From an optimization exercise on the open Yosys and OpenROAD flow, aimed at small area; shortcuts taken in it are not production practice. In this exercise RTL edits were held to simulation tests only and were not proved equivalent to the original. The series may have gaps, and a smaller design here may also do less where the tests do not look.

`flow/run.sh`:
```
#!/bin/bash
# synth_recipe.tcl (not shown) runs the flow's synth.tcl, then flattens the netlist and writes it again
# the make line also repeats each setting of config.mk as NAME=value (left out here)
make -C /OpenROAD-flow-scripts/flow DESIGN_CONFIG=/design/flow/config.mk WORK_HOME=/design/flow/orfs CLKGATE_MAP_FILE= SYNTH_SCRIPT=/design/flow/synth_recipe.tcl finish
```
`flow/config.mk`:
```
export PLATFORM = sky130hd
export DESIGN_NAME = audio_core
export DESIGN_NICKNAME = audio_core
export VERILOG_FILES = /design/flow/design.v
export SDC_FILE = /design/flow/constraint.sdc
export NUM_CORES = 4
export LEC_CHECK = 0
export CAP_MARGIN = 20
export CORE_MARGIN = 2
export CORE_UTILIZATION = 40
export SLEW_MARGIN = 20
```
`flow/constraint.sdc`:
```
create_clock -name core_clock -period 40.0 [get_ports {AUD_BCLK}]
set_input_delay 8.0000 -clock core_clock [delete_from_list [all_inputs] [get_ports {AUD_BCLK}]]
set_output_delay 8.0000 -clock core_clock [all_outputs]
set_load 0.01 [all_outputs]
```
`flow/design.v`:
```
module AudioADC
(
input rst,  
input AUD_BCLK,  
input AUD_ADCLRCK,  
input AUD_ADCDAT,  
output reg done,
output reg [31:0]digital_signal_out
);
parameter START = 3'd0, RECIEVE = 3'd1, DONE = 3'd2, ERROR = 3'd3;
reg [2:0]S, NS;
reg [4:0]bits_left;
reg [31:0]temp_data;
always @(posedge AUD_BCLK or negedge rst)
begin
	if(rst == 1'b0)
		S <= START;
	else
		S <= NS;
end
always @ (posedge AUD_BCLK or negedge rst)
begin
	if(rst == 0)
	begin
		done <= 1'b0;
		bits_left <= 5'd31;
		digital_signal_out <= 31'd0;
	end
	else		
		case(S)
			START: 
			begin
				done <= 1'b0;
				bits_left <= 5'd31;
			end
			RECIEVE:
			begin
				bits_left <= bits_left - 5'd1;
				temp_data[bits_left] <= AUD_ADCDAT;
			end	
			DONE:
			begin
				done <= 1'b1;
				bits_left <= 5'd31;			
				digital_signal_out <= temp_data;
			end	
		endcase
end
always @ (*)
begin
	case (S)
		START:
		begin
			if(AUD_ADCLRCK == 1'd1)
				NS = RECIEVE;
			else
				NS = START;
		end
		RECIEVE:
		begin
			if(bits_left == 5'd0)
				NS = DONE;
			else
				NS = RECIEVE;
		end
		DONE: NS = START;
		ERROR: NS = ERROR;
		default: NS = ERROR;
	endcase
end
endmodule
module AudioDAC
(
input rst,
input AUD_BCLK,  
input AUD_DACLRCK,  
input [31:0]digital_signal_in,
output reg done,
output reg AUD_DACDAT  
);
parameter START = 3'd0, SEND = 3'd1, DONE = 3'd2, ERROR = 3'd3;
reg [2:0]S, NS;
reg [4:0]bits_left;
reg [31:0]temp_data;
always @(posedge AUD_BCLK or negedge rst)
begin
	if(rst == 1'b0)
		S <= START;
	else
		S <= NS;
end
always @ (posedge AUD_BCLK or negedge rst)
begin
	if(rst == 0)
		begin
			done <= 1'b0;
			bits_left <= 5'd31;
			temp_data <= 32'd0;
		end
	else
		case(S)
			START:
			begin
				done <= 1'b0;
				bits_left <= 5'd31;
				temp_data <= digital_signal_in;
			end
			SEND: bits_left <= bits_left - 5'd1;
			DONE:
			begin
				done <= 1'b1;				
				bits_left <= 5'd31;
			end
		endcase
end
always @ (*)
begin
	AUD_DACDAT = temp_data[bits_left];
	case (S)
		START:
		begin
			if(AUD_DACLRCK == 1)
				NS = SEND;
			else
				NS = START;	
		end
		SEND:
		begin
			if(bits_left == 5'd0)
				NS = DONE;
			else
				NS = SEND;
		end
		DONE: NS = START;
		ERROR: NS = ERROR;
		default: NS = ERROR;
	endcase
end
endmodule
module LowPassFilter
(
input rst,
input AUDIO_CLK, 
input AUD_DACLRCK, 
input [31:0]currentADCData,
output reg [31:0]lowPassFilterOutput
);
reg [31:0]lastAudioIn;
reg [31:0]lastOutput;
wire signed [31:0]leftAudio = {{16{currentADCData[31]}}, currentADCData[31:16]};
wire signed [31:0]leftLastOutput = {{16{lastOutput[31]}}, lastOutput[31:16]};
reg signed [31:0]leftResult;
wire signed [31:0]rightAudio = { {16{currentADCData[15]}}, currentADCData[15:0]};
wire signed [31:0]rightLastOutput = {{16{lastOutput[15]}}, lastOutput[15:0]};
reg signed [31:0]rightResult;
always @ (*)
begin
	leftResult = (($signed(32'd16) * $signed(leftAudio)) / $signed(32'd141)) + (($signed(32'd125) * $signed(leftLastOutput)) / $signed(32'd141));
	rightResult = (($signed(32'd16) * $signed(rightAudio)) / $signed(32'd141)) + (($signed(32'd125) * $signed(rightLastOutput)) / $signed(32'd141));
	lowPassFilterOutput[31:16] = leftResult[15:0];
	lowPassFilterOutput[15:0] =  rightResult[15:0];
end
always @ (posedge AUDIO_CLK or negedge rst)
begin	
	if(rst == 0)
		lastOutput <= 32'd0;
	else 
		if(AUD_DACLRCK == 1'b1)
			lastOutput <= lowPassFilterOutput;
end
endmodule
module HighPassFilter
(
input rst,
input AUDIO_CLK, 
input AUD_DACLRCK,  
input [31:0]currentADCData,
output reg [31:0]highPassFilterOutput
);
reg [31:0]lastAudioIn;
reg [31:0]lastOutput;
wire signed [31:0]leftAudio = {{16{currentADCData[31]}}, currentADCData[31:16]};
wire signed [31:0]leftLastOutput = {{16{lastOutput[31]}}, lastOutput[31:16]};
wire signed [31:0]leftLastInput = { {16{lastAudioIn[31]}}, lastAudioIn[31:16]};
reg signed [31:0]leftResult;
wire signed [31:0]rightAudio = {{16{currentADCData[15]}}, currentADCData[15:0]};
wire signed [31:0]rightLastOutput = {{16{lastOutput[15]}}, lastOutput[15:0]};
wire signed [31:0]rightLastInput = {{16{lastAudioIn[15]}}, lastAudioIn[15:0]};
reg signed [31:0]rightResult;
always @ (*)
begin
	leftResult = (($signed(32'd16) * ($signed(leftLastOutput) + $signed(leftAudio) - $signed(leftLastInput))) / $signed(32'd141));
	rightResult = (($signed(32'd16) * ($signed(rightLastOutput) + $signed(rightAudio) - $signed(rightLastInput))) / $signed(32'd141));
	highPassFilterOutput[31:16] = leftResult[15:0];
	highPassFilterOutput[15:0] =  rightResult[15:0];
end
always @ (posedge AUDIO_CLK or negedge rst)
begin	
	if(rst == 0)
	begin
		lastOutput <= 32'd0;
		lastAudioIn <= 32'd0;
	end
	else 
		if(AUD_DACLRCK == 1'b1)
		begin
			lastOutput <= highPassFilterOutput;
			lastAudioIn <= currentADCData;
		end
end
endmodule
module EchoFilter
(
input rst,
input AUDIO_CLK, 
input AUD_DACLRCK, 
input [31:0]currentADCData,
output reg [31:0]echoFilterOutput
);
reg [31:0]lastAudioIn;
wire signed [31:0]leftAudio = {{16{currentADCData[31]}}, currentADCData[31:16]};
wire signed [31:0]leftLastInput = {{16{lastAudioIn[31]}}, lastAudioIn[31:16]};
reg signed [31:0]leftResult;
wire signed [31:0]rightAudio = {{16{currentADCData[15]}}, currentADCData[15:0]};
wire signed [31:0]rightLastInput = {{16{lastAudioIn[15]}}, lastAudioIn[15:0]};
reg signed [31:0]rightResult;
always @ (*)
begin
	leftResult = (($signed(32'd3) * $signed(leftLastInput)) / $signed(32'd4)) + $signed(leftAudio) ;
	rightResult = (($signed(32'd3) * $signed(rightLastInput)) / $signed(32'd4)) + $signed(rightAudio);
	echoFilterOutput[31:16] = leftResult[15:0];
	echoFilterOutput[15:0] =  rightResult[15:0];
end
always @ (posedge AUDIO_CLK or negedge rst)
begin	
	if(rst == 0)
		lastAudioIn <= 32'd0;
	else 
		if(AUD_DACLRCK == 1'b1)
			lastAudioIn <= currentADCData;
end
endmodule
module audio_core
(
	input AUD_BCLK,
	input rst,
	input [2:0]SW,
	input AUD_ADCLRCK,
	input AUD_ADCDAT,
	input AUD_DACLRCK,
	output AUD_DACDAT
);
wire DACDone;
wire ADCDone;
wire [31:0]currentADCData;
reg [31:0]currentDACData;
AudioDAC myDAC(
	rst,  
	AUD_BCLK,  
	AUD_DACLRCK,  
	currentDACData,  
	DACDone,  
	AUD_DACDAT  
);
AudioADC myADC(
	rst,  
	AUD_BCLK,  
	AUD_ADCLRCK,  
	AUD_ADCDAT,  
	ADCDone,  
	currentADCData  
);
wire [31:0]lowPassFilterOutput;
LowPassFilter lowpass(rst, AUD_BCLK, AUD_DACLRCK, currentADCData, lowPassFilterOutput);
wire [31:0]highPassFilterOutput;
HighPassFilter highpass(rst, AUD_BCLK, AUD_DACLRCK, currentADCData, highPassFilterOutput);
wire [31:0]echoFilterOutput;
EchoFilter echo(rst, AUD_BCLK, AUD_DACLRCK, currentADCData, echoFilterOutput);
always @(*)
begin
	case({SW[2], SW[1], SW[0]})
		3'b001: currentDACData = lowPassFilterOutput; 
		3'b010: currentDACData = highPassFilterOutput; 
		3'b100: currentDACData = echoFilterOutput; 
		default: currentDACData = currentADCData;
	endcase
end
endmodule
```
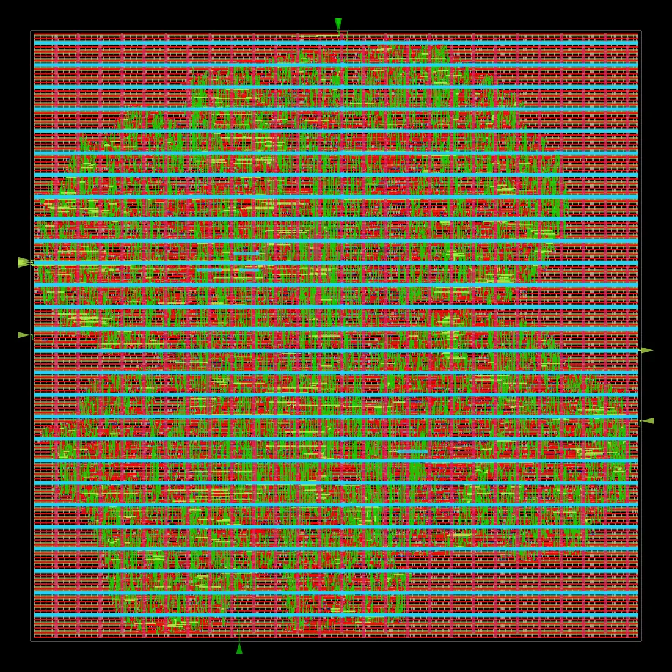
Fig. 1. Full-chip view from the flow's report step (run 1).
final wirelength: 158 mm
Die Footprint: 0.142 mm²

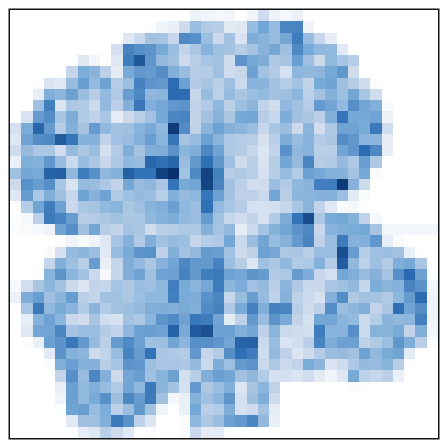
Fig. 2. Wire density map (run 1).
38 x 38 tiles, from white (low) to dark blue (high), scaled to the fullest tile. Values are wire area over tile area, all layers added.
tiles over half the peak = 21%
mean over tiles = 0.17
nearly empty tiles = 23%
fullest tile = 0.56
post-DR wirelength/cell: 17.1 µm
GRT Overall Usage: 0.213
routed vias: 54985

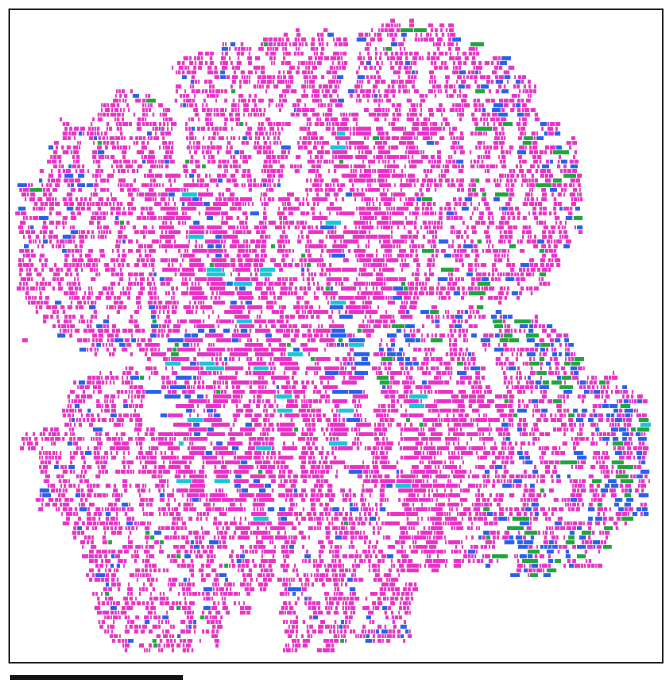
Fig. 3. Cells by drive strength (run 1).
Bar = 100 µm.
drive 2 -> blue  # cells 454, share 6.2%, most used mux2_2
drive 1 or less -> magenta  # cells 6720, share 92%, most used nand2_1
drive 6 and up -> cyan  # cells 32, share 0.44%, most used clkbuf_16
drive 3 to 4 -> green  # cells 135, share 1.8%, most used buf_4

==> results by group, run 1 <==
Clocking
  – CTS tree: done
  – Clock Path Buffers: 3
  – Root buf cell: clkbuf_16
  – Number of post-CTS setup repair buffers: 0
  – Post-CTS Resized: 0
  – Clock sinks: between 200 and 250
  – Reg clk slew, reported paths: roughly 0.070 ns
  – Num CTS Buffers: 23
  – CTS H-tree depth: 1
  – Post-CTS Hold Fix Bufs: 0
  – Worst-Skew Late Latency: ~0.55 ns

Placed design
  – Placed Cells: ~9200
  – Final HPWL DP: around 130 mm
  – Port buffer count: 8
  – Area after DPL: between 0.05 and 0.06 mm²
  – Gpl congestion: a little under 0.9
  – Pre-CTS setup slack: ~15 ns

Finish
  – Clock-cell share: 0.0140
  – Buffering overhead: 0.00735
  – Logic inverters: ~630
  – FFs & Latches: a little over 200
  – Non-Filler Instances: between 9000 and 10000
  – Leading cell kind: multi-input combinational cells
  – Post-layout util: 0.418
  – # nets final: about 8000
  – Fraction of area in registers: 0.0917
  – Signal buffers: between 50 and 60
  – Fill cell count: between 10000 and 15000
  – Ratio of cells with drive above 1 in the final layout: 0.0846
  – Register area: between 0.005 and 0.006 mm²
  – Fraction of area in multi-input gates: 0.805
  – Finished Cell Area: 0.0581 mm²
  – Area Growth Syn to Fin: 4.10%
  – # diodes: 0

STA
  – Final Hold Vio Count: 0
  – Fin crit period: 25.68 ns
  – Worst clock skew: about 0.018 ns
  – RSZ-0062 raised after global routing: no
  – Maximum clock rate: ~0.04 GHz
  – Final Setup Violations: 0
  – Period utilization: 0.642
  – Worst slew pin tran: ~1.2 ns
  – Post-route setup TNS: 0 ns
  – Final Worst Setup Slack: ~14 ns
  – Max Transition Viols Final: 0
  – Fin Hold WS: ~0.48 ns
  – Relative slew slack: 0.195

Setup path
  – Crit path to: myDAC.temp_data[31]$_DFFE_PN0P_
  – Critical path type: reg -> reg
  – Worst EP required: between 40 and 50 ns
  – Worst path depth: 90
  – CP arrival: between 20 and 30 ns
  – CP bufs+invs: 5
  – Top cell family by delay on the critical path: compound AO/OA/AOI/OAI gates
  – Crit-path slowest cell: o21ai_1
  – CP dominant cell by count: a21oi_1
  – Crit path launch type: flip-flop
  – Worst reg2reg path depth: 90
  – RR Startpoint: lowpass.lastOutput[21]$_DFFE_PN0P_
  – Worst reg2reg path endpoint: myDAC.temp_data[31]$_DFFE_PN0P_
  – Crit-path max cell delay: just over 0.8 ns
  – CP endpoint kind: flip-flop
  – Critical Path Start: lowpass.lastOutput[21]$_DFFE_PN0P_
  – Register-to-register setup slack: 14.32 ns

Die
  – Number of tapcells: between 1500 and 2000
  – Io pins: 9
  – Initial core utilization: 0.401
  – Die H: ~380 µm
  – Core area: ~0.14 mm²
  – # rows: 137
  – Die W: between 300 and 400 µm

Detailed routing
  – Drt first pass iters: 6
  – Final ANT Viol Nets: 0
  – Number of remaining DRC errors: 0
  – Avg Vias per Cell: slightly below 6
  – Drt initial violations: 4449

Synthesis
  – Top FF cell, synth: dfrtp_1
  – Register area share after synthesis: 0.0955
  – Synthesized area: ~0.056 mm²
  – Async SR Flop Fraction: 0.845
  – Post-synth top area share: 0.0757
  – Synth area leader: xnor2_1
  – Register bit total from synthesis: a little over 200
  – Synth Area in Adders: 0.134
  – Synth Area in Compound Gates: 0.317
  – Synthesized instance count: around 7500
  – Most numerous cell in the Yosys netlist: nand2_1
  – Largest family of logic cells by synthesized area: compound AO/OA/AOI/OAI gates
  – Synth area leaders: xnor2_1 7.6%, ha_1 7.4%, dfrtp_1 7.4%, fa_1 5.6%, nand2_1 4.7%
  – Avg Inst Size Synth: about 7.4 µm²
  – Multiplexer share of the synthesized area: 0.0532
  – Simple-Gate Fraction of Synth Area: 0.226
  – Post-synthesis xor/xnor area fraction: 0.107
  – Post-synth EDFFs: 32
  – Synth top cells by count: 695 x nand2_1, 622 x inv_1, 590 x nor2_1
  – Synth Warn #: 6
  – Distinct cells, synth: between 150 and 200

Flow run
  – Max-cap violations: 0

Hold path
  – WHS Endpoint: myDAC.temp_data[4]$_DFFE_PN0P_
  – Min-delay src: myDAC.temp_data[4]$_DFFE_PN0P_
  – Worst hold path type: reg -> reg

Global route
  – Total grt overflow: 0
  – Largest net degree at the start of global routing: 86
  – Vias in the first global route: around 50000
  – Initial antenna violation count: 5
  – First-pass GRT wire length: 261 mm

Outcome
  – Status: timing/DRC/antenna clean
-- run 1: placed cells by master (no fill, tap or decap), types with 47 or more instances in the layout --
cell type and n:
and2_1 109, or3_1 65, a31oi_1 127, xnor2_1 480, o21ai_0 463, nand2_1 695
o22ai_1 57, and3_1 72, inv_1 622, xor2_1 152, nand4_1 66, or2_2 50
nand3_1 225, mux2i_1 136, o31ai_1 83, fa_1 156, nor2_1 589, a21o_1 112
o21ai_1 70, nor4_1 70, nand2b_1 81, a211oi_1 86, dfrtp_1 164, ha_1 331
a21oi_1 504, buf_4 47, mux2_2 96, o21bai_1 61, o21a_1 82, o211ai_1 109
nor3_1 184
-- run 1: routing by layer --
layer / routed length [µm] / track usage
met2: 72300 / 0.355
met3: 5670 / 0.0103
met5: 54 / 0
met4: 1930 / 0.0309
met1: 77900 / 0.307
--- run 2 (changed files replaced; the others as in run 1) ---
==> flow/design.v <==
module AudioADC
(
input rst,
input AUD_BCLK,
input AUD_ADCLRCK,
input AUD_ADCDAT,
output reg [31:0] digital_signal_out
);
reg [5:0] cnt;
reg [31:0] shift;
always @(posedge AUD_BCLK)
	shift <= {shift[30:0], AUD_ADCDAT};
always @(posedge AUD_BCLK or negedge rst)
begin
	if (rst == 1'b0)
		cnt <= 6'd0;
	else if (cnt == 6'd33)
		cnt <= 6'd0;
	else if (cnt != 6'd0 || AUD_ADCLRCK)
		cnt <= cnt + 6'd1;
end
always @(posedge AUD_BCLK or negedge rst)
begin
	if (rst == 1'b0)
		digital_signal_out <= 32'd0;
	else if (cnt == 6'd33)
		digital_signal_out <= shift;
end
endmodule
module AudioDAC
(
input rst,
input AUD_BCLK,
input AUD_DACLRCK,
input [31:0] digital_signal_in,
output AUD_DACDAT
);
reg [5:0] cnt;
reg top;
reg [31:0] ring;
wire idle = (cnt == 6'd0);
always @(posedge AUD_BCLK or negedge rst)
begin
	if (rst == 1'b0)
		cnt <= 6'd0;
	else if (cnt == 6'd33)
		cnt <= 6'd0;
	else if (!idle || AUD_DACLRCK)
		cnt <= cnt + 6'd1;
end
always @(posedge AUD_BCLK or negedge rst)
begin
	if (rst == 1'b0)
		top <= 1'b0;
	else
		top <= idle ? digital_signal_in[31] : ring[31];
end
always @(posedge AUD_BCLK)
	ring <= idle ? {digital_signal_in[30:0], digital_signal_in[31]} : {ring[30:0], top};
assign AUD_DACDAT = top;
endmodule
module LowPassFilter
(
input rst,
input AUDIO_CLK,
input AUD_DACLRCK,
input [15:0] x,
output [15:0] y
);
reg [15:0] lastOutput;
wire [12:0] a;
wire [15:0] b;
div_t1 d1(x, a);
div_t2 d2(lastOutput, b);
assign y = {{3{a[12]}}, a} + b;
always @(posedge AUDIO_CLK or negedge rst)
begin
	if (rst == 1'b0)
		lastOutput <= 16'd0;
	else if (AUD_DACLRCK)
		lastOutput <= y;
end
endmodule
module div_t1(input signed [15:0] v, output signed [12:0] q);
wire signed [31:0] vp = v;
wire signed [31:0] vn = ~vp;
wire signed [31:0] r0 = (vn >>> 10);
wire signed [31:0] r1 = (vn >>> 7);
wire signed [31:0] r2 = (vp >>> 5);
wire signed [31:0] r3 = (vn >>> 3);
wire signed [31:0] r4 = (vp >>> 1);
wire signed [31:0] r5 = (vp <<< 3);
wire signed [31:0] r6 = (vn <<< 5);
wire signed [31:0] r7 = (vp <<< 8);
wire signed [31:0] s = r0 + r1 + r2 + r3 + r4 + r5 + r6 + r7 + (v[15] ? 32'sd2080 : 32'sd36);
wire signed [31:0] qq = s >>> 11;
assign q = qq[12:0];
endmodule
module div_t2(input signed [15:0] v, output signed [15:0] q);
wire signed [31:0] vp = v;
wire signed [31:0] vn = ~vp;
wire signed [31:0] r0 = (vp >>> 10);
wire signed [31:0] r1 = (vp >>> 7);
wire signed [31:0] r2 = (vn >>> 5);
wire signed [31:0] r3 = (vp >>> 3);
wire signed [31:0] r4 = (vn >>> 1);
wire signed [31:0] r5 = (vn <<< 3);
wire signed [31:0] r6 = (vp <<< 5);
wire signed [31:0] r7 = (vn <<< 8);
wire signed [31:0] r8 = (vp <<< 11);
wire signed [31:0] s = r0 + r1 + r2 + r3 + r4 + r5 + r6 + r7 + r8 + (v[15] ? 32'sd2302 : 32'sd278);
wire signed [31:0] qq = s >>> 11;
assign q = qq[15:0];
endmodule
module HighPassFilter
(
input rst,
input AUDIO_CLK,
input AUD_DACLRCK,
input [15:0] x,
input [15:0] xp,
output [15:0] y
);
reg [14:0] lastOutput;
wire signed [17:0] u = $signed(lastOutput) + $signed(x) - $signed(xp);
wire [14:0] q;
div_t3 d3(u, q);
assign y = {q[14], q};
always @(posedge AUDIO_CLK or negedge rst)
begin
	if (rst == 1'b0)
		lastOutput <= 15'd0;
	else if (AUD_DACLRCK)
		lastOutput <= q;
end
endmodule
module div_t3(input signed [17:0] v, output signed [14:0] q);
wire signed [31:0] vp = v;
wire signed [31:0] vn = ~vp;
wire signed [31:0] r0 = (vn >>> 13);
wire signed [31:0] r1 = (vn >>> 11);
wire signed [31:0] r2 = (vn >>> 8);
wire signed [31:0] r3 = (vp >>> 6);
wire signed [31:0] r4 = (vn >>> 4);
wire signed [31:0] r5 = (vp >>> 2);
wire signed [31:0] r6 = (vp <<< 2);
wire signed [31:0] r7 = (vn <<< 4);
wire signed [31:0] r8 = (vp <<< 7);
wire signed [31:0] s = r0 + r1 + r2 + r3 + r4 + r5 + r6 + r7 + r8 + (v[17] ? 32'sd1040 : 32'sd20);
wire signed [31:0] qq = s >>> 10;
assign q = qq[14:0];
endmodule
module EchoFilter
(
input [15:0] x,
input [15:0] xp,
output [15:0] y
);
wire signed [17:0] t = $signed(xp) * 3 + (xp[15] ? 18'sd3 : 18'sd0);
wire signed [17:0] q = t >>> 2;
assign y = q[15:0] + x;
endmodule
module audio_core
(
	input AUD_BCLK,
	input rst,
	input [2:0]SW,
	input AUD_ADCLRCK,
	input AUD_ADCDAT,
	input AUD_DACLRCK,
	output AUD_DACDAT
);
wire [31:0] x;
reg [31:0] currentDACData;
AudioADC myADC(rst, AUD_BCLK, AUD_ADCLRCK, AUD_ADCDAT, x);
reg [31:0] xp;
always @(posedge AUD_BCLK or negedge rst)
begin
	if (rst == 1'b0)
		xp <= 32'd0;
	else if (AUD_DACLRCK)
		xp <= x;
end
wire [31:0] lp, hp, ec;
LowPassFilter lpL(rst, AUD_BCLK, AUD_DACLRCK, x[31:16], lp[31:16]);
LowPassFilter lpR(rst, AUD_BCLK, AUD_DACLRCK, x[15:0], lp[15:0]);
HighPassFilter hpL(rst, AUD_BCLK, AUD_DACLRCK, x[31:16], xp[31:16], hp[31:16]);
HighPassFilter hpR(rst, AUD_BCLK, AUD_DACLRCK, x[15:0], xp[15:0], hp[15:0]);
EchoFilter ecL(x[31:16], xp[31:16], ec[31:16]);
EchoFilter ecR(x[15:0], xp[15:0], ec[15:0]);
always @(*)
begin
	case (SW)
		3'b001: currentDACData = lp;
		3'b010: currentDACData = hp;
		3'b100: currentDACData = ec;
		default: currentDACData = x;
	endcase
end
AudioDAC myDAC(rst, AUD_BCLK, AUD_DACLRCK, currentDACData, AUD_DACDAT);
endmodule
==> results by group, run 2 <==
Outcome
  – Status: timing/DRC/antenna clean

Setup path
  – CP endpoint kind: flip-flop
  – Max FO, Critical Path: 22
  – Worst path depth: 10 (-89%)
  – Worst reg2reg path depth: 31 (-66%)
  – CP arrival: 10.83 ns (-15.26 ns)
  – Top cell family by delay on the critical path: simple AND/OR/NAND/NOR gates
  – Crit path to: myDAC.ring[12]$_DFF_P_
  – Worst reg2reg path endpoint: myDAC.ring[11]$_DFF_P_
  – Crit-path slowest cell: nand2_1
  – CP bufs+invs: 2 (-3)
  – Critical Path Start: SW[0]
  – Crit path launch type: input port
  – Critical path type: in -> reg
  – Register-to-register setup slack: 30.49 ns (+16.17 ns)
  – Worst EP required: 40.46 ns (+0.06 ns)
  – Critical path, cell by cell: clkdlybuf4s50_1, nor2_1, nand2_1, o21ai_0, buf_4, nand2_1, a21oi_1, o21ai_0, o21ai_0, nand2_1
  – RR Startpoint: myADC.digital_signal_out[1]$_DFFE_PN0N_
  – Crit-path max cell delay: 0.62 ns (-0.20 ns)

STA
  – Worst clock skew: 0.0237 ns (+0.00610 ns)
  – Fin Hold WS: 0.346 ns (-0.132 ns)
  – Fin crit period: 10.38 ns (-15.31 ns)
  – Post-route setup TNS: 0 ns (unchanged)
  – Maximum clock rate: 0.0964 GHz (+150%)
  – Final Setup Violations: 0 (unchanged)
  – RSZ-0062 raised after global routing: no
  – Relative slew slack: 0.237 (+0.0416)
  – Max Transition Viols Final: 0 (unchanged)
  – Period utilization: 0.259 (-0.383)
  – Final Hold Vio Count: 0 (unchanged)
  – Worst slew pin tran: 1.14 ns (-0.0361 ns)

Placed design
  – Pre-CTS setup slack: 29.12 ns (+14.46 ns)
  – Area after DPL: 0.0360 mm² (-37%)
  – Gpl congestion: 0.876 (-1.7%)
  – Placed Cells: 4673 (-49%)
  – Final HPWL DP: 68.2 mm (-46%)
  – Port buffer count: 8 (unchanged)

Synthesis
  – Async SR Flop Fraction: 0.685 (-0.160)
  – Synth Area in Adders: 0.507 (+0.374)
  – Post-synthesis xor/xnor area fraction: 0.0599 (-0.0470)
  – Synthesized area: 0.0344 mm² (-38%)
  – Register bit total from synthesis: 203 (-1.5%)
  – Post-synth top area share: 0.305 (+0.229)
  – Most numerous cell in the Yosys netlist: inv_1
  – Simple-Gate Fraction of Synth Area: 0.0707 (-0.156)
  – Multiplexer share of the synthesized area: 0.0245 (-0.0287)
  – Synth Area in Compound Gates: 0.107 (-0.210)
  – Post-synth EDFFs: 0 (-100%)
  – Avg Inst Size Synth: 9.75 µm² (+31%)
  – Synth Warn #: 5 (-1)
  – Register area share after synthesis: 0.138 (+0.0429)
  – Synth area leader: fa_1
  – Largest family of logic cells by synthesized area: adder cells
  – Top FF cell, synth: dfrtp_1
  – Synth top cells by count: 793 x inv_1, 556 x ha_1, 524 x fa_1
  – Synth area leaders: fa_1 31%, ha_1 20%, dfrtp_1 10%, inv_1 8.7%, xnor2_1 4.2%
  – Distinct cells, synth: 78 (-60%)
  – Synthesized instance count: 3528 (-53%)

Clocking
  – Num CTS Buffers: 26 (+13%)
  – Root buf cell: clkbuf_16
  – Clock Path Buffers: 3 (unchanged)
  – CTS H-tree depth: 1 (unchanged)
  – Post-CTS Hold Fix Bufs: 0 (unchanged)
  – CTS tree: done
  – Number of post-CTS setup repair buffers: 0 (unchanged)
  – Worst-Skew Late Latency: 0.56 ns (about the same)
  – Post-CTS Resized: 0 (unchanged)
  – Clock sinks: 203 (-1.5%)
  – Reg clk slew, reported paths: 0.07 ns (about the same)

Die
  – Initial core utilization: 0.404 (+0.00253)
  – # rows: 107 (-22%)
  – Die H: 297 µm (-21%)
  – Die W: 297 µm (-21%)
  – Die Footprint: 0.0883 mm² (-38%)
  – Io pins: 9 (unchanged)
  – Core area: 0.0851 mm² (-39%)

Detailed routing
  – Final wirelength: 81.9 mm (-48%)
  – Routed vias: 23882 (-57%)
  – Avg Vias per Cell: 5.06 (-15%)
  – Drt initial violations: 1389 (-69%)
  – Post-DR wirelength/cell: 17.3 µm (+1.2%)
  – Drt first pass iters: 5 (-1)
  – Final ANT Viol Nets: 0 (unchanged)
  – Number of remaining DRC errors: 0 (unchanged)

Global route
  – Initial antenna violation count: 2 (-3)
  – First-pass GRT wire length: 135 mm (-49%)
  – Vias in the first global route: 24641 (-52%)
  – Total grt overflow: 0 (unchanged)
  – Largest net degree at the start of global routing: 79 (-8.1%)
  – GRT Overall Usage: 0.191 (-0.0220)

Hold path
  – Worst hold path type: reg -> reg
  – Hold path cells: 0
  – Min-delay src: myADC.shift[5]$_DFF_P_
  – WHS Endpoint: myADC.shift[6]$_DFF_P_

Flow run
  – Max-cap violations: 0 (unchanged)

Finish
  – Fill cell count: 8455 (-41%)
  – Area Growth Syn to Fin: 7.29%
  – Non-Filler Instances: 4721 (-49%)
  – # nets final: 4645 (-41%)
  – Ratio of cells with drive above 1 in the final layout: 0.0498 (-0.0348)
  – Commonest non-fill, non-tap cell in the layout: inv_1
  – Most frequent cells in the layout: 793 x inv_1, 556 x ha_1, 524 x fa_1
  – # diodes: 0 (unchanged)
  – Post-layout util: 0.433 (+0.0155)
==> run 2: changes by cell type in the layout (fill, tap and decap cells not counted), moves of 109 or more <==
cell     change
nand2_1    -557
nor3_1     -152
nand3_1    -180
a21oi_1    -351
a31oi_1    -109
fa_1       +368
o21ai_0    -319
ha_1       +225
inv_1      +171
mux2i_1    -126
nor2_1     -436
xnor2_1    -316
==> run 2: per-layer routing <==
layer	wire [µm]	global-route usage	up-vias
li1	-	-	11469
met1	38100	0.268	11875
met2	37700	0.312	436
met3	4580	0.0319	98
met4	1490	0.0351	4
met5	23	0	-
==> run 2: cell type report <==
| cell class | count | area (µm²) | area share |
|---|---|---|---|
| sequential | 203 | 4760 | 0.129 |
| timing repair buffer | 48 | 379 | 0.0103 |
| clock inverter | 10 | 120 | 0.00326 |
| tap | 1144 | 1430 | 0.0388 |
| clock buffer | 38 | 757 | 0.0205 |
| multi-input combinational | 2484 | 26500 | 0.717 |
| inverter | 794 | 2980 | 0.0808 |
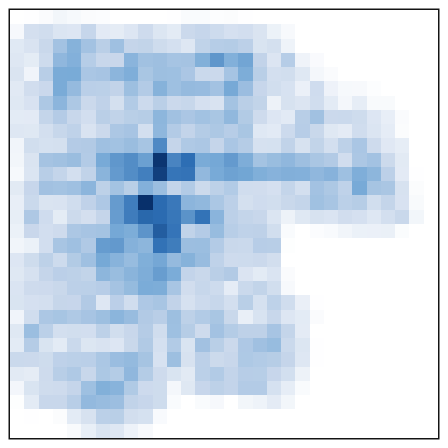
Fig. 4. Wire density map (run 2).
30 x 30 tiles, from white (low) to dark blue (high), scaled to the fullest tile. Values are wire area over tile area, all layers added.
tiles over half the peak = 5.0%
fullest tile = 0.72
nearly empty tiles = 28%

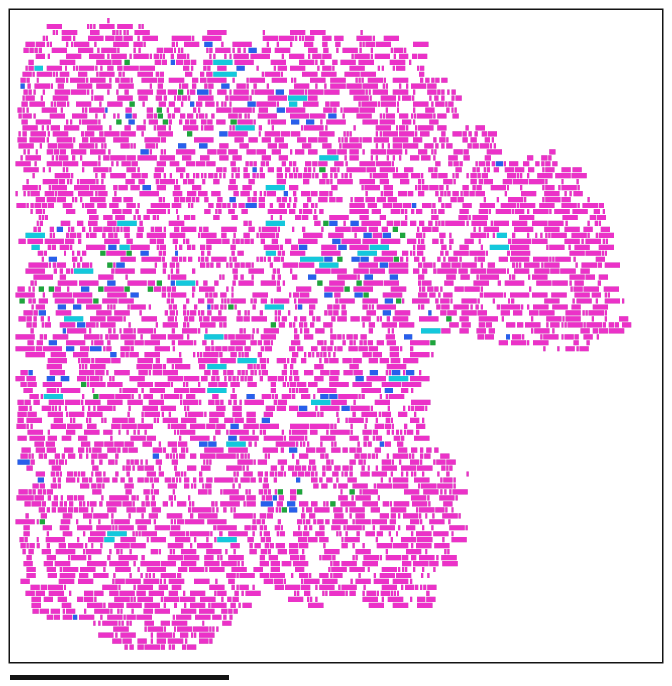
Fig. 5. Cells by drive strength (run 2).
Bar = 100 µm.
drive 3 to 4 -> green  # cells 43, share 1.2%, most used buf_4
drive 2 -> blue  # cells 99, share 2.8%, most used mux2_2
drive 1 or less -> magenta  # cells 3399, share 95%, most used inv_1
drive 6 and up -> cyan  # cells 36, share 1.0%, most used clkbuf_16
Signal buffers: 48
Final Worst Setup Slack: 29.62 ns
Finished Cell Area: 0.0369 mm²

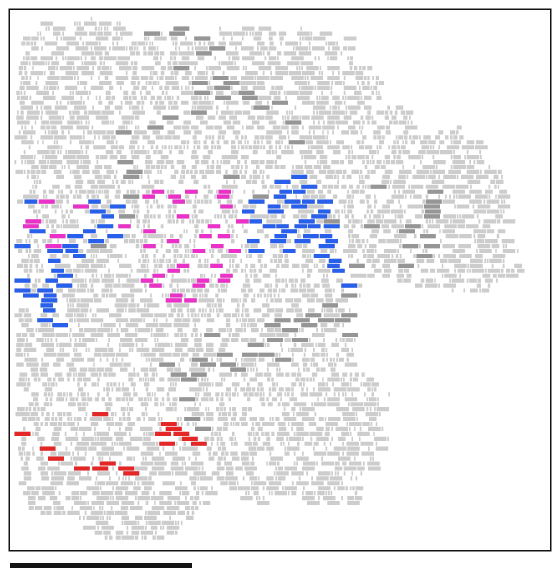
Fig. 6. Sequential cells colored by instance or generate block (run 2).
Bar = 100 µm.
myDAC -> magenta  # placed flops 39
lpL -> red  # placed flops 16, where bottom left
myADC -> blue  # placed flops 70

==> run 3: a larger rewrite; changed files in full <==
==> flow/design.v <==
module AudioADC
(
input rst,
input AUD_BCLK,
input AUD_ADCLRCK,
input AUD_ADCDAT,
output reg [31:0] digital_signal_out,
output reg [13:0] t1_left,   
output reg [13:0] t1_right
);
reg [5:0] cnt;
reg [31:0] shift;
always @(posedge AUD_BCLK)
	shift <= {shift[30:0], AUD_ADCDAT};
always @(posedge AUD_BCLK or negedge rst)
begin
	if (rst == 1'b0)
		cnt <= 6'd0;
	else if (cnt == 6'd33)
		cnt <= 6'd0;
	else if (cnt != 6'd0 || AUD_ADCLRCK)
		cnt <= cnt + 6'd1;
end
reg [7:0] r;
reg [8:0] q;
wire sign_bit = (cnt == 6'd1) || (cnt == 6'd17);
wire [8:0] t = {r, AUD_ADCDAT};
wire ge = (t >= 9'd141);
wire [8:0] tm = t - 9'd141;
always @(posedge AUD_BCLK)
begin
	if (sign_bit) begin
		r <= AUD_ADCDAT ? 8'd140 : 8'd0;
		q <= {9{AUD_ADCDAT}};
	end else begin
		r <= ge ? tm[7:0] : t[7:0];
		q <= {q[7:0], ge};
	end
end
reg [3:0] g;
always @(*)
begin
	case (r)
		8'd0: g = 4'd0;
		8'd1: g = 4'd0;
		8'd2: g = 4'd0;
		8'd3: g = 4'd0;
		8'd4: g = 4'd0;
		8'd5: g = 4'd0;
		8'd6: g = 4'd0;
		8'd7: g = 4'd0;
		8'd8: g = 4'd0;
		8'd9: g = 4'd1;
		8'd10: g = 4'd1;
		8'd11: g = 4'd1;
		8'd12: g = 4'd1;
		8'd13: g = 4'd1;
		8'd14: g = 4'd1;
		8'd15: g = 4'd1;
		8'd16: g = 4'd1;
		8'd17: g = 4'd1;
		8'd18: g = 4'd2;
		8'd19: g = 4'd2;
		8'd20: g = 4'd2;
		8'd21: g = 4'd2;
		8'd22: g = 4'd2;
		8'd23: g = 4'd2;
		8'd24: g = 4'd2;
		8'd25: g = 4'd2;
		8'd26: g = 4'd2;
		8'd27: g = 4'd3;
		8'd28: g = 4'd3;
		8'd29: g = 4'd3;
		8'd30: g = 4'd3;
		8'd31: g = 4'd3;
		8'd32: g = 4'd3;
		8'd33: g = 4'd3;
		8'd34: g = 4'd3;
		8'd35: g = 4'd3;
		8'd36: g = 4'd4;
		8'd37: g = 4'd4;
		8'd38: g = 4'd4;
		8'd39: g = 4'd4;
		8'd40: g = 4'd4;
		8'd41: g = 4'd4;
		8'd42: g = 4'd4;
		8'd43: g = 4'd4;
		8'd44: g = 4'd4;
		8'd45: g = 4'd5;
		8'd46: g = 4'd5;
		8'd47: g = 4'd5;
		8'd48: g = 4'd5;
		8'd49: g = 4'd5;
		8'd50: g = 4'd5;
		8'd51: g = 4'd5;
		8'd52: g = 4'd5;
		8'd53: g = 4'd6;
		8'd54: g = 4'd6;
		8'd55: g = 4'd6;
		8'd56: g = 4'd6;
		8'd57: g = 4'd6;
		8'd58: g = 4'd6;
		8'd59: g = 4'd6;
		8'd60: g = 4'd6;
		8'd61: g = 4'd6;
		8'd62: g = 4'd7;
		8'd63: g = 4'd7;
		8'd64: g = 4'd7;
		8'd65: g = 4'd7;
		8'd66: g = 4'd7;
		8'd67: g = 4'd7;
		8'd68: g = 4'd7;
		8'd69: g = 4'd7;
		8'd70: g = 4'd7;
		8'd71: g = 4'd8;
		8'd72: g = 4'd8;
		8'd73: g = 4'd8;
		8'd74: g = 4'd8;
		8'd75: g = 4'd8;
		8'd76: g = 4'd8;
		8'd77: g = 4'd8;
		8'd78: g = 4'd8;
		8'd79: g = 4'd8;
		8'd80: g = 4'd9;
		8'd81: g = 4'd9;
		8'd82: g = 4'd9;
		8'd83: g = 4'd9;
		8'd84: g = 4'd9;
		8'd85: g = 4'd9;
		8'd86: g = 4'd9;
		8'd87: g = 4'd9;
		8'd88: g = 4'd9;
		8'd89: g = 4'd10;
		8'd90: g = 4'd10;
		8'd91: g = 4'd10;
		8'd92: g = 4'd10;
		8'd93: g = 4'd10;
		8'd94: g = 4'd10;
		8'd95: g = 4'd10;
		8'd96: g = 4'd10;
		8'd97: g = 4'd11;
		8'd98: g = 4'd11;
		8'd99: g = 4'd11;
		8'd100: g = 4'd11;
		8'd101: g = 4'd11;
		8'd102: g = 4'd11;
		8'd103: g = 4'd11;
		8'd104: g = 4'd11;
		8'd105: g = 4'd11;
		8'd106: g = 4'd12;
		8'd107: g = 4'd12;
		8'd108: g = 4'd12;
		8'd109: g = 4'd12;
		8'd110: g = 4'd12;
		8'd111: g = 4'd12;
		8'd112: g = 4'd12;
		8'd113: g = 4'd12;
		8'd114: g = 4'd12;
		8'd115: g = 4'd13;
		8'd116: g = 4'd13;
		8'd117: g = 4'd13;
		8'd118: g = 4'd13;
		8'd119: g = 4'd13;
		8'd120: g = 4'd13;
		8'd121: g = 4'd13;
		8'd122: g = 4'd13;
		8'd123: g = 4'd13;
		8'd124: g = 4'd14;
		8'd125: g = 4'd14;
		8'd126: g = 4'd14;
		8'd127: g = 4'd14;
		8'd128: g = 4'd14;
		8'd129: g = 4'd14;
		8'd130: g = 4'd14;
		8'd131: g = 4'd14;
		8'd132: g = 4'd14;
		8'd133: g = 4'd15;
		8'd134: g = 4'd15;
		8'd135: g = 4'd15;
		8'd136: g = 4'd15;
		8'd137: g = 4'd15;
		8'd138: g = 4'd15;
		8'd139: g = 4'd15;
		8'd140: g = 4'd15;
		default: g = 4'd15;
	endcase
end
wire [13:0] t1_now = {q, g, q[8] & (r != 8'd0)};
reg [13:0] t1_saved;
always @(posedge AUD_BCLK)
	if (cnt == 6'd17)
		t1_saved <= t1_now;
always @(posedge AUD_BCLK or negedge rst)
begin
	if (rst == 1'b0) begin
		digital_signal_out <= 32'd0;
		t1_left <= 14'd0;
		t1_right <= 14'd0;
	end else if (cnt == 6'd33) begin
		digital_signal_out <= shift;
		t1_left <= t1_saved;
		t1_right <= t1_now;
	end
end
endmodule
module AudioDAC
(
input rst,
input AUD_BCLK,
input AUD_DACLRCK,
input [31:0] digital_signal_in,
output AUD_DACDAT
);
reg [5:0] cnt;
reg top;
reg [31:0] ring;
wire idle = (cnt == 6'd0);
always @(posedge AUD_BCLK or negedge rst)
begin
	if (rst == 1'b0)
		cnt <= 6'd0;
	else if (cnt == 6'd33)
		cnt <= 6'd0;
	else if (!idle || AUD_DACLRCK)
		cnt <= cnt + 6'd1;
end
always @(posedge AUD_BCLK or negedge rst)
begin
	if (rst == 1'b0)
		top <= 1'b0;
	else
		top <= idle ? digital_signal_in[31] : ring[31];
end
always @(posedge AUD_BCLK)
	ring <= idle ? {digital_signal_in[30:0], digital_signal_in[31]} : {ring[30:0], top};
assign AUD_DACDAT = top;
endmodule
module LowPassFilter
(
input rst,
input AUDIO_CLK,
input AUD_DACLRCK,
input [13:0] t1,
output [15:0] y
);
reg [15:0] lastOutput;
div_t2_acc d2(lastOutput, t1[13:1], t1[0], y);
always @(posedge AUDIO_CLK or negedge rst)
begin
	if (rst == 1'b0)
		lastOutput <= 16'd0;
	else if (AUD_DACLRCK)
		lastOutput <= y;
end
endmodule
module div_t2_acc(input signed [15:0] v, input signed [12:0] e, input c, output signed [15:0] q);
wire signed [31:0] vp = v;
wire signed [31:0] vn = ~vp;
wire signed [31:0] r0 = (vp >>> 10);
wire signed [31:0] r1 = (vp >>> 7);
wire signed [31:0] r2 = (vn >>> 5);
wire signed [31:0] r3 = (vp >>> 3);
wire signed [31:0] r4 = (vn >>> 1);
wire signed [31:0] r5 = (vn <<< 3);
wire signed [31:0] r6 = (vp <<< 5);
wire signed [31:0] r7 = (vn <<< 8);
wire signed [31:0] r8 = (vp <<< 11);
wire signed [31:0] ex = e;
wire [31:0] cx = c;
wire signed [31:0] s = r0 + r1 + r2 + r3 + r4 + r5 + r6 + r7 + r8 + (ex <<< 11) + $signed(cx <<< 11) + (v[15] ? 32'sd2302 : 32'sd278);
wire signed [31:0] qq = s >>> 11;
assign q = qq[15:0];
endmodule
module HighPassFilter
(
input rst,
input AUDIO_CLK,
input AUD_DACLRCK,
input [15:0] x,
input [15:0] xp,
output [15:0] y
);
reg [14:0] lastOutput;
wire signed [17:0] u = $signed(lastOutput) + $signed(x) - $signed(xp);
wire [14:0] q;
div_t3 d3(u, q);
assign y = {q[14], q};
always @(posedge AUDIO_CLK or negedge rst)
begin
	if (rst == 1'b0)
		lastOutput <= 15'd0;
	else if (AUD_DACLRCK)
		lastOutput <= q;
end
endmodule
module div_t3(input signed [17:0] v, output signed [14:0] q);
wire signed [31:0] vp = v;
wire signed [31:0] vn = ~vp;
wire signed [31:0] r0 = (vn >>> 13);
wire signed [31:0] r1 = (vn >>> 11);
wire signed [31:0] r2 = (vn >>> 8);
wire signed [31:0] r3 = (vp >>> 6);
wire signed [31:0] r4 = (vn >>> 4);
wire signed [31:0] r5 = (vp >>> 2);
wire signed [31:0] r6 = (vp <<< 2);
wire signed [31:0] r7 = (vn <<< 4);
wire signed [31:0] r8 = (vp <<< 7);
wire signed [31:0] s = r0 + r1 + r2 + r3 + r4 + r5 + r6 + r7 + r8 + (v[17] ? 32'sd1040 : 32'sd20);
wire signed [31:0] qq = s >>> 10;
assign q = qq[14:0];
endmodule
module EchoFilter
(
input [15:0] x,
input [15:0] xp,
output [15:0] y
);
wire signed [17:0] t = $signed(xp) * 3 + (xp[15] ? 18'sd3 : 18'sd0);
wire signed [17:0] q = t >>> 2;
assign y = q[15:0] + x;
endmodule
module audio_core
(
	input AUD_BCLK,
	input rst,
	input [2:0]SW,
	input AUD_ADCLRCK,
	input AUD_ADCDAT,
	input AUD_DACLRCK,
	output AUD_DACDAT
);
wire [31:0] x;
reg [31:0] currentDACData;
wire [13:0] t1L, t1R;
AudioADC myADC(rst, AUD_BCLK, AUD_ADCLRCK, AUD_ADCDAT, x, t1L, t1R);
reg [31:0] xp;
always @(posedge AUD_BCLK or negedge rst)
begin
	if (rst == 1'b0)
		xp <= 32'd0;
	else if (AUD_DACLRCK)
		xp <= x;
end
wire [31:0] lp, hp, ec;
LowPassFilter lpL(rst, AUD_BCLK, AUD_DACLRCK, t1L, lp[31:16]);
LowPassFilter lpR(rst, AUD_BCLK, AUD_DACLRCK, t1R, lp[15:0]);
HighPassFilter hpL(rst, AUD_BCLK, AUD_DACLRCK, x[31:16], xp[31:16], hp[31:16]);
HighPassFilter hpR(rst, AUD_BCLK, AUD_DACLRCK, x[15:0], xp[15:0], hp[15:0]);
EchoFilter ecL(x[31:16], xp[31:16], ec[31:16]);
EchoFilter ecR(x[15:0], xp[15:0], ec[15:0]);
always @(*)
begin
	case (SW)
		3'b001: currentDACData = lp;
		3'b010: currentDACData = hp;
		3'b100: currentDACData = ec;
		default: currentDACData = x;
	endcase
end
AudioDAC myDAC(rst, AUD_BCLK, AUD_DACLRCK, currentDACData, AUD_DACDAT);
endmodule
==> results by group, run 3 <==
STA
  – Final Setup Violations: 0 (unchanged)
  – Relative slew slack: 0.279 (+0.0417)
  – Final Hold Vio Count: 0 (unchanged)
  – Worst clock skew: 0.0128 ns (-0.0109 ns)
  – Max Transition Viols Final: 0 (unchanged)
  – RSZ-0062 raised after global routing: no
  – Period utilization: 0.265 (+0.00576)
  – Maximum clock rate: 0.0943 GHz (-2.2%)
  – Final Worst Setup Slack: 29.39 ns (-0.230 ns)

Setup path
  – Worst reg2reg path endpoint: myDAC.ring[16]$_DFF_P_
  – RR Startpoint: myADC.digital_signal_out[1]$_DFFE_PN0N_
  – Critical Path Start: AUD_ADCDAT
  – Crit path launch type: input port
  – Max FO, Critical Path: 11 (-50%)
  – Critical path type: in -> reg
  – Register-to-register setup slack: 30.67 ns (+0.18 ns)
  – CP endpoint kind: flip-flop
  – Crit path to: myADC.g[0]$_DFF_P_

Finish
  – Fill cell count: 7475 (-12%)
  – Most frequent cells in the layout: 650 x inv_1, 438 x ha_1, 418 x fa_1
  – Post-layout util: 0.434 (+0.000705)
  – Non-Filler Instances: 4193 (-11%)
  – Ratio of cells with drive above 1 in the final layout: 0.0692 (+0.0194)
  – # nets final: 3991 (-14%)
  – Commonest non-fill, non-tap cell in the layout: inv_1

Global route
  – First-pass GRT wire length: 116 mm (-14%)
  – Total grt overflow: 0 (unchanged)
  – Met3 usage: 0.0184 (-0.0135)
  – Vias in the first global route: 21749 (-12%)
  – Initial antenna violation count: 1 (-1)

Detailed routing
  – Final ANT Viol Nets: 0 (unchanged)
  – Number of remaining DRC errors: 0 (unchanged)
  – Drt initial violations: 1079 (-22%)
  – Highest Signal Layer: met4
  – Drt first pass iters: 6 (+1)
  – Avg Vias per Cell: 5.00 (-1.1%)
  – Post-DR wirelength/cell: 16.6 µm (-4.0%)
  – Met2 wire len: 34.5 mm (-8.5%)
  – Met1 WL: 32.0 mm (-16%)
  – Routed vias: 20985 (-12%)

Synthesis
  – Avg Inst Size Synth: 10.1 µm² (+3.2%)
  – Synth Warn #: 5 (unchanged)
  – Post-synthesis xor/xnor area fraction: 0.0508 (-0.00903)
  – Multiplexer share of the synthesized area: 0.0398 (+0.0153)
  – Synth area leaders: fa_1 27%, ha_1 17%, dfrtp_1 13%, inv_1 7.8%, dfxtp_1 5.4%
  – Register area share after synthesis: 0.201 (+0.0627)
  – Synth Area in Adders: 0.442 (-0.0655)
  – Post-synth top area share: 0.267 (-0.0380)
  – Most numerous cell in the Yosys netlist: inv_1
  – Largest family of logic cells by synthesized area: adder cells
  – Register bit total from synthesis: 266 (+31%)
  – Async SR Flop Fraction: 0.628 (-0.0569)
  – Distinct cells, synth: 102 (+31%)

Clocking
  – Num CTS Buffers: 31 (+19%)
  – Post-CTS Resized: 0 (unchanged)
  – Clock sinks: 266 (+31%)
  – Clock Path Buffers: 3 (unchanged)
  – Number of post-CTS setup repair buffers: 0 (unchanged)
  – Post-CTS Hold Fix Bufs: 0 (unchanged)
  – Reg clk slew, reported paths: 0.06 ns (about the same)
  – CTS tree: done
  – Root buf cell: clkbuf_16

Placed design
  – Placed Cells: 4133 (-12%)
  – Final HPWL DP: 57.5 mm (-16%)
  – Port buffer count: 8 (unchanged)
  – Gpl congestion: 0.854 (-2.5%)
  – Pre-CTS setup slack: 28.81 ns (-0.304 ns)

Hold path
  – Worst hold path type: reg -> reg
  – Hold path cells: 0 (unchanged)
  – WHS Endpoint: myADC.shift[29]$_DFF_P_
  – Min-delay src: myADC.shift[28]$_DFF_P_

Die
  – Io pins: 9 (unchanged)
  – Initial core utilization: 0.405 (+0.000679)

Outcome
  – Status: timing/DRC/antenna clean

Flow run
  – Max-cap violations: 0 (unchanged)
run 3: changes by cell type after synthesis, moves of 10 or more:
cell | previous run | this run
a21oi_1 | 153 | 134
edfxtp_1 | 0 | 14
ha_1 | 556 | 438
nand2_1 | 138 | 156
fa_1 | 524 | 418
mux2i_1 | 10 | 20
nor2b_1 | 36 | 24
dfrtp_1 | 139 | 167
o21ai_0 | 144 | 114
inv_1 | 793 | 650
mux2_2 | 66 | 91
dfxtp_1 | 64 | 85
nor2_1 | 153 | 125
xnor2_1 | 164 | 111
run 3: critical path, cell delays in order:
cell	delay (ns)
clkdlybuf4s50_1	0.67
ha_1	0.23
o311ai_2	0.11
a21boi_4	0.29
o22ai_1	0.15
or3_1	0.34
xor2_1	0.12
or2_1	0.31
clkinv_1	0.27
a21oi_1	0.19
a211o_1	0.13
o311ai_0	0.14
a2bb2oi_1	0.15
run 3: layout make-up:
class                           instances  area [µm²]  share of cell area
Antenna cell                            2        5.00            0.000149
Inverter                              655        2460              0.0731
Tap cell                             1040        1300              0.0387
Multi-Input combinational cell       2137       22300               0.663
Timing Repair Buffer                   36         292             0.00867
Sequential cell                       266        6300               0.187
Clock buffer                           45         888              0.0264
Clock inverter                         12        80.1             0.00238
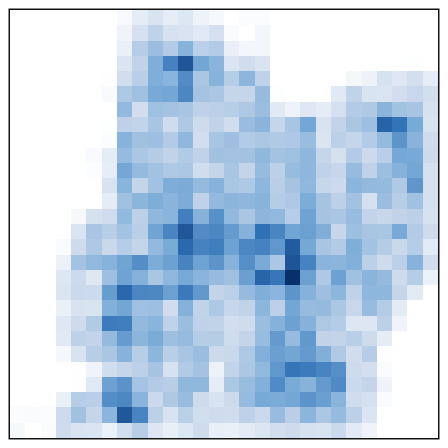
Fig. 7. Wire density map (run 3).
28 x 28 tiles, from white (low) to dark blue (high), scaled to the fullest tile. Values are wire area over tile area, all layers added.
fullest tile = 0.53
mean over tiles = 0.13
densest ninth of the die = middle
emptiest ninth of the die = top left

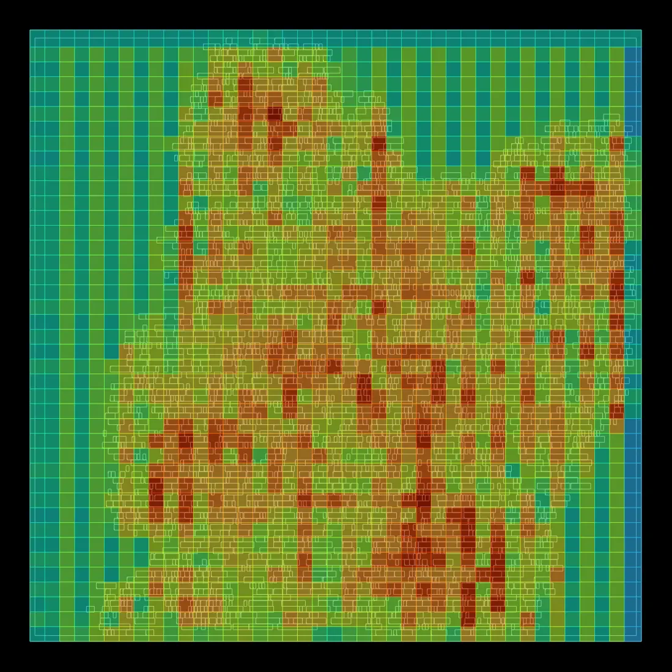
Fig. 8. Routing congestion (run 3).
met2 Use GR: 0.313
GRT Overall Usage: 0.179

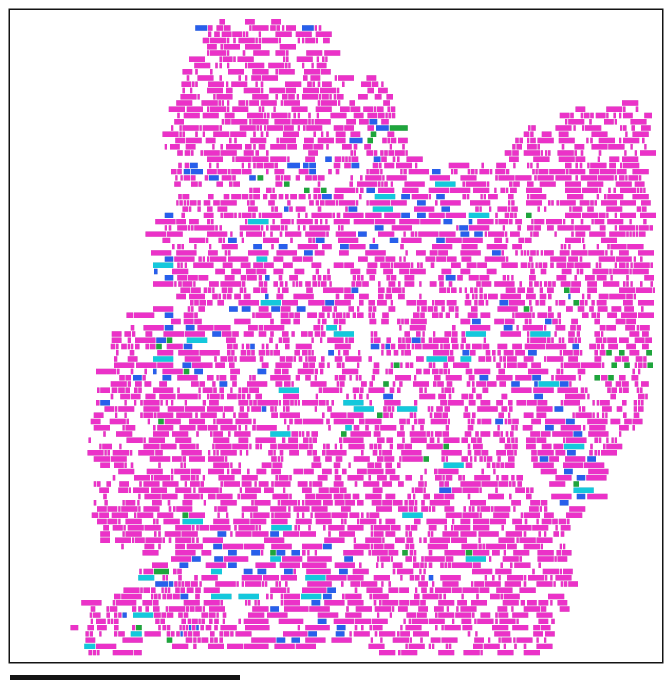
Fig. 9. Cells by drive strength (run 3).
Bar = 100 µm.
Signal buffers: 36
Area Growth Syn to Fin: 7.28%
Finished Cell Area: 0.0336 mm²

## Run 4: files that changed since run 3, shown whole
==> flow/design.v <==
module lp_ch(input [15:0] y, input [12:0] t1, input c1, output [15:0] yn);
wire pos = ~y[15];
wire [7:0] uh = y[15:8];
wire [7:0] ul = y[7:0];
wire [13:0] m;
wire a1 = uh[0] | 1'b0;
wire a2 = uh[0] ^ 1'b0;
wire a3, a4;
assign a3 = uh[1] ^ a1; assign a4 = uh[1] | a1;
wire a5, a6;
fa a5_c(uh[2], a4, ~pos, a5, a6);
wire a7, a8;
fa a7_c(uh[0], pos, ~uh[3], a7, a8);
wire a9 = ~a6 & a7;
wire a10 = a6 ^ a7;
wire a11, a12;
fa a11_c(uh[1], ul[0], a8, a11, a12);
wire a13, a14;
fa a13_c(a9, a11, ~uh[4], a13, a14);
wire a15, a16;
fa a15_c(uh[2], ul[1], a12, a15, a16);
wire a17, a18;
fa a17_c(a14, a15, ~uh[5], a17, a18);
wire a19, a20;
fa a19_c(uh[3], ul[2], a16, a19, a20);
wire a21, a22;
fa a21_c(a18, a19, ~uh[6], a21, a22);
wire a23, a24;
fa a23_c(uh[4], uh[7], ul[3], a23, a24);
wire a25, a26;
fa a25_c(pos, a20, a22, a25, a26);
wire a27, a28;
fa a27_c(a23, a25, ~1'b0, a27, a28);
wire a29, a30;
fa a29_c(uh[5], ul[4], a24, a29, a30);
wire a31, a32;
fa a31_c(a26, a28, a29, a31, a32);
wire a33 = ~1'b0 & a31;
wire a34 = 1'b0 ^ a31;
wire a35, a36;
fa a35_c(uh[6], ul[5], a30, a35, a36);
wire a37, a38;
fa a37_c(a32, a33, a35, a37, a38);
wire a39 = ~1'b0 & a37;
wire a40 = 1'b0 ^ a37;
wire a41, a42;
fa a41_c(ul[6], a36, a38, a41, a42);
wire a43, a44;
fa a43_c(a39, a41, ~uh[7], a43, a44);
wire a45, a46;
fa a45_c(ul[7], a42, a44, a45, a46);
wire a47 = ~1'b0 & a45;
wire a48 = 1'b0 ^ a45;
wire a49, a50;
fa a49_c(a46, a47, ~1'b0, a49, a50);
wire a51 = 1'b0 ^ a50;
assign m[0] = a2;
assign m[1] = a3;
assign m[2] = ~a5;
assign m[3] = ~a10;
assign m[4] = a13;
assign m[5] = a17;
assign m[6] = a21;
assign m[7] = a27;
assign m[8] = ~a34;
assign m[9] = ~a40;
assign m[10] = a43;
assign m[11] = ~a48;
assign m[12] = a49;
assign m[13] = ~a51;
wire [6:0] mh = m[13:7];
wire [6:0] ml = m[6:0];
wire [9:0] p;
wire b1, b2;
ha b1_c(mh[0], ~ml[0], b1, b2);
wire b3, b4;
fa b3_c(mh[1], b2, ~ml[1], b3, b4);
wire b5, b6;
ha b5_c(mh[0], mh[2], b5, b6);
wire b7, b8;
fa b7_c(b4, b5, ~ml[2], b7, b8);
wire b9, b10;
fa b9_c(mh[0], mh[1], mh[3], b9, b10);
wire b11, b12;
ha b11_c(b6, b8, b11, b12);
wire b13, b14;
fa b13_c(b9, b11, ~ml[3], b13, b14);
wire b15, b16;
fa b15_c(mh[1], mh[2], mh[4], b15, b16);
wire b17, b18;
fa b17_c(b10, b12, b14, b17, b18);
wire b19, b20;
fa b19_c(b15, b17, ~ml[4], b19, b20);
wire b21, b22;
fa b21_c(mh[2], mh[3], mh[5], b21, b22);
wire b23, b24;
fa b23_c(b16, b18, b20, b23, b24);
wire b25, b26;
fa b25_c(b21, b23, ~ml[5], b25, b26);
wire b27, b28;
ha b27_c(mh[3], mh[4], b27, b28);
wire b29, b30;
fa b29_c(b22, b24, b26, b29, b30);
wire b31, b32;
fa b31_c(ml[6], mh[6], ~b27, b31, b32);
wire b33 = ~b29 & b31;
wire b34 = b29 ^ b31;
wire b35, b36;
ha b35_c(mh[4], mh[5], b35, b36);
wire b37, b38;
fa b37_c(b28, b30, b35, b37, b38);
wire b39, b40;
fa b39_c(b32, b33, ~b37, b39, b40);
wire b41, b42;
fa b41_c(mh[5], b36, b38, b41, b42);
wire b43, b44;
fa b43_c(mh[6], b40, ~b41, b43, b44);
wire b45 = mh[6] ^ b44 ^ ~b42;
assign p[0] = ~b1;
assign p[1] = ~b3;
assign p[2] = ~b7;
assign p[3] = ~b13;
assign p[4] = ~b19;
assign p[5] = ~b25;
assign p[6] = ~b34;
assign p[7] = b39;
assign p[8] = b43;
assign p[9] = b45;
wire g1 = $signed(p) >= 10'sd141;
wire l0 = p[9];
wire l1 = $signed(p) < -10'sd141;
wire l2 = $signed(p) < -10'sd282;
wire l3 = $signed(p) < -10'sd423;
wire f1, f2;
fa f1_c(t1[0], c1, y[0], f1, f2);
wire f3, f4;
fa f3_c(l0, l1, l2, f3, f4);
wire f5, f6;
fa f5_c(l3, f1, f3, f5, f6);
wire f7, f8;
fa f7_c(uh[0], mh[0], g1, f7, f8);
wire f9, f10;
ha f9_c(f7, ~f5, f9, f10);
wire f11, f12;
fa f11_c(t1[1], y[1], f2, f11, f12);
wire f13, f14;
fa f13_c(f4, f6, f11, f13, f14);
wire f15, f16;
fa f15_c(uh[1], mh[1], f8, f15, f16);
wire f17, f18;
fa f17_c(f10, f15, ~f13, f17, f18);
wire f19, f20;
fa f19_c(t1[2], y[2], uh[0], f19, f20);
wire f21, f22;
fa f21_c(f12, f14, f19, f21, f22);
wire f23, f24;
fa f23_c(uh[2], mh[2], f16, f23, f24);
wire f25, f26;
fa f25_c(f18, f23, ~f21, f25, f26);
wire f27, f28;
fa f27_c(t1[3], y[3], uh[1], f27, f28);
wire f29, f30;
fa f29_c(f20, f22, f27, f29, f30);
wire f31, f32;
fa f31_c(uh[3], mh[3], f24, f31, f32);
wire f33, f34;
fa f33_c(f26, f31, ~f29, f33, f34);
wire f35, f36;
fa f35_c(t1[4], y[4], uh[2], f35, f36);
wire f37, f38;
fa f37_c(f28, f30, f35, f37, f38);
wire f39, f40;
fa f39_c(uh[4], mh[4], f32, f39, f40);
wire f41, f42;
fa f41_c(f34, f39, ~f37, f41, f42);
wire f43, f44;
fa f43_c(t1[5], y[5], uh[3], f43, f44);
wire f45, f46;
fa f45_c(f36, f38, f43, f45, f46);
wire f47, f48;
fa f47_c(uh[0], uh[5], mh[5], f47, f48);
wire f49, f50;
ha f49_c(f40, f42, f49, f50);
wire f51, f52;
fa f51_c(f47, f49, ~f45, f51, f52);
wire f53, f54;
fa f53_c(t1[6], y[6], uh[4], f53, f54);
wire f55, f56;
fa f55_c(mh[6], f44, f46, f55, f56);
wire f57, f58;
ha f57_c(uh[1], uh[6], f57, f58);
wire f59, f60;
fa f59_c(f48, f50, f52, f59, f60);
wire f61, f62;
fa f61_c(f53, f55, ~f57, f61, f62);
wire f63 = ~f59 & f61;
wire f64 = f59 ^ f61;
wire f65, f66;
fa f65_c(t1[7], y[7], uh[5], f65, f66);
wire f67, f68;
fa f67_c(uh[7], f54, f56, f67, f68);
wire f69, f70;
fa f69_c(f62, f63, f65, f69, f70);
wire f71, f72;
fa f71_c(uh[2], f58, f60, f71, f72);
wire f73, f74;
fa f73_c(f67, f69, ~f71, f73, f74);
wire f75, f76;
fa f75_c(t1[8], y[8], uh[6], f75, f76);
wire f77, f78;
fa f77_c(f66, f68, f70, f77, f78);
wire f79, f80;
fa f79_c(f74, f75, f77, f79, f80);
wire f81, f82;
ha f81_c(uh[3], f72, f81, f82);
wire f83 = f79 & ~f81;
wire f84 = f79 ^ f81;
wire f85, f86;
fa f85_c(t1[9], y[9], f76, f85, f86);
wire f87, f88;
fa f87_c(f78, f80, f83, f87, f88);
wire f89, f90;
fa f89_c(uh[4], uh[7], f82, f89, f90);
wire f91, f92;
fa f91_c(f85, f87, ~f89, f91, f92);
wire f93, f94;
fa f93_c(t1[10], y[10], f86, f93, f94);
wire f95, f96;
fa f95_c(f88, f92, f93, f95, f96);
wire f97, f98;
ha f97_c(uh[5], f90, f97, f98);
wire f99 = f95 & ~f97;
wire f100 = f95 ^ f97;
wire f101, f102;
fa f101_c(t1[11], y[11], f94, f101, f102);
wire f103, f104;
fa f103_c(f96, f99, f101, f103, f104);
wire f105, f106;
ha f105_c(uh[6], f98, f105, f106);
wire f107 = f103 & ~f105;
wire f108 = f103 ^ f105;
wire f109, f110;
fa f109_c(y[12], uh[7], f102, f109, f110);
wire f111, f112;
fa f111_c(f104, f107, f109, f111, f112);
wire f113, f114;
ha f113_c(t1[12], f106, f113, f114);
wire f115 = f111 & ~f113;
wire f116 = f111 ^ f113;
wire f117, f118;
fa f117_c(y[13], f110, f112, f117, f118);
wire f119, f120;
fa f119_c(f115, f117, ~f114, f119, f120);
wire f121, f122;
fa f121_c(y[14], f118, f120, f121, f122);
wire f123 = ~1'b0 & f121;
wire f124 = 1'b0 ^ f121;
wire f125 = f122 ^ f123 ^ ~y[15];
assign yn[0] = ~f9;
assign yn[1] = ~f17;
assign yn[2] = ~f25;
assign yn[3] = ~f33;
assign yn[4] = ~f41;
assign yn[5] = ~f51;
assign yn[6] = ~f64;
assign yn[7] = f73;
assign yn[8] = ~f84;
assign yn[9] = f91;
assign yn[10] = ~f100;
assign yn[11] = ~f108;
assign yn[12] = ~f116;
assign yn[13] = f119;
assign yn[14] = ~f124;
assign yn[15] = f125;
endmodule
module hp_ch(input [14:0] h, input [15:0] x, input [15:0] xp, output [14:0] q);
wire [17:0] u;
wire s1, s2;
fa s1_c(h[0], x[0], ~xp[0], s1, s2);
wire s3 = ~1'b0 & s1;
wire s4 = 1'b0 ^ s1;
wire s5, s6;
fa s5_c(h[1], x[1], s2, s5, s6);
wire s7, s8;
fa s7_c(s3, s5, ~xp[1], s7, s8);
wire s9, s10;
fa s9_c(h[2], x[2], s6, s9, s10);
wire s11, s12;
fa s11_c(s8, s9, ~xp[2], s11, s12);
wire s13, s14;
fa s13_c(h[3], x[3], s10, s13, s14);
wire s15, s16;
fa s15_c(s12, s13, ~xp[3], s15, s16);
wire s17, s18;
fa s17_c(h[4], x[4], s14, s17, s18);
wire s19, s20;
fa s19_c(s16, s17, ~xp[4], s19, s20);
wire s21, s22;
fa s21_c(h[5], x[5], s18, s21, s22);
wire s23, s24;
fa s23_c(s20, s21, ~xp[5], s23, s24);
wire s25, s26;
fa s25_c(h[6], x[6], s22, s25, s26);
wire s27, s28;
fa s27_c(s24, s25, ~xp[6], s27, s28);
wire s29, s30;
fa s29_c(h[7], x[7], s26, s29, s30);
wire s31, s32;
fa s31_c(s28, s29, ~xp[7], s31, s32);
wire s33, s34;
fa s33_c(h[8], x[8], s30, s33, s34);
wire s35, s36;
fa s35_c(s32, s33, ~xp[8], s35, s36);
wire s37, s38;
fa s37_c(h[9], x[9], s34, s37, s38);
wire s39, s40;
fa s39_c(s36, s37, ~xp[9], s39, s40);
wire s41, s42;
fa s41_c(h[10], x[10], s38, s41, s42);
wire s43, s44;
fa s43_c(s40, s41, ~xp[10], s43, s44);
wire s45, s46;
fa s45_c(h[11], x[11], s42, s45, s46);
wire s47, s48;
fa s47_c(s44, s45, ~xp[11], s47, s48);
wire s49, s50;
fa s49_c(h[12], x[12], s46, s49, s50);
wire s51, s52;
fa s51_c(s48, s49, ~xp[12], s51, s52);
wire s53, s54;
fa s53_c(h[13], x[13], s50, s53, s54);
wire s55, s56;
fa s55_c(s52, s53, ~xp[13], s55, s56);
wire s57, s58;
fa s57_c(x[14], s54, s56, s57, s58);
wire s59, s60;
ha s59_c(h[14], xp[14], s59, s60);
wire s61 = s57 & ~s59;
wire s62 = s57 ^ s59;
wire s63, s64;
fa s63_c(xp[15], s58, s61, s63, s64);
wire s65, s66;
ha s65_c(x[15], s60, s65, s66);
wire s67 = s63 & ~s65;
wire s68 = s63 ^ s65;
wire s69, s70;
fa s69_c(s64, s67, ~s66, s69, s70);
wire s71 = 1'b0 ^ s70;
assign u[0] = ~s4;
assign u[1] = s7;
assign u[2] = s11;
assign u[3] = s15;
assign u[4] = s19;
assign u[5] = s23;
assign u[6] = s27;
assign u[7] = s31;
assign u[8] = s35;
assign u[9] = s39;
assign u[10] = s43;
assign u[11] = s47;
assign u[12] = s51;
assign u[13] = s55;
assign u[14] = ~s62;
assign u[15] = ~s68;
assign u[16] = s69;
assign u[17] = ~s71;
wire neg = u[17];
wire [9:0] uh = u[17:8];
wire [7:0] ul = u[7:0];
wire [13:0] m;
wire a1 = uh[0] | 1'b0;
wire a2 = uh[0] ^ 1'b0;
wire a3, a4;
assign a3 = uh[1] ^ a1; assign a4 = uh[1] | a1;
wire a5, a6;
fa a5_c(uh[2], a4, ~neg, a5, a6);
wire a7, a8;
fa a7_c(uh[0], neg, ~uh[3], a7, a8);
wire a9 = ~a6 & a7;
wire a10 = a6 ^ a7;
wire a11, a12;
fa a11_c(uh[1], ul[0], a8, a11, a12);
wire a13, a14;
fa a13_c(a9, a11, ~uh[4], a13, a14);
wire a15, a16;
fa a15_c(uh[2], ul[1], a12, a15, a16);
wire a17, a18;
fa a17_c(a14, a15, ~uh[5], a17, a18);
wire a19, a20;
fa a19_c(uh[3], ul[2], a16, a19, a20);
wire a21, a22;
fa a21_c(a18, a19, ~uh[6], a21, a22);
wire a23, a24;
fa a23_c(uh[4], ul[3], neg, a23, a24);
wire a25, a26;
fa a25_c(a20, a22, a23, a25, a26);
wire a27 = ~uh[7] & a25;
wire a28 = uh[7] ^ a25;
wire a29, a30;
fa a29_c(uh[5], ul[4], a24, a29, a30);
wire a31, a32;
fa a31_c(a26, a27, a29, a31, a32);
wire a33 = ~uh[8] & a31;
wire a34 = uh[8] ^ a31;
wire a35, a36;
fa a35_c(uh[6], uh[9], ul[5], a35, a36);
wire a37, a38;
fa a37_c(a30, a32, a33, a37, a38);
wire a39, a40;
fa a39_c(a35, a37, ~1'b0, a39, a40);
wire a41, a42;
fa a41_c(uh[7], ul[6], a36, a41, a42);
wire a43, a44;
fa a43_c(a38, a40, a41, a43, a44);
wire a45 = ~1'b0 & a43;
wire a46 = 1'b0 ^ a43;
wire a47, a48;
fa a47_c(uh[8], ul[7], a42, a47, a48);
wire a49, a50;
fa a49_c(a44, a45, a47, a49, a50);
wire a51 = ~1'b0 & a49;
wire a52 = 1'b0 ^ a49;
wire a53, a54;
fa a53_c(a48, a50, a51, a53, a54);
wire a55 = ~uh[9] & a53;
wire a56 = uh[9] ^ a53;
wire a57 = a54 ^ a55 ^ ~1'b0;
assign m[0] = a2;
assign m[1] = a3;
assign m[2] = ~a5;
assign m[3] = ~a10;
assign m[4] = a13;
assign m[5] = a17;
assign m[6] = a21;
assign m[7] = ~a28;
assign m[8] = ~a34;
assign m[9] = a39;
assign m[10] = ~a46;
assign m[11] = ~a52;
assign m[12] = ~a56;
assign m[13] = a57;
wire [6:0] mh = m[13:7];
wire [6:0] ml = m[6:0];
wire [10:0] p;
wire b1, b2;
ha b1_c(mh[0], ~ml[0], b1, b2);
wire b3, b4;
fa b3_c(mh[1], b2, ~ml[1], b3, b4);
wire b5, b6;
ha b5_c(mh[0], mh[2], b5, b6);
wire b7, b8;
fa b7_c(b4, b5, ~ml[2], b7, b8);
wire b9, b10;
fa b9_c(mh[0], mh[1], mh[3], b9, b10);
wire b11, b12;
ha b11_c(b6, b8, b11, b12);
wire b13, b14;
fa b13_c(b9, b11, ~ml[3], b13, b14);
wire b15, b16;
fa b15_c(mh[1], mh[2], mh[4], b15, b16);
wire b17, b18;
fa b17_c(b10, b12, b14, b17, b18);
wire b19, b20;
fa b19_c(b15, b17, ~ml[4], b19, b20);
wire b21, b22;
fa b21_c(mh[2], mh[3], mh[5], b21, b22);
wire b23, b24;
fa b23_c(b16, b18, b20, b23, b24);
wire b25, b26;
fa b25_c(b21, b23, ~ml[5], b25, b26);
wire b27, b28;
ha b27_c(mh[3], mh[4], b27, b28);
wire b29, b30;
fa b29_c(b22, b24, b26, b29, b30);
wire b31, b32;
fa b31_c(ml[6], mh[6], ~b27, b31, b32);
wire b33 = ~b29 & b31;
wire b34 = b29 ^ b31;
wire b35, b36;
ha b35_c(mh[4], mh[5], b35, b36);
wire b37, b38;
fa b37_c(b28, b30, b35, b37, b38);
wire b39, b40;
fa b39_c(b32, b33, ~b37, b39, b40);
wire b41, b42;
fa b41_c(mh[5], b36, b38, b41, b42);
wire b43, b44;
fa b43_c(mh[6], b40, ~b41, b43, b44);
wire b45, b46;
fa b45_c(mh[6], b44, ~b42, b45, b46);
wire b47 = 1'b0 ^ b46;
assign p[0] = ~b1;
assign p[1] = ~b3;
assign p[2] = ~b7;
assign p[3] = ~b13;
assign p[4] = ~b19;
assign p[5] = ~b25;
assign p[6] = ~b34;
assign p[7] = b39;
assign p[8] = b43;
assign p[9] = b45;
assign p[10] = ~b47;
wire g1 = $signed(p) >= 11'sd141;
wire g2 = $signed(p) >= 11'sd282;
wire g3 = $signed(p) >= 11'sd423;
wire l0 = p[10];
wire l1 = $signed(p) < -11'sd141;
wire l2 = $signed(p) < -11'sd282;
wire l3 = $signed(p) < -11'sd423;
wire l4 = $signed(p) < -11'sd564;
wire l5 = $signed(p) < -11'sd705;
wire f1, f2;
fa f1_c(uh[0], mh[0], g1, f1, f2);
wire f3, f4;
fa f3_c(g2, g3, f1, f3, f4);
wire f5, f6;
fa f5_c(l0, l1, l2, f5, f6);
wire f7, f8;
fa f7_c(l3, l4, l5, f7, f8);
wire f9, f10;
fa f9_c(f5, f7, ~f3, f9, f10);
wire f11, f12;
fa f11_c(uh[1], mh[1], f2, f11, f12);
wire f13, f14;
ha f13_c(f6, f8, f13, f14);
wire f15, f16;
fa f15_c(f4, f11, ~f10, f15, f16);
wire f17 = ~f13 & f15;
wire f18 = f13 ^ f15;
wire f19, f20;
fa f19_c(uh[2], mh[2], f12, f19, f20);
wire f21, f22;
fa f21_c(f16, f17, f19, f21, f22);
wire f23, f24;
ha f23_c(uh[0], f14, f23, f24);
wire f25 = f21 & ~f23;
wire f26 = f21 ^ f23;
wire f27, f28;
fa f27_c(uh[3], mh[3], f20, f27, f28);
wire f29, f30;
fa f29_c(f22, f25, f27, f29, f30);
wire f31, f32;
ha f31_c(uh[1], f24, f31, f32);
wire f33 = f29 & ~f31;
wire f34 = f29 ^ f31;
wire f35, f36;
fa f35_c(uh[4], mh[4], f28, f35, f36);
wire f37, f38;
fa f37_c(f30, f33, f35, f37, f38);
wire f39, f40;
ha f39_c(uh[2], f32, f39, f40);
wire f41 = f37 & ~f39;
wire f42 = f37 ^ f39;
wire f43, f44;
fa f43_c(uh[0], uh[5], mh[5], f43, f44);
wire f45, f46;
fa f45_c(f36, f38, f41, f45, f46);
wire f47, f48;
ha f47_c(uh[3], f40, f47, f48);
wire f49, f50;
fa f49_c(f43, f45, ~f47, f49, f50);
wire f51, f52;
fa f51_c(uh[1], uh[6], f44, f51, f52);
wire f53, f54;
fa f53_c(f46, f50, f51, f53, f54);
wire f55, f56;
fa f55_c(uh[4], mh[6], f48, f55, f56);
wire f57 = f53 & ~f55;
wire f58 = f53 ^ f55;
wire f59, f60;
fa f59_c(uh[2], uh[7], f52, f59, f60);
wire f61, f62;
fa f61_c(f54, f57, f59, f61, f62);
wire f63, f64;
ha f63_c(uh[5], f56, f63, f64);
wire f65 = f61 & ~f63;
wire f66 = f61 ^ f63;
wire f67, f68;
fa f67_c(uh[3], uh[8], f60, f67, f68);
wire f69, f70;
fa f69_c(f62, f65, f67, f69, f70);
wire f71, f72;
ha f71_c(uh[6], f64, f71, f72);
wire f73 = f69 & ~f71;
wire f74 = f69 ^ f71;
wire f75, f76;
fa f75_c(uh[4], f68, f70, f75, f76);
wire f77, f78;
fa f77_c(uh[7], uh[9], f72, f77, f78);
wire f79, f80;
fa f79_c(f73, f75, ~f77, f79, f80);
wire f81, f82;
fa f81_c(uh[5], f76, f80, f81, f82);
wire f83, f84;
ha f83_c(uh[8], f78, f83, f84);
wire f85 = f81 & ~f83;
wire f86 = f81 ^ f83;
wire f87, f88;
fa f87_c(uh[6], uh[9], f82, f87, f88);
wire f89, f90;
fa f89_c(f85, f87, ~f84, f89, f90);
wire f91, f92;
fa f91_c(uh[7], f88, f90, f91, f92);
wire f93 = ~1'b0 & f91;
wire f94 = 1'b0 ^ f91;
wire f95, f96;
fa f95_c(uh[8], f92, f93, f95, f96);
wire f97 = ~1'b0 & f95;
wire f98 = 1'b0 ^ f95;
wire f99 = f96 ^ f97 ^ ~uh[9];
assign q[0] = ~f9;
assign q[1] = ~f18;
assign q[2] = ~f26;
assign q[3] = ~f34;
assign q[4] = ~f42;
assign q[5] = f49;
assign q[6] = ~f58;
assign q[7] = ~f66;
assign q[8] = ~f74;
assign q[9] = f79;
assign q[10] = ~f86;
assign q[11] = f89;
assign q[12] = ~f94;
assign q[13] = ~f98;
assign q[14] = f99;
endmodule
module ec_ch(input [15:0] x, input [15:0] xp, output [15:0] y);
wire [13:0] xq = ~xp[15:2];
wire c = xp[15] | ~(xp[1] | xp[0]);
wire s1, s2;
fa s1_c(x[0], xp[0], xq[0], s1, s2);
wire s3, s4;
ha s3_c(c, s1, s3, s4);
wire s5, s6;
fa s5_c(x[1], xp[1], xq[1], s5, s6);
wire s7, s8;
fa s7_c(s2, s4, s5, s7, s8);
wire s9, s10;
fa s9_c(x[2], xp[2], xq[2], s9, s10);
wire s11, s12;
fa s11_c(s6, s8, s9, s11, s12);
wire s13, s14;
fa s13_c(x[3], xp[3], xq[3], s13, s14);
wire s15, s16;
fa s15_c(s10, s12, s13, s15, s16);
wire s17, s18;
fa s17_c(x[4], xp[4], xq[4], s17, s18);
wire s19, s20;
fa s19_c(s14, s16, s17, s19, s20);
wire s21, s22;
fa s21_c(x[5], xp[5], xq[5], s21, s22);
wire s23, s24;
fa s23_c(s18, s20, s21, s23, s24);
wire s25, s26;
fa s25_c(x[6], xp[6], xq[6], s25, s26);
wire s27, s28;
fa s27_c(s22, s24, s25, s27, s28);
wire s29, s30;
fa s29_c(x[7], xp[7], xq[7], s29, s30);
wire s31, s32;
fa s31_c(s26, s28, s29, s31, s32);
wire s33, s34;
fa s33_c(x[8], xp[8], xq[8], s33, s34);
wire s35, s36;
fa s35_c(s30, s32, s33, s35, s36);
wire s37, s38;
fa s37_c(x[9], xp[9], xq[9], s37, s38);
wire s39, s40;
fa s39_c(s34, s36, s37, s39, s40);
wire s41, s42;
fa s41_c(x[10], xp[10], xq[10], s41, s42);
wire s43, s44;
fa s43_c(s38, s40, s41, s43, s44);
wire s45, s46;
fa s45_c(x[11], xp[11], xq[11], s45, s46);
wire s47, s48;
fa s47_c(s42, s44, s45, s47, s48);
wire s49, s50;
fa s49_c(x[12], xp[12], xq[12], s49, s50);
wire s51, s52;
fa s51_c(s46, s48, s49, s51, s52);
wire s53, s54;
fa s53_c(x[13], xp[13], s50, s53, s54);
wire s55, s56;
fa s55_c(s52, s53, ~xq[13], s55, s56);
wire s57 = ~1'b0 & s55;
wire s58 = 1'b0 ^ s55;
wire s59, s60;
fa s59_c(x[14], xp[14], s54, s59, s60);
wire s61, s62;
fa s61_c(s56, s57, s59, s61, s62);
wire s63 = ~1'b0 & s61;
wire s64 = 1'b0 ^ s61;
wire s65 = s60 ^ s62 ^ s63;
wire s66 = x[15] ^ xp[15] ^ 1'b0;
wire s67 = s65 ^ s66;
assign y[0] = s3;
assign y[1] = s7;
assign y[2] = s11;
assign y[3] = s15;
assign y[4] = s19;
assign y[5] = s23;
assign y[6] = s27;
assign y[7] = s31;
assign y[8] = s35;
assign y[9] = s39;
assign y[10] = s43;
assign y[11] = s47;
assign y[12] = s51;
assign y[13] = ~s58;
assign y[14] = ~s64;
assign y[15] = ~s67;
endmodule
module fa(input a, input b, input c, output s, output co);
assign s = a ^ b ^ c;
assign co = (a & b) | (a & c) | (b & c);
endmodule
module ha(input a, input b, output s, output co);
assign s = a ^ b;
assign co = a & b;
endmodule
module audio_core
(
	input AUD_BCLK,
	input rst,
	input [2:0]SW,
	input AUD_ADCLRCK,
	input AUD_ADCDAT,
	input AUD_DACLRCK,
	output AUD_DACDAT
);
reg [5:0] adc_cnt;
reg [31:0] adc_shift;
reg [31:0] x;
always @(posedge AUD_BCLK)
	adc_shift <= {adc_shift[30:0], AUD_ADCDAT};
always @(posedge AUD_BCLK or negedge rst)
begin
	if (rst == 1'b0)
		adc_cnt <= 6'd0;
	else if (adc_cnt == 6'd33)
		adc_cnt <= 6'd0;
	else if (adc_cnt != 6'd0 || AUD_ADCLRCK)
		adc_cnt <= adc_cnt + 6'd1;
end
reg [7:0] r;
reg [8:0] q;
wire sign_bit = (adc_cnt == 6'd1) || (adc_cnt == 6'd17);
wire [8:0] t = {r, AUD_ADCDAT};
wire ge = (t >= 9'd141);
wire [8:0] tm = t - 9'd141;
always @(posedge AUD_BCLK)
begin
	if (sign_bit) begin
		r <= AUD_ADCDAT ? 8'd140 : 8'd0;
		q <= {9{AUD_ADCDAT}};
	end else begin
		r <= ge ? tm[7:0] : t[7:0];
		q <= {q[7:0], ge};
	end
end
reg [3:0] g;
always @(*)
begin
	case (r)
		8'd0: g = 4'd0;
		8'd1: g = 4'd0;
		8'd2: g = 4'd0;
		8'd3: g = 4'd0;
		8'd4: g = 4'd0;
		8'd5: g = 4'd0;
		8'd6: g = 4'd0;
		8'd7: g = 4'd0;
		8'd8: g = 4'd0;
		8'd9: g = 4'd1;
		8'd10: g = 4'd1;
		8'd11: g = 4'd1;
		8'd12: g = 4'd1;
		8'd13: g = 4'd1;
		8'd14: g = 4'd1;
		8'd15: g = 4'd1;
		8'd16: g = 4'd1;
		8'd17: g = 4'd1;
		8'd18: g = 4'd2;
		8'd19: g = 4'd2;
		8'd20: g = 4'd2;
		8'd21: g = 4'd2;
		8'd22: g = 4'd2;
		8'd23: g = 4'd2;
		8'd24: g = 4'd2;
		8'd25: g = 4'd2;
		8'd26: g = 4'd2;
		8'd27: g = 4'd3;
		8'd28: g = 4'd3;
		8'd29: g = 4'd3;
		8'd30: g = 4'd3;
		8'd31: g = 4'd3;
		8'd32: g = 4'd3;
		8'd33: g = 4'd3;
		8'd34: g = 4'd3;
		8'd35: g = 4'd3;
		8'd36: g = 4'd4;
		8'd37: g = 4'd4;
		8'd38: g = 4'd4;
		8'd39: g = 4'd4;
		8'd40: g = 4'd4;
		8'd41: g = 4'd4;
		8'd42: g = 4'd4;
		8'd43: g = 4'd4;
		8'd44: g = 4'd4;
		8'd45: g = 4'd5;
		8'd46: g = 4'd5;
		8'd47: g = 4'd5;
		8'd48: g = 4'd5;
		8'd49: g = 4'd5;
		8'd50: g = 4'd5;
		8'd51: g = 4'd5;
		8'd52: g = 4'd5;
		8'd53: g = 4'd6;
		8'd54: g = 4'd6;
		8'd55: g = 4'd6;
		8'd56: g = 4'd6;
		8'd57: g = 4'd6;
		8'd58: g = 4'd6;
		8'd59: g = 4'd6;
		8'd60: g = 4'd6;
		8'd61: g = 4'd6;
		8'd62: g = 4'd7;
		8'd63: g = 4'd7;
		8'd64: g = 4'd7;
		8'd65: g = 4'd7;
		8'd66: g = 4'd7;
		8'd67: g = 4'd7;
		8'd68: g = 4'd7;
		8'd69: g = 4'd7;
		8'd70: g = 4'd7;
		8'd71: g = 4'd8;
		8'd72: g = 4'd8;
		8'd73: g = 4'd8;
		8'd74: g = 4'd8;
		8'd75: g = 4'd8;
		8'd76: g = 4'd8;
		8'd77: g = 4'd8;
		8'd78: g = 4'd8;
		8'd79: g = 4'd8;
		8'd80: g = 4'd9;
		8'd81: g = 4'd9;
		8'd82: g = 4'd9;
		8'd83: g = 4'd9;
		8'd84: g = 4'd9;
		8'd85: g = 4'd9;
		8'd86: g = 4'd9;
		8'd87: g = 4'd9;
		8'd88: g = 4'd9;
		8'd89: g = 4'd10;
		8'd90: g = 4'd10;
		8'd91: g = 4'd10;
		8'd92: g = 4'd10;
		8'd93: g = 4'd10;
		8'd94: g = 4'd10;
		8'd95: g = 4'd10;
		8'd96: g = 4'd10;
		8'd97: g = 4'd11;
		8'd98: g = 4'd11;
		8'd99: g = 4'd11;
		8'd100: g = 4'd11;
		8'd101: g = 4'd11;
		8'd102: g = 4'd11;
		8'd103: g = 4'd11;
		8'd104: g = 4'd11;
		8'd105: g = 4'd11;
		8'd106: g = 4'd12;
		8'd107: g = 4'd12;
		8'd108: g = 4'd12;
		8'd109: g = 4'd12;
		8'd110: g = 4'd12;
		8'd111: g = 4'd12;
		8'd112: g = 4'd12;
		8'd113: g = 4'd12;
		8'd114: g = 4'd12;
		8'd115: g = 4'd13;
		8'd116: g = 4'd13;
		8'd117: g = 4'd13;
		8'd118: g = 4'd13;
		8'd119: g = 4'd13;
		8'd120: g = 4'd13;
		8'd121: g = 4'd13;
		8'd122: g = 4'd13;
		8'd123: g = 4'd13;
		8'd124: g = 4'd14;
		8'd125: g = 4'd14;
		8'd126: g = 4'd14;
		8'd127: g = 4'd14;
		8'd128: g = 4'd14;
		8'd129: g = 4'd14;
		8'd130: g = 4'd14;
		8'd131: g = 4'd14;
		8'd132: g = 4'd14;
		8'd133: g = 4'd15;
		8'd134: g = 4'd15;
		8'd135: g = 4'd15;
		8'd136: g = 4'd15;
		8'd137: g = 4'd15;
		8'd138: g = 4'd15;
		8'd139: g = 4'd15;
		8'd140: g = 4'd15;
		default: g = 4'd15;
	endcase
end
wire [13:0] t1_now = {q, g, q[8] & (r != 8'd0)};
reg [13:0] t1_saved;
always @(posedge AUD_BCLK)
	if (adc_cnt == 6'd17)
		t1_saved <= t1_now;
reg [13:0] t1L, t1R;
always @(posedge AUD_BCLK or negedge rst)
begin
	if (rst == 1'b0) begin
		x <= 32'd0;
		t1L <= 14'd0;
		t1R <= 14'd0;
	end else if (adc_cnt == 6'd33) begin
		x <= adc_shift;
		t1L <= t1_saved;
		t1R <= t1_now;
	end
end
reg [31:0] xp;
reg [15:0] lpL, lpR;
reg [14:0] hpL, hpR;
wire [15:0] lpL_n, lpR_n, ecL, ecR;
wire [14:0] hpL_n, hpR_n;
lp_ch lp_left(lpL, t1L[13:1], t1L[0], lpL_n);
lp_ch lp_right(lpR, t1R[13:1], t1R[0], lpR_n);
hp_ch hp_left(hpL, x[31:16], xp[31:16], hpL_n);
hp_ch hp_right(hpR, x[15:0], xp[15:0], hpR_n);
ec_ch ec_left(x[31:16], xp[31:16], ecL);
ec_ch ec_right(x[15:0], xp[15:0], ecR);
always @(posedge AUD_BCLK or negedge rst)
begin
	if (rst == 1'b0) begin
		xp <= 32'd0;
		lpL <= 16'd0;
		lpR <= 16'd0;
		hpL <= 15'd0;
		hpR <= 15'd0;
	end else if (AUD_DACLRCK) begin
		xp <= x;
		lpL <= lpL_n;
		lpR <= lpR_n;
		hpL <= hpL_n;
		hpR <= hpR_n;
	end
end
reg [31:0] currentDACData;
always @(*)
begin
	case (SW)
		3'b001: currentDACData = {lpL_n, lpR_n};
		3'b010: currentDACData = {hpL_n[14], hpL_n, hpR_n[14], hpR_n};
		3'b100: currentDACData = {ecL, ecR};
		default: currentDACData = x;
	endcase
end
reg [5:0] dac_cnt;
reg dac_top;
reg [31:0] dac_ring;
wire dac_idle = (dac_cnt == 6'd0);
always @(posedge AUD_BCLK or negedge rst)
begin
	if (rst == 1'b0)
		dac_cnt <= 6'd0;
	else if (dac_cnt == 6'd33)
		dac_cnt <= 6'd0;
	else if (!dac_idle || AUD_DACLRCK)
		dac_cnt <= dac_cnt + 6'd1;
end
always @(posedge AUD_BCLK or negedge rst)
begin
	if (rst == 1'b0)
		dac_top <= 1'b0;
	else
		dac_top <= dac_idle ? currentDACData[31] : dac_ring[31];
end
always @(posedge AUD_BCLK)
	dac_ring <= dac_idle ? {currentDACData[30:0], currentDACData[31]} : {dac_ring[30:0], dac_top};
assign AUD_DACDAT = dac_top;
endmodule
==> flow/config.mk <==
export PLATFORM = sky130hd
export DESIGN_NAME = audio_core
export DESIGN_NICKNAME = audio_core
export VERILOG_FILES = /design/flow/design.v
export SDC_FILE = /design/flow/constraint.sdc
export NUM_CORES = 4
export LEC_CHECK = 0
export CAP_MARGIN = 20
export CORE_MARGIN = 2
export CORE_UTILIZATION = 65
export CTS_BUF_LIST = sky130_fd_sc_hd__clkbuf_8
export CTS_CLUSTER_DIAMETER = 60
export CTS_CLUSTER_SIZE = 16
export PLACE_DENSITY = 0.75
export SLEW_MARGIN = 20
export SYNTH_HIERARCHICAL = 1
export SYNTH_MINIMUM_KEEP_SIZE = 0
==> results by group, run 4 <==
STA
  – Period utilization: 0.784 (+0.519)
  – Final Hold Vio Count: 0 (unchanged)
  – Maximum clock rate: 0.0319 GHz (-66%)
  – Final Setup Violations: 0 (unchanged)
  – Max Transition Viols Final: 0 (unchanged)

Clocking
  – Number of post-CTS setup repair buffers: 0 (unchanged)
  – Root buf cell: clkbuf_8
  – Post-CTS Resized: 0 (unchanged)
  – CTS tree: done
  – Num CTS Buffers: 26 (-16%)
  – Reg clk slew, reported paths: 0.11 ns (+0.05 ns)
  – Post-CTS Hold Fix Bufs: 0 (unchanged)

Hold path
  – WHS Endpoint: adc_shift[30]$_DFF_P_
  – Hold path cells: 0 (unchanged)

Detailed routing
  – Met2 wire len: 22.3 mm (-35%)
  – Avg Vias per Cell: 5.87 (+17%)
  – Highest Signal Layer: met4
  – Number of remaining DRC errors: 0 (unchanged)
  – Final ANT Viol Nets: 0 (unchanged)
  – Drt initial violations: 719 (-33%)
  – Met1 WL: 19.4 mm (-39%)

Synthesis
  – Synth area leaders: fa_1 38%, dfrtp_1 19%, mux2_2 7.7%, dfxtp_1 7.6%, ha_1 6.2%
  – Synth Warn #: 7 (+2)
  – Distinct cells, synth: 81 (-21%)
  – Async SR Flop Fraction: 0.628 (unchanged)
  – Largest family of logic cells by synthesized area: adder cells
  – Multiplexer share of the synthesized area: 0.0803 (+0.0405)
  – Post-synthesis xor/xnor area fraction: 0.0113 (-0.0395)
  – Register bit total from synthesis: 266 (unchanged)
  – Post-synth top area share: 0.375 (+0.108)
  – Synth Area in Adders: 0.438 (-0.00417)
  – Register area share after synthesis: 0.280 (+0.0790)

Placed design
  – Port buffer count: 8 (unchanged)
  – Gpl congestion: 0.887 (+4.0%)
  – Placed Cells: 2153 (-48%)

Die
  – Initial core utilization: 0.656 (+0.252)

Global route
  – Met3 usage: 0.0373 (+0.0189)
  – Vias in the first global route: 14514 (-33%)
  – Initial antenna violation count: 0 (-1)
  – First-pass GRT wire length: 76.8 mm (-34%)
  – Met2 Use GR: 0.452 (+0.139)
  – Total grt overflow: 0 (unchanged)

Setup path
  – Max FO, Critical Path: 11 (unchanged)
  – Worst reg2reg path endpoint: dac_top$_DFF_PN0_
  – CP endpoint kind: flip-flop
  – Crit path to: dac_top$_DFF_PN0_
  – CP dominant cell by count: fa_1
  – Register-to-register setup slack: 8.63 ns (-22.04 ns)
  – Critical Path Start: x[16]$_DFFE_PN0N_
  – Crit-path slowest cell: fa_1

Outcome
  – Status: timing/DRC/antenna clean

Finish
  – Ratio of cells with drive above 1 in the final layout: 0.140 (+0.0706)
  – Area Growth Syn to Fin: 3.29%
  – # diodes: 0 (-2)

Flow run
  – Max-cap violations: 0 (unchanged)
-- run 4: changes by cell type after synthesis, moves of 26 or more --
cell and delta:
nor2_1 -67, nand2_1 -84, inv_1 -403, mux2_2 +63, xor2_1 -66, o21ai_0 -74
xnor2_1 -90, ha_1 -326, a21oi_1 -112, buf_4 +47, a22oi_1 +26, nand3_1 -26
a21o_1 -45
-- run 4: critical path, delay by kind of cell, from the launching register on --
kind	cells	cell delay, ns
AO/OA/AOI/OAI	3	0.80
buffers and inverters	4	0.47
flip-flops	1	0.46
AND/OR/NAND/NOR	2	0.41
XOR/XNOR	2	0.43
adder cells (fa/ha/maj)	69	28.73
-- run 4: cell type report --
type	instances	area, µm²
Clock buffer	28	385
Clock inverter	19	221
Fill cell	2474	11000
Inverter	253	953
Multi-Input combinational cell	1162	14700
Sequential cell	266	6300
Tap cell	455	569
Timing Repair Buffer	17	146
-- run 4: per-module statistics from Yosys, one instance, submodules excluded --
| module | cell area [µm²] | times used | cells |
|---|---|---|---|
| hp_ch | 757 | 2 | 124 |
| audio_core | 10600 | 1 | 845 |
| lp_ch | 437 | 2 | 76 |
| ec_ch | 201 | 2 | 32 |
| fa | 20.0 | 422 | 1 |
| ha | 12.5 | 56 | 1 |
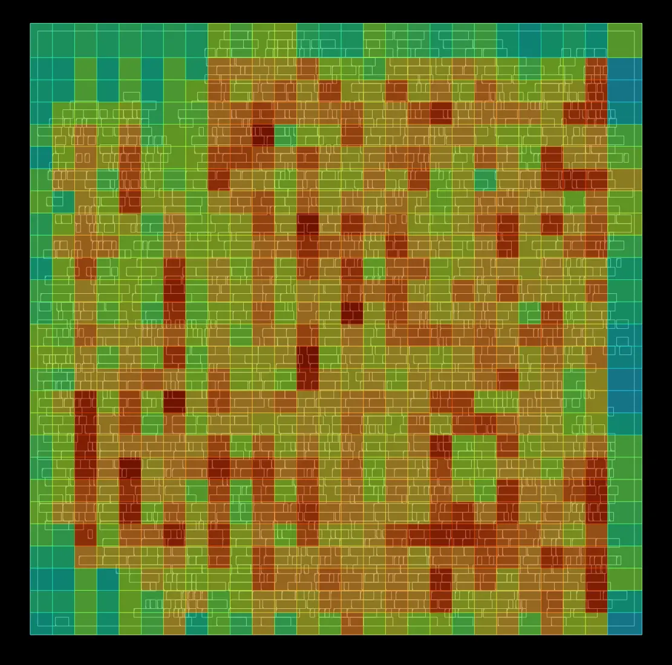
Fig. 10. Routing congestion (run 4).
met1 usage: 0.384
post-DR wirelength/cell: 20.2 µm
post-layout util: 0.678
GRT Overall Usage: 0.271

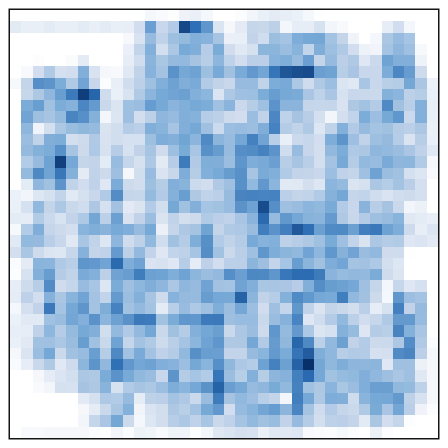
Fig. 11. Wire density map (run 4).
38 x 38 tiles, from white (low) to dark blue (high), scaled to the fullest tile. Values are wire area over tile area, all layers added.
final wirelength: 44.5 mm
routed vias: 12908

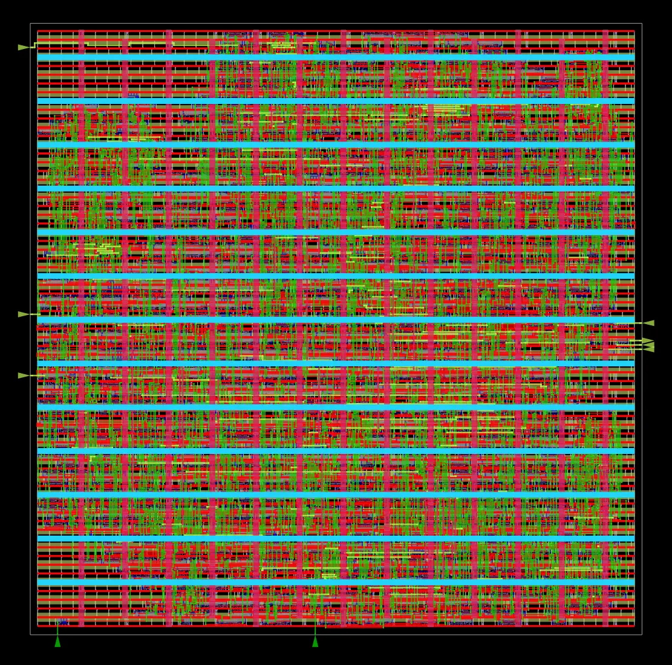
Fig. 12. Full-chip view from the flow's report step (run 4).
Finished Cell Area: 0.0232 mm²
Die Footprint: 0.0361 mm²
io pins: 9

==> run 5, diff against run 4 <==
==> flow/config.mk (replaced) <==
export PLATFORM = sky130hd
export DESIGN_NAME = audio_core
export DESIGN_NICKNAME = audio_core
export VERILOG_FILES = /design/flow/design.v
export SDC_FILE = /design/flow/constraint.sdc
export NUM_CORES = 4
export LEC_CHECK = 0
export CAP_MARGIN = 20
export CORE_MARGIN = 2
export CORE_UTILIZATION = 40
export SLEW_MARGIN = 20
export SYNTH_HIERARCHICAL = 1
export SYNTH_MINIMUM_KEEP_SIZE = 0
==> results by group, run 5 <==
STA
  – Max Transition Viols Final: 0 (unchanged)
  – Final Worst Setup Slack: 8.69 ns
  – Relative slew slack: 0.339
  – Final Hold Vio Count: 0 (unchanged)
  – RSZ-0062 raised after global routing: no
  – Fin Hold WS: roughly 0.35 ns
  – Maximum clock rate: 0.0319 GHz (+0.17%)
  – Worst clock skew: approximately 0.016 ns
  – Final Setup Violations: 0 (unchanged)
  – Period utilization: 0.783 (-0.00135)
  – Fin crit period: 31.31 ns

Detailed routing
  – Routed vias: 12727 (-1.4%)
  – Final wirelength: 45.9 mm (+2.9%)
  – Avg Vias per Cell: 5.08 (-13%)
  – Detail Route met3 WL: about 1.6 mm
  – Number of remaining DRC errors: 0 (unchanged)
  – Drt first pass iters: 6
  – Met2 wire len: 21.5 mm (-3.6%)
  – Highest Signal Layer: met4
  – Final ANT Viol Nets: 0 (unchanged)
  – Drt initial violations: 654 (-9.0%)
  – Met1 WL: 21.8 mm (+12%)

Global route
  – Initial antenna violation count: 0 (unchanged)
  – Largest net degree at the start of global routing: between 60 and 70
  – Total grt overflow: 0 (unchanged)
  – Vias in the first global route: 14332 (-1.3%)
  – First-pass GRT wire length: 78.9 mm (+2.7%)

Clocking
  – Post-CTS Hold Fix Bufs: 0 (unchanged)
  – Worst-Skew Late Latency: slightly below 0.6 ns
  – Clock Path Buffers: 3
  – Number of post-CTS setup repair buffers: 0 (unchanged)
  – CTS tree: done
  – Post-CTS Resized: 0 (unchanged)
  – Reg clk slew, reported paths: 0.06 ns (-0.05 ns)
  – CTS H-tree depth: 1
  – Clock sinks: 266
  – Num CTS Buffers: 31 (+19%)
  – Root buf cell: clkbuf_16

Synthesis
  – Post-synth top area share: 0.375 (unchanged)
  – Synth top cells by count: 422 x fa_1, 247 x inv_1, 167 x dfrtp_1
  – Synth Warn #: 7 (unchanged)
  – Register area share after synthesis: 0.280 (unchanged)
  – Distinct cells, synth: 81 (unchanged)
  – Synthesized area: about 0.023 mm²
  – Register bit total from synthesis: 266 (unchanged)
  – Async SR Flop Fraction: 0.628 (unchanged)
  – Synth area leaders: fa_1 38%, dfrtp_1 19%, mux2_2 7.7%, dfxtp_1 7.6%, ha_1 6.2%

Hold path
  – Worst hold path type: reg -> reg
  – Hold path cells: 0 (unchanged)
  – Min-delay src: adc_shift[1]$_DFF_P_
  – WHS Endpoint: adc_shift[2]$_DFF_P_

Die
  – Initial core utilization: 0.407 (-0.249)
  – # rows: 86
  – Io pins: 9 (unchanged)
  – Die Footprint: 0.0582 mm² (+61%)
  – Core area: 0.0553 mm²
  – Die H: around 240 µm

Placed design
  – Placed Cells: 2447 (+14%)
  – Port buffer count: 8 (unchanged)
  – Gpl congestion: 0.833 (-6.2%)

Finish
  – Commonest non-fill, non-tap cell in the layout: fa_1
  – Ratio of cells with drive above 1 in the final layout: 0.143 (+0.00360)
  – Finished Cell Area: 0.0241 mm² (+3.7%)
  – Post-layout util: 0.436 (-0.242)
  – # diodes: 0 (unchanged)
  – Area Growth Syn to Fin: 7.10%
  – # nets final: 2274

Setup path
  – Critical path type: reg -> reg
  – Register-to-register setup slack: 8.69 ns (+0.05 ns)
  – CP bufs+invs: 4 (unchanged)
  – RR Startpoint: x[16]$_DFFE_PN0N_
  – CP dominant cell by count: fa_1
  – Top cell family by delay on the critical path: adder cells
  – Max FO, Critical Path: 11 (unchanged)
  – Worst reg2reg path endpoint: dac_top$_DFF_PN0_
  – Worst reg2reg path depth: 80
  – Crit-path slowest cell: fa_1
  – Crit-path max cell delay: around 0.70 ns
  – CP endpoint kind: flip-flop
  – Crit path launch type: flip-flop

Outcome
  – Status: timing/DRC/antenna clean

Flow run
  – Max-cap violations: 0 (unchanged)
## run 5: cell type report
type,instances,area (µm²)
clock inverter,15,224
multi-input combinational,1162,14700
timing repair buffer,18,154
clock buffer,43,861
fill,5079,31200
tap,748,936
inverter,253,953
sequential,266,6300
## run 5: cells by family after synthesis
group           synth area share
compound gates            0.0690
xor+xnor                  0.0113
fa+ha+maj                  0.438
buf+inv                   0.0698
flops                      0.280
mux                       0.0803
other cells             0.000667
simple gates              0.0512
## run 5: how the worst max path moves through the flow
| stage | from | endpoint | depth (start not counted) | slack (ns) |
|---|---|---|---|---|
| floorplan | x[16]$_DFFE_PN0N_ | dac_top$_DFF_PN0_ | 82 | 9.80 |
| global placement | x[16]$_DFFE_PN0N_ | dac_ring[0]$_DFF_P_ | 80 | 8.79 |
| detailed placement | x[16]$_DFFE_PN0N_ | dac_top$_DFF_PN0_ | 80 | 8.51 |
| CTS | x[16]$_DFFE_PN0N_ | dac_top$_DFF_PN0_ | 80 | 8.45 |
| global route | x[16]$_DFFE_PN0N_ | dac_top$_DFF_PN0_ | 80 | 7.24 |
| finish | x[16]$_DFFE_PN0N_ | dac_top$_DFF_PN0_ | 80 | 8.69 |
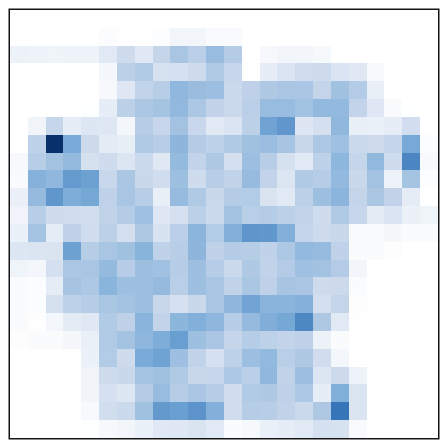
Fig. 13. Wire density map (run 5).
24 x 24 tiles, from white (low) to dark blue (high), scaled to the fullest tile. Values are wire area over tile area, all layers added.
post-DR wirelength/cell: 18.3 µm
GRT Overall Usage: 0.171

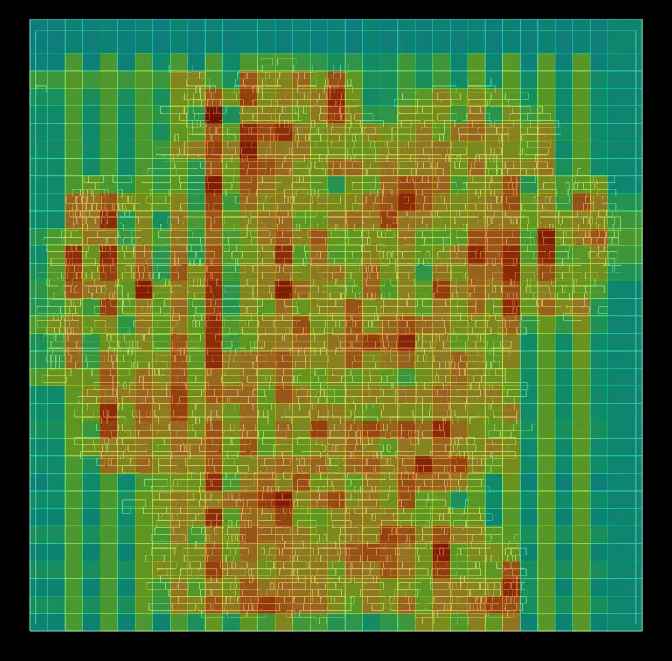
Fig. 14. Routing congestion (run 5).
GR peak layer: met2
met3 usage: 0.0199
met2 Use GR: 0.273
met1 usage: 0.252

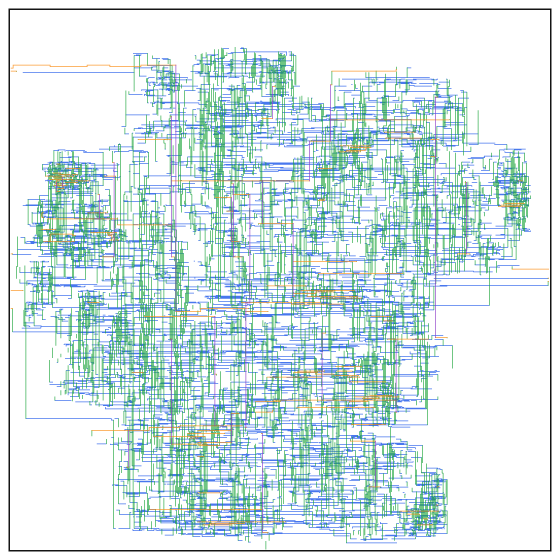
Fig. 15. Wiring by layer (run 5).
met4 -> purple  # wire length 893 µm
met1 -> blue  # wire length 21.8 mm
met2 -> green  # wire length 21.5 mm
met3 -> orange  # wire length 1640 µm

==> run 6, diff against run 5 <==
--- a/flow/config.mk
+++ b/flow/config.mk
@@ -7,7 +7,11 @@
 export LEC_CHECK = 0
 export CAP_MARGIN = 20
 export CORE_MARGIN = 2
-export CORE_UTILIZATION = 40
+export CORE_UTILIZATION = 65
+export CTS_BUF_LIST = sky130_fd_sc_hd__clkbuf_16
+export CTS_CLUSTER_DIAMETER = 100
+export CTS_CLUSTER_SIZE = 30
+export PLACE_DENSITY = 0.75
 export SLEW_MARGIN = 20
 export SYNTH_HIERARCHICAL = 1
 export SYNTH_MINIMUM_KEEP_SIZE = 0
==> results by group, run 6 <==
Finish
  – Most frequent cells in the layout: 422 x fa_1, 250 x inv_1, 167 x dfrtp_1
  – Signal buffers: 17 (-1)
  – Clock-cell share: 0.0203 (-0.0248)
  – Commonest non-fill, non-tap cell in the layout: fa_1
  – Ratio of cells with drive above 1 in the final layout: 0.129 (-0.0145)
  – Fill cell count: 2479 (-51%)
  – Logic inverters: 253 (unchanged)
  – Register area: 0.00630 mm² (unchanged)
  – Fraction of area in registers: 0.273 (+0.0113)
  – Multi-Input Combinational: 1162 (unchanged)
  – FFs & Latches: 266 (unchanged)
  – Number of clock buffers in the layout: 15 (-65%)
  – Area of the multi-input gates: 0.0147 mm² (about the same)
  – Non-Filler Instances: approximately 2200
  – # diodes: 0 (unchanged)
  – Buffering overhead: 0.00634 (-0.0000497)
  – Fraction of area in multi-input gates: 0.635 (+0.0260)
  – Leading cell kind: multi-input combinational cells
  – # nets final: 2256 (-0.79%)

Clocking
  – Num CTS Buffers: 14 (-55%)
  – CTS tree: done
  – Clock sinks: 266 (unchanged)
  – Post-CTS Resized: 0 (unchanged)
  – Worst-Skew Late Latency: 0.51 ns (-0.07 ns)
  – Number of post-CTS setup repair buffers: 0 (unchanged)
  – CTS H-tree depth: 1 (unchanged)
  – Clock Path Buffers: 3 (unchanged)
  – Reg clk slew, reported paths: 0.12 ns (+0.06 ns)
  – Post-CTS Hold Fix Bufs: 0 (unchanged)
  – Root buf cell: clkbuf_16

Hold path
  – WHS Endpoint: adc_shift[3]$_DFF_P_
  – Hold path cells: 0 (unchanged)
  – Min-delay src: adc_shift[2]$_DFF_P_
  – Worst hold path type: reg -> reg

Synthesis
  – Async SR Flop Fraction: 0.628 (unchanged)
  – Synth area leader: fa_1
  – Post-synth top area share: 0.375 (unchanged)
  – Synth area leaders: fa_1 38%, dfrtp_1 19%, mux2_2 7.7%, dfxtp_1 7.6%, ha_1 6.2%
  – Synthesized instance count: between 1500 and 2000
  – Most numerous cell in the Yosys netlist: fa_1
  – Post-synthesis xor/xnor area fraction: 0.0113 (unchanged)
  – Synthesized area: 0.0225 mm² (unchanged)
  – Synth Area in Adders: 0.438 (unchanged)
  – Synth top cells by count: 422 x fa_1, 247 x inv_1, 167 x dfrtp_1
  – Post-synth EDFFs: 14
  – Register bit total from synthesis: 266 (unchanged)
  – Register area share after synthesis: 0.280 (unchanged)
  – Synth Area in Compound Gates: 0.0690 (unchanged)
  – Simple-Gate Fraction of Synth Area: 0.0512 (unchanged)
  – Top FF cell, synth: dfrtp_1
  – Multiplexer share of the synthesized area: 0.0803 (unchanged)
  – Largest family of logic cells by synthesized area: adder cells
  – Synth Warn #: 7 (unchanged)
  – Avg Inst Size Synth: 12.6 µm²
  – Distinct cells, synth: 81 (unchanged)

STA
  – Maximum clock rate: 0.0320 GHz (about the same)
  – Final Setup Violations: 0 (unchanged)
  – Worst clock skew: 0.0359 ns (+0.0201 ns)
  – Worst slew pin tran: between 1 and 1.5 ns
  – RSZ-0062 raised after global routing: no
  – Fin crit period: 31.29 ns (-0.0246 ns)
  – Max Transition Viols Final: 0 (unchanged)
  – Period utilization: 0.782 (about the same)
  – Post-route setup TNS: 0 ns
  – Relative slew slack: 0.294 (-0.0450)
  – Final Hold Vio Count: 0 (unchanged)

Detailed routing
  – Drt initial violations: 718 (+9.8%)
  – Avg Vias per Cell: 5.90 (+16%)
  – Detail Route met3 WL: 1.62 mm (-1.2%)
  – Highest Signal Layer: met4
  – Drt first pass iters: 5 (-1)
  – Number of remaining DRC errors: 0 (unchanged)
  – Met1 WL: 19.4 mm (-11%)
  – Met2 wire len: 22.5 mm (+4.3%)
  – Post-DR wirelength/cell: 20.3 µm (+11%)
  – Final ANT Viol Nets: 0 (unchanged)

Setup path
  – Worst reg2reg path endpoint: dac_ring[0]$_DFF_P_
  – RR Startpoint: x[16]$_DFFE_PN0N_
  – Crit path to: dac_ring[0]$_DFF_P_
  – CP arrival: approximately 32 ns
  – Critical path type: reg -> reg
  – Register-to-register setup slack: 8.71 ns (+0.02 ns)
  – Crit-path slowest cell: fa_1
  – Crit path launch type: flip-flop
  – Worst EP required: approximately 40 ns
  – Critical Path Start: x[16]$_DFFE_PN0N_
  – Worst reg2reg path depth: 80 (unchanged)
  – CP dominant cell by count: fa_1
  – Crit-path max cell delay: 0.69 ns (about the same)
  – CP endpoint kind: flip-flop
  – Max FO, Critical Path: 11 (unchanged)

Placed design
  – Placed Cells: 2153 (-12%)
  – Gpl congestion: 0.887 (+6.6%)
  – Final HPWL DP: about 35 mm
  – Port buffer count: 8 (unchanged)

Die
  – Io pins: 9 (unchanged)
  – Core area: 0.0343 mm² (-38%)
  – Die W: about 190 µm
  – # rows: 68 (-21%)
  – Initial core utilization: 0.656 (+0.249)
  – Die Footprint: 0.0361 mm² (-38%)
  – Die H: 190 µm (-21%)
  – Number of tapcells: 455 (-39%)

Global route
  – Initial antenna violation count: 0 (unchanged)
  – GRT Overall Usage: 0.269 (+0.0972)
  – Vias in the first global route: 14431 (+0.69%)
  – Met2 Use GR: 0.451 (+0.178)
  – GR peak layer: met2
  – Largest net degree at the start of global routing: 73 (+7.4%)
  – First-pass GRT wire length: 76.4 mm (-3.1%)
  – Total grt overflow: 0 (unchanged)
  – Met3 usage: 0.0328 (+0.0129)

Outcome
  – Status: timing/DRC/antenna clean

Flow run
  – Max-cap violations: 0 (unchanged)
-- run 6: through the flow --
stage	cell area (µm²)	worst slack [ns]	hold slack, ns	utilization
floorplan	22500	9.80	0.327	-
global placement	22600	8.98	0.332	0.660
detailed placement	22600	8.53	0.336	0.660
CTS	23100	8.54	0.356	0.674
global route	23100	7.35	0.357	0.674
finish	23100	8.71	0.355	0.674
-- run 6: per-module statistics from Yosys, one instance, submodules excluded --
| module | area, µm² | flops+latches |
|---|---|---|
| hp_ch | 757 | 0 |
| ec_ch | 201 | 0 |
| lp_ch | 437 | 0 |
| ha | 12.5 | 0 |
| fa | 20.0 | 0 |
| audio_core | 10600 | 266 |
-- run 6: cell families after synthesis --
logic type               Yosys count
flip-flops                       266
AO/OA/AOI/OAI                    206
other                              4
AND/OR/NAND/NOR                  230
multiplexers                     160
buffers and inverters            361
XOR/XNOR                          26
adder cells (fa/ha/maj)          534
-- run 6: worst max-delay path, delay by kind of cell (launching register included) --
kind            cells  cell delay (ns)
flops               1             0.47
fa+ha+maj          69            28.72
buf+inv             4             0.46
xor+xnor            2             0.43
simple gates        2             0.41
compound gates      3             0.78
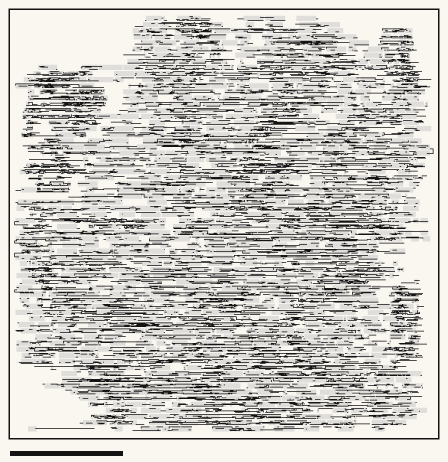
Fig. 16. Signal wires on met1 (run 6).
Bar = 50 µm. Cells faint in the background.
longest straight run = 53.4 µm
wire length on this layer = 19400 µm
share of all routed wire = 44%
final wirelength: 44.3 mm
met1 usage: 0.384
routed vias: 12840

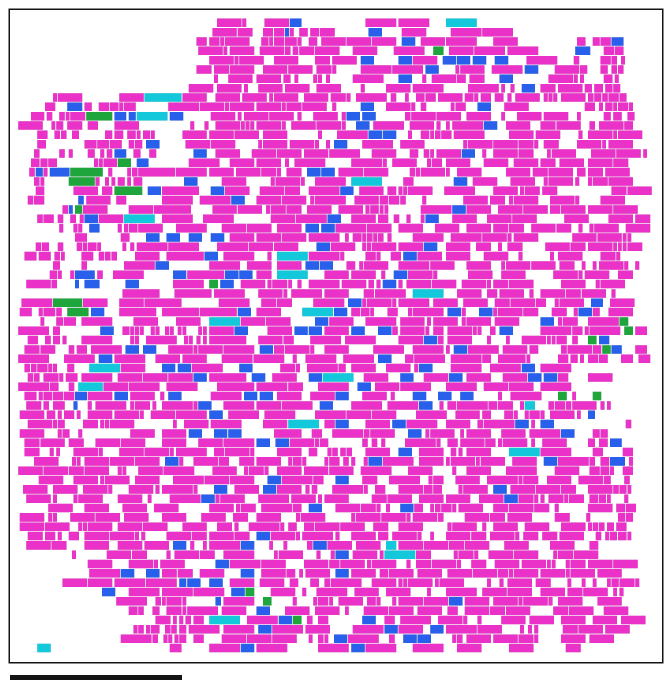
Fig. 17. Cells by drive strength (run 6).
Bar = 50 µm.
drive 2 -> blue  # cells 183, share 11%, most used mux2_2
drive 1 or less -> magenta  # cells 1500, share 87%, most used fa_1
drive 3 to 4 -> green  # cells 19, share 1.1%, most used buf_4
drive 6 and up -> cyan  # cells 20, share 1.2%, most used clkbuf_16
Finished Cell Area: 0.0231 mm²
Area Growth Syn to Fin: 2.67%

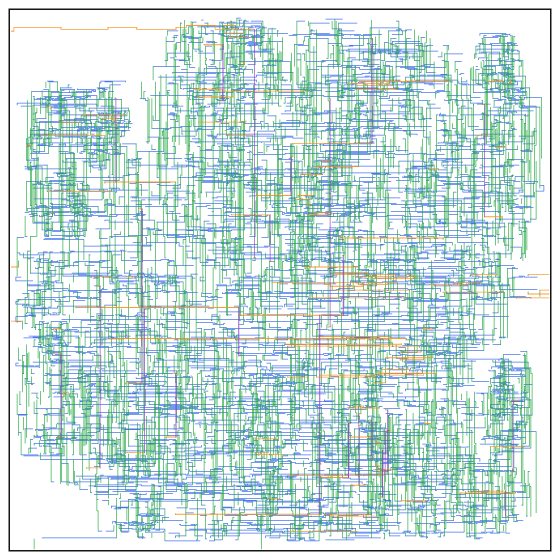
Fig. 18. Wiring by layer (run 6).
met2 -> green  # wire length 22.5 mm
met4 -> purple  # wire length 796 µm
met3 -> orange  # wire length 1620 µm
met1 -> blue  # wire length 19400 µm

--- run 7: outline of the changes from run 6 ---
flow/design.v: 988 -> 984 lines; modules unchanged: 4
  hp_ch: edited, 351 -> 349 lines
  ec_ch: edited, 87 -> 85 lines
--- a/flow/config.mk
+++ b/flow/config.mk
@@ -10,6 +10,6 @@
 export CORE_UTILIZATION = 65
 export CTS_BUF_LIST = sky130_fd_sc_hd__clkbuf_16
-export CTS_CLUSTER_DIAMETER = 100
-export CTS_CLUSTER_SIZE = 30
+export CTS_CLUSTER_DIAMETER = 120
+export CTS_CLUSTER_SIZE = 34
 export PLACE_DENSITY = 0.75
 export SLEW_MARGIN = 20
==> results by group, run 7 <==
Global route
  – Initial antenna violation count: 4 (+4)

Hold path
  – Min-delay src: adc_shift[26]$_DFF_P_

STA
  – Fin Hold WS: 0.349 ns (-0.00594 ns)
  – Final Setup Violations: 0 (unchanged)
  – Final Worst Setup Slack: 8.89 ns (+0.173 ns)
  – Maximum clock rate: 0.0321 GHz (+0.56%)
  – Worst clock skew: 0.0396 ns (+0.00371 ns)

Detailed routing
  – Number of remaining DRC errors: 0 (unchanged)
  – Final ANT Viol Nets: 0 (unchanged)
  – Drt initial violations: 638 (-11%)

Placed design
  – Pre-CTS setup slack: 8.71 ns (+0.177 ns)
  – Gpl congestion: 0.888 (about the same)
  – Port buffer count: 8 (unchanged)

Synthesis
  – Synth Warn #: 7 (unchanged)
  – Synth top cells by count: 422 x fa_1, 221 x inv_1, 167 x dfrtp_1
  – Register bit total from synthesis: 266 (unchanged)
  – Post-synth EDFFs: 14 (unchanged)

Setup path
  – CP endpoint kind: flip-flop
  – Worst path depth: 77 (-3.8%)
  – CP dominant cell by count: fa_1
  – RR Startpoint: x[16]$_DFFE_PN0N_
  – Max FO, Critical Path: 8 (-3)
  – Worst reg2reg path endpoint: dac_ring[0]$_DFF_P_

Finish
  – Area Growth Syn to Fin: 2.73% (about the same)
  – Ratio of cells with drive above 1 in the final layout: 0.135 (+0.00570)
  – Commonest non-fill, non-tap cell in the layout: fa_1
  – Area of the multi-input gates: 0.0145 mm² (-1.2%)
  – Register area: 0.00630 mm² (unchanged)

Clocking
  – Worst-Skew Late Latency: 0.52 ns (about the same)
  – Post-CTS Hold Fix Bufs: 0 (unchanged)
  – Reg clk slew, reported paths: 0.12 ns (about the same)

Outcome
  – Status: timing/DRC/antenna clean
[run 7: kinds of logic (layout without fill, tap and decap cells)]
group,Yosys count,count (layout),share of synthesized area
compound gates,200,200,0.0679
xor+xnor,22,22,0.00992
fa+ha+maj,536,536,0.445
buf+inv,331,266,0.0651
flops,266,266,0.284
mux,160,160,0.0814
other cells,4,6,0.000676
simple gates,208,208,0.0463
[run 7: layer usage]
| metal | share of wire | up-vias | GRT usage |
|---|---|---|---|
| li1 | - | 5513 | - |
| met4 | 0.025 | 2 | 0.0607 |
| met2 | 0.52 | 282 | 0.446 |
| met5 | 0.00030 | - | 0 |
| met3 | 0.042 | 67 | 0.0345 |
| met1 | 0.42 | 6758 | 0.368 |
[run 7: cell type report]
| cell class | count | area share |
|---|---|---|
| multi-input combinational | 1132 | 0.635 |
| sequential | 266 | 0.276 |
| inverter | 227 | 0.0375 |
| tap | 448 | 0.0246 |
| clock buffer | 13 | 0.0143 |
| timing repair buffer | 17 | 0.00642 |
| clock inverter | 9 | 0.00560 |
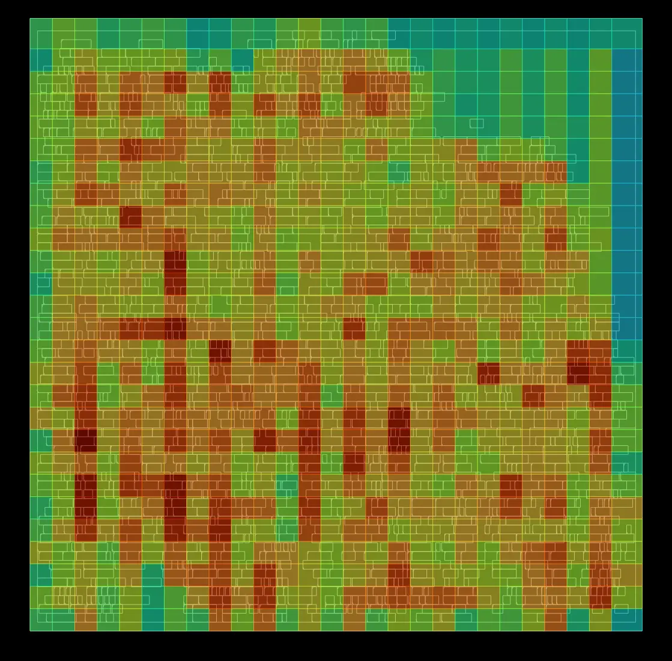
Fig. 19. Routing congestion (run 7).
post-layout util: 0.678
met1 usage: 0.368

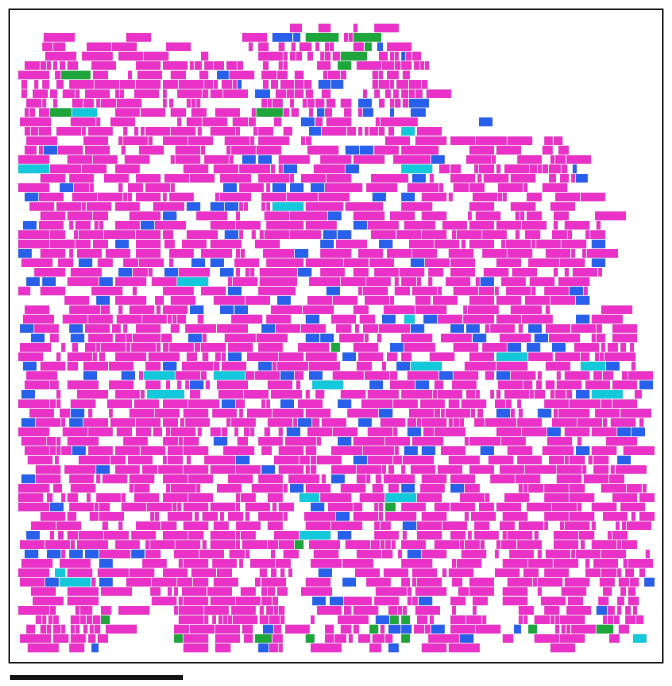
Fig. 20. Cells by drive strength (run 7).
Bar = 50 µm.
drive 6 and up -> cyan  # cells 21, share 1.3%, most used clkbuf_16
drive 2 -> blue  # cells 182, share 11%, most used mux2_2
drive 1 or less -> magenta  # cells 1440, share 87%, most used fa_1
drive 3 to 4 -> green  # cells 21, share 1.3%, most used buf_4

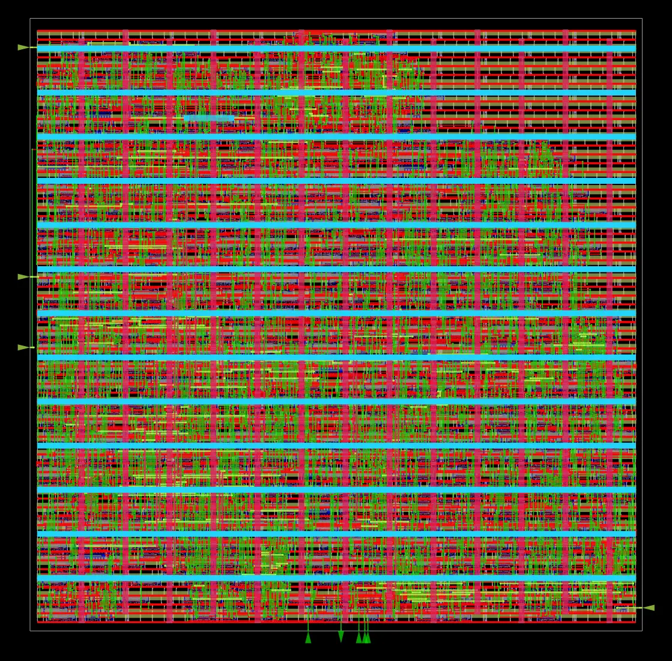
Fig. 21. Full-chip view from the flow's report step (run 7).
Non-Filler Instances: 2112
final wirelength: 42.8 mm
Die H: 189 µm
Die W: 189 µm


## Gallery

Wiring by layer.
panel A
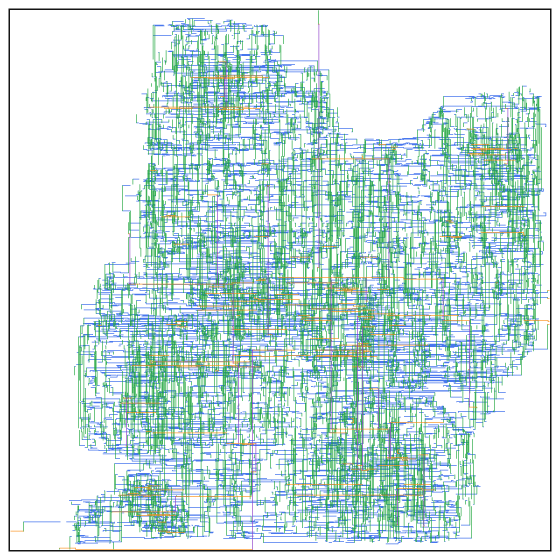
panel B
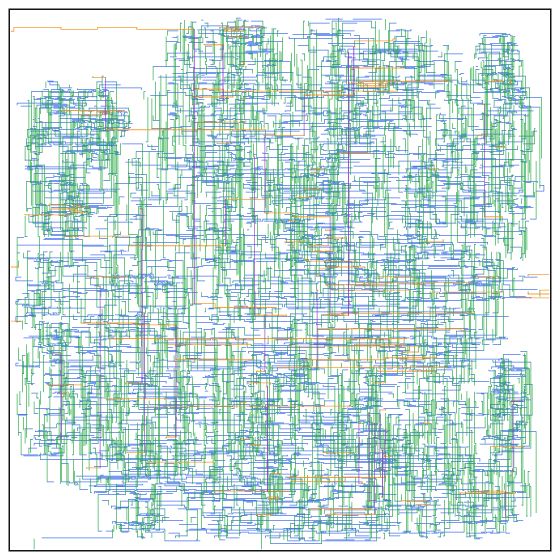
panel C
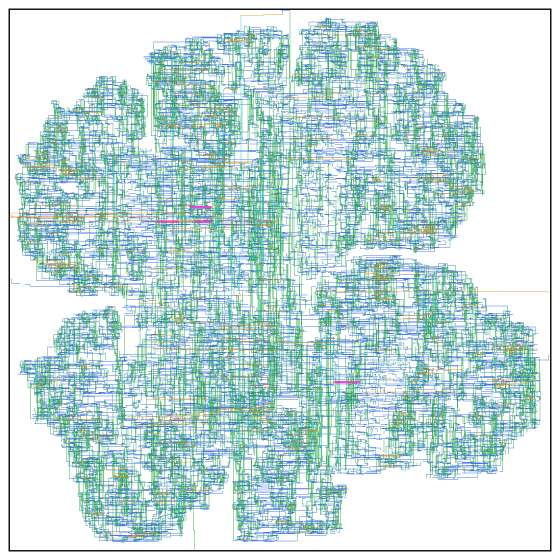
panel D
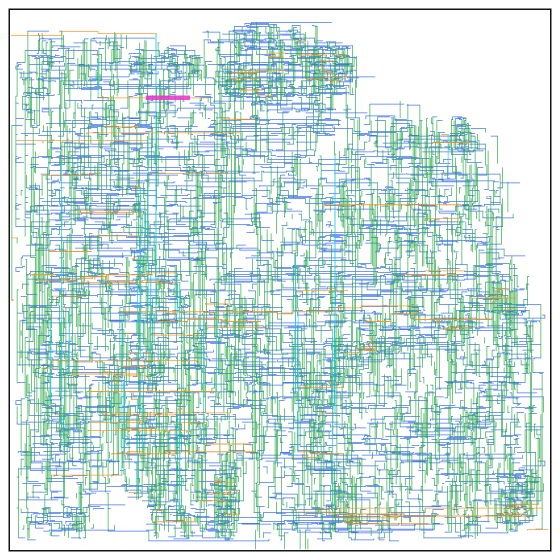
panel E
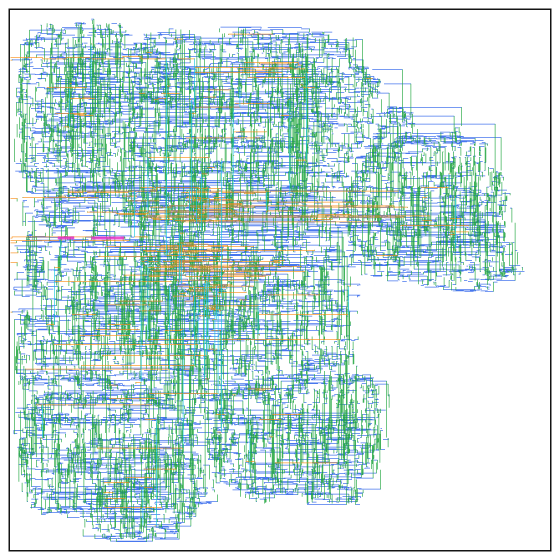
| picture | from |
|---|---|
| panel D | run 7 |
| panel E | run 2 |
| panel C | run 1 |
| panel B | run 4 |
| panel A | run 3 |


## Gallery

Signal wires on met1.
Bar = 50 µm. Cells faint in the background.
Plate I
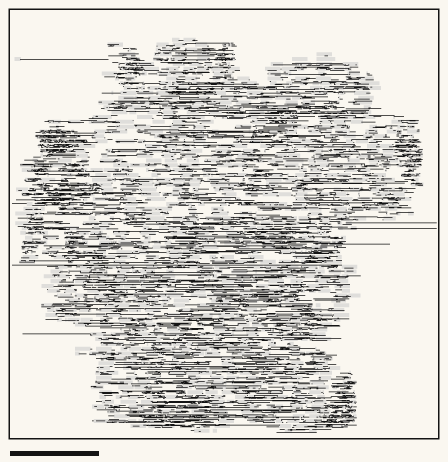
Plate II
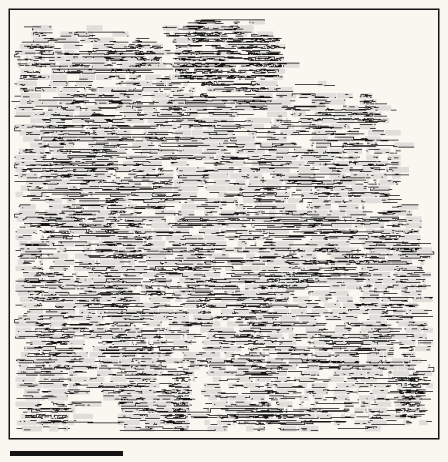
Plate III
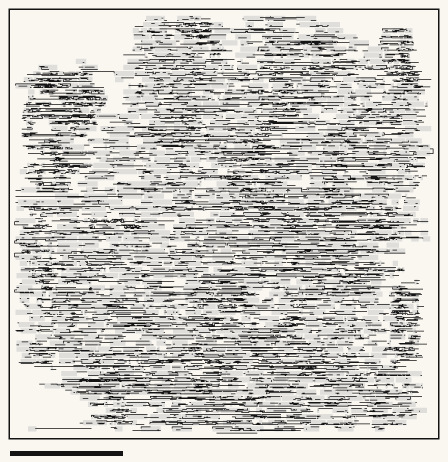
Of these, largest die: Plate I
- Plate II = run 7
- Plate III = run 4
- Plate I = run 5

[re-timing with driven ports]
In the flow no input, the clock included, has a driving cell. The finished layouts below were timed again as built, in two steps. Step 1, drivers: a clkbuf_16 drives AUD_BCLK and a buf_2 each remaining input, both assumed. Step 2 also shifts input and output timing later by t, the mid clock arrival at the registers, as if the neighbouring blocks saw the same clock. a / b / c = ideal ports / drivers / drivers and shift; a / b = the first two.
run | t, ns | setup slack, ns | clock arrival spread, ns | worst slew at a driven data input, ns
run 1 | 0.598 | 14.316 / 14.316 / 14.316 | 0.020 / 0.020 | 0.16
run 2 | 0.616 | 29.623 / 29.630 / 29.014 | 0.025 / 0.024 | 0.07
run 3 | 0.615 | 29.393 / 29.426 / 28.810 | 0.013 / 0.013 | 0.13
run 4 | 0.635 | 8.634 / 8.634 / 8.634 | 0.027 / 0.027 | 0.04
run 5 | 0.631 | 8.688 / 8.688 / 8.688 | 0.016 / 0.016 | 0.05
run 6 | 0.546 | 8.713 / 8.713 / 8.713 | 0.036 / 0.036 | 0.04
run 7 | 0.556 | 8.885 / 8.885 / 8.885 | 0.046 / 0.046 | 0.05
After both steps setup and hold are still met in every run listed. For run 2, which loses most, drivers alone change the setup slack by +0.007 ns; drivers and shift together by -0.609 ns.
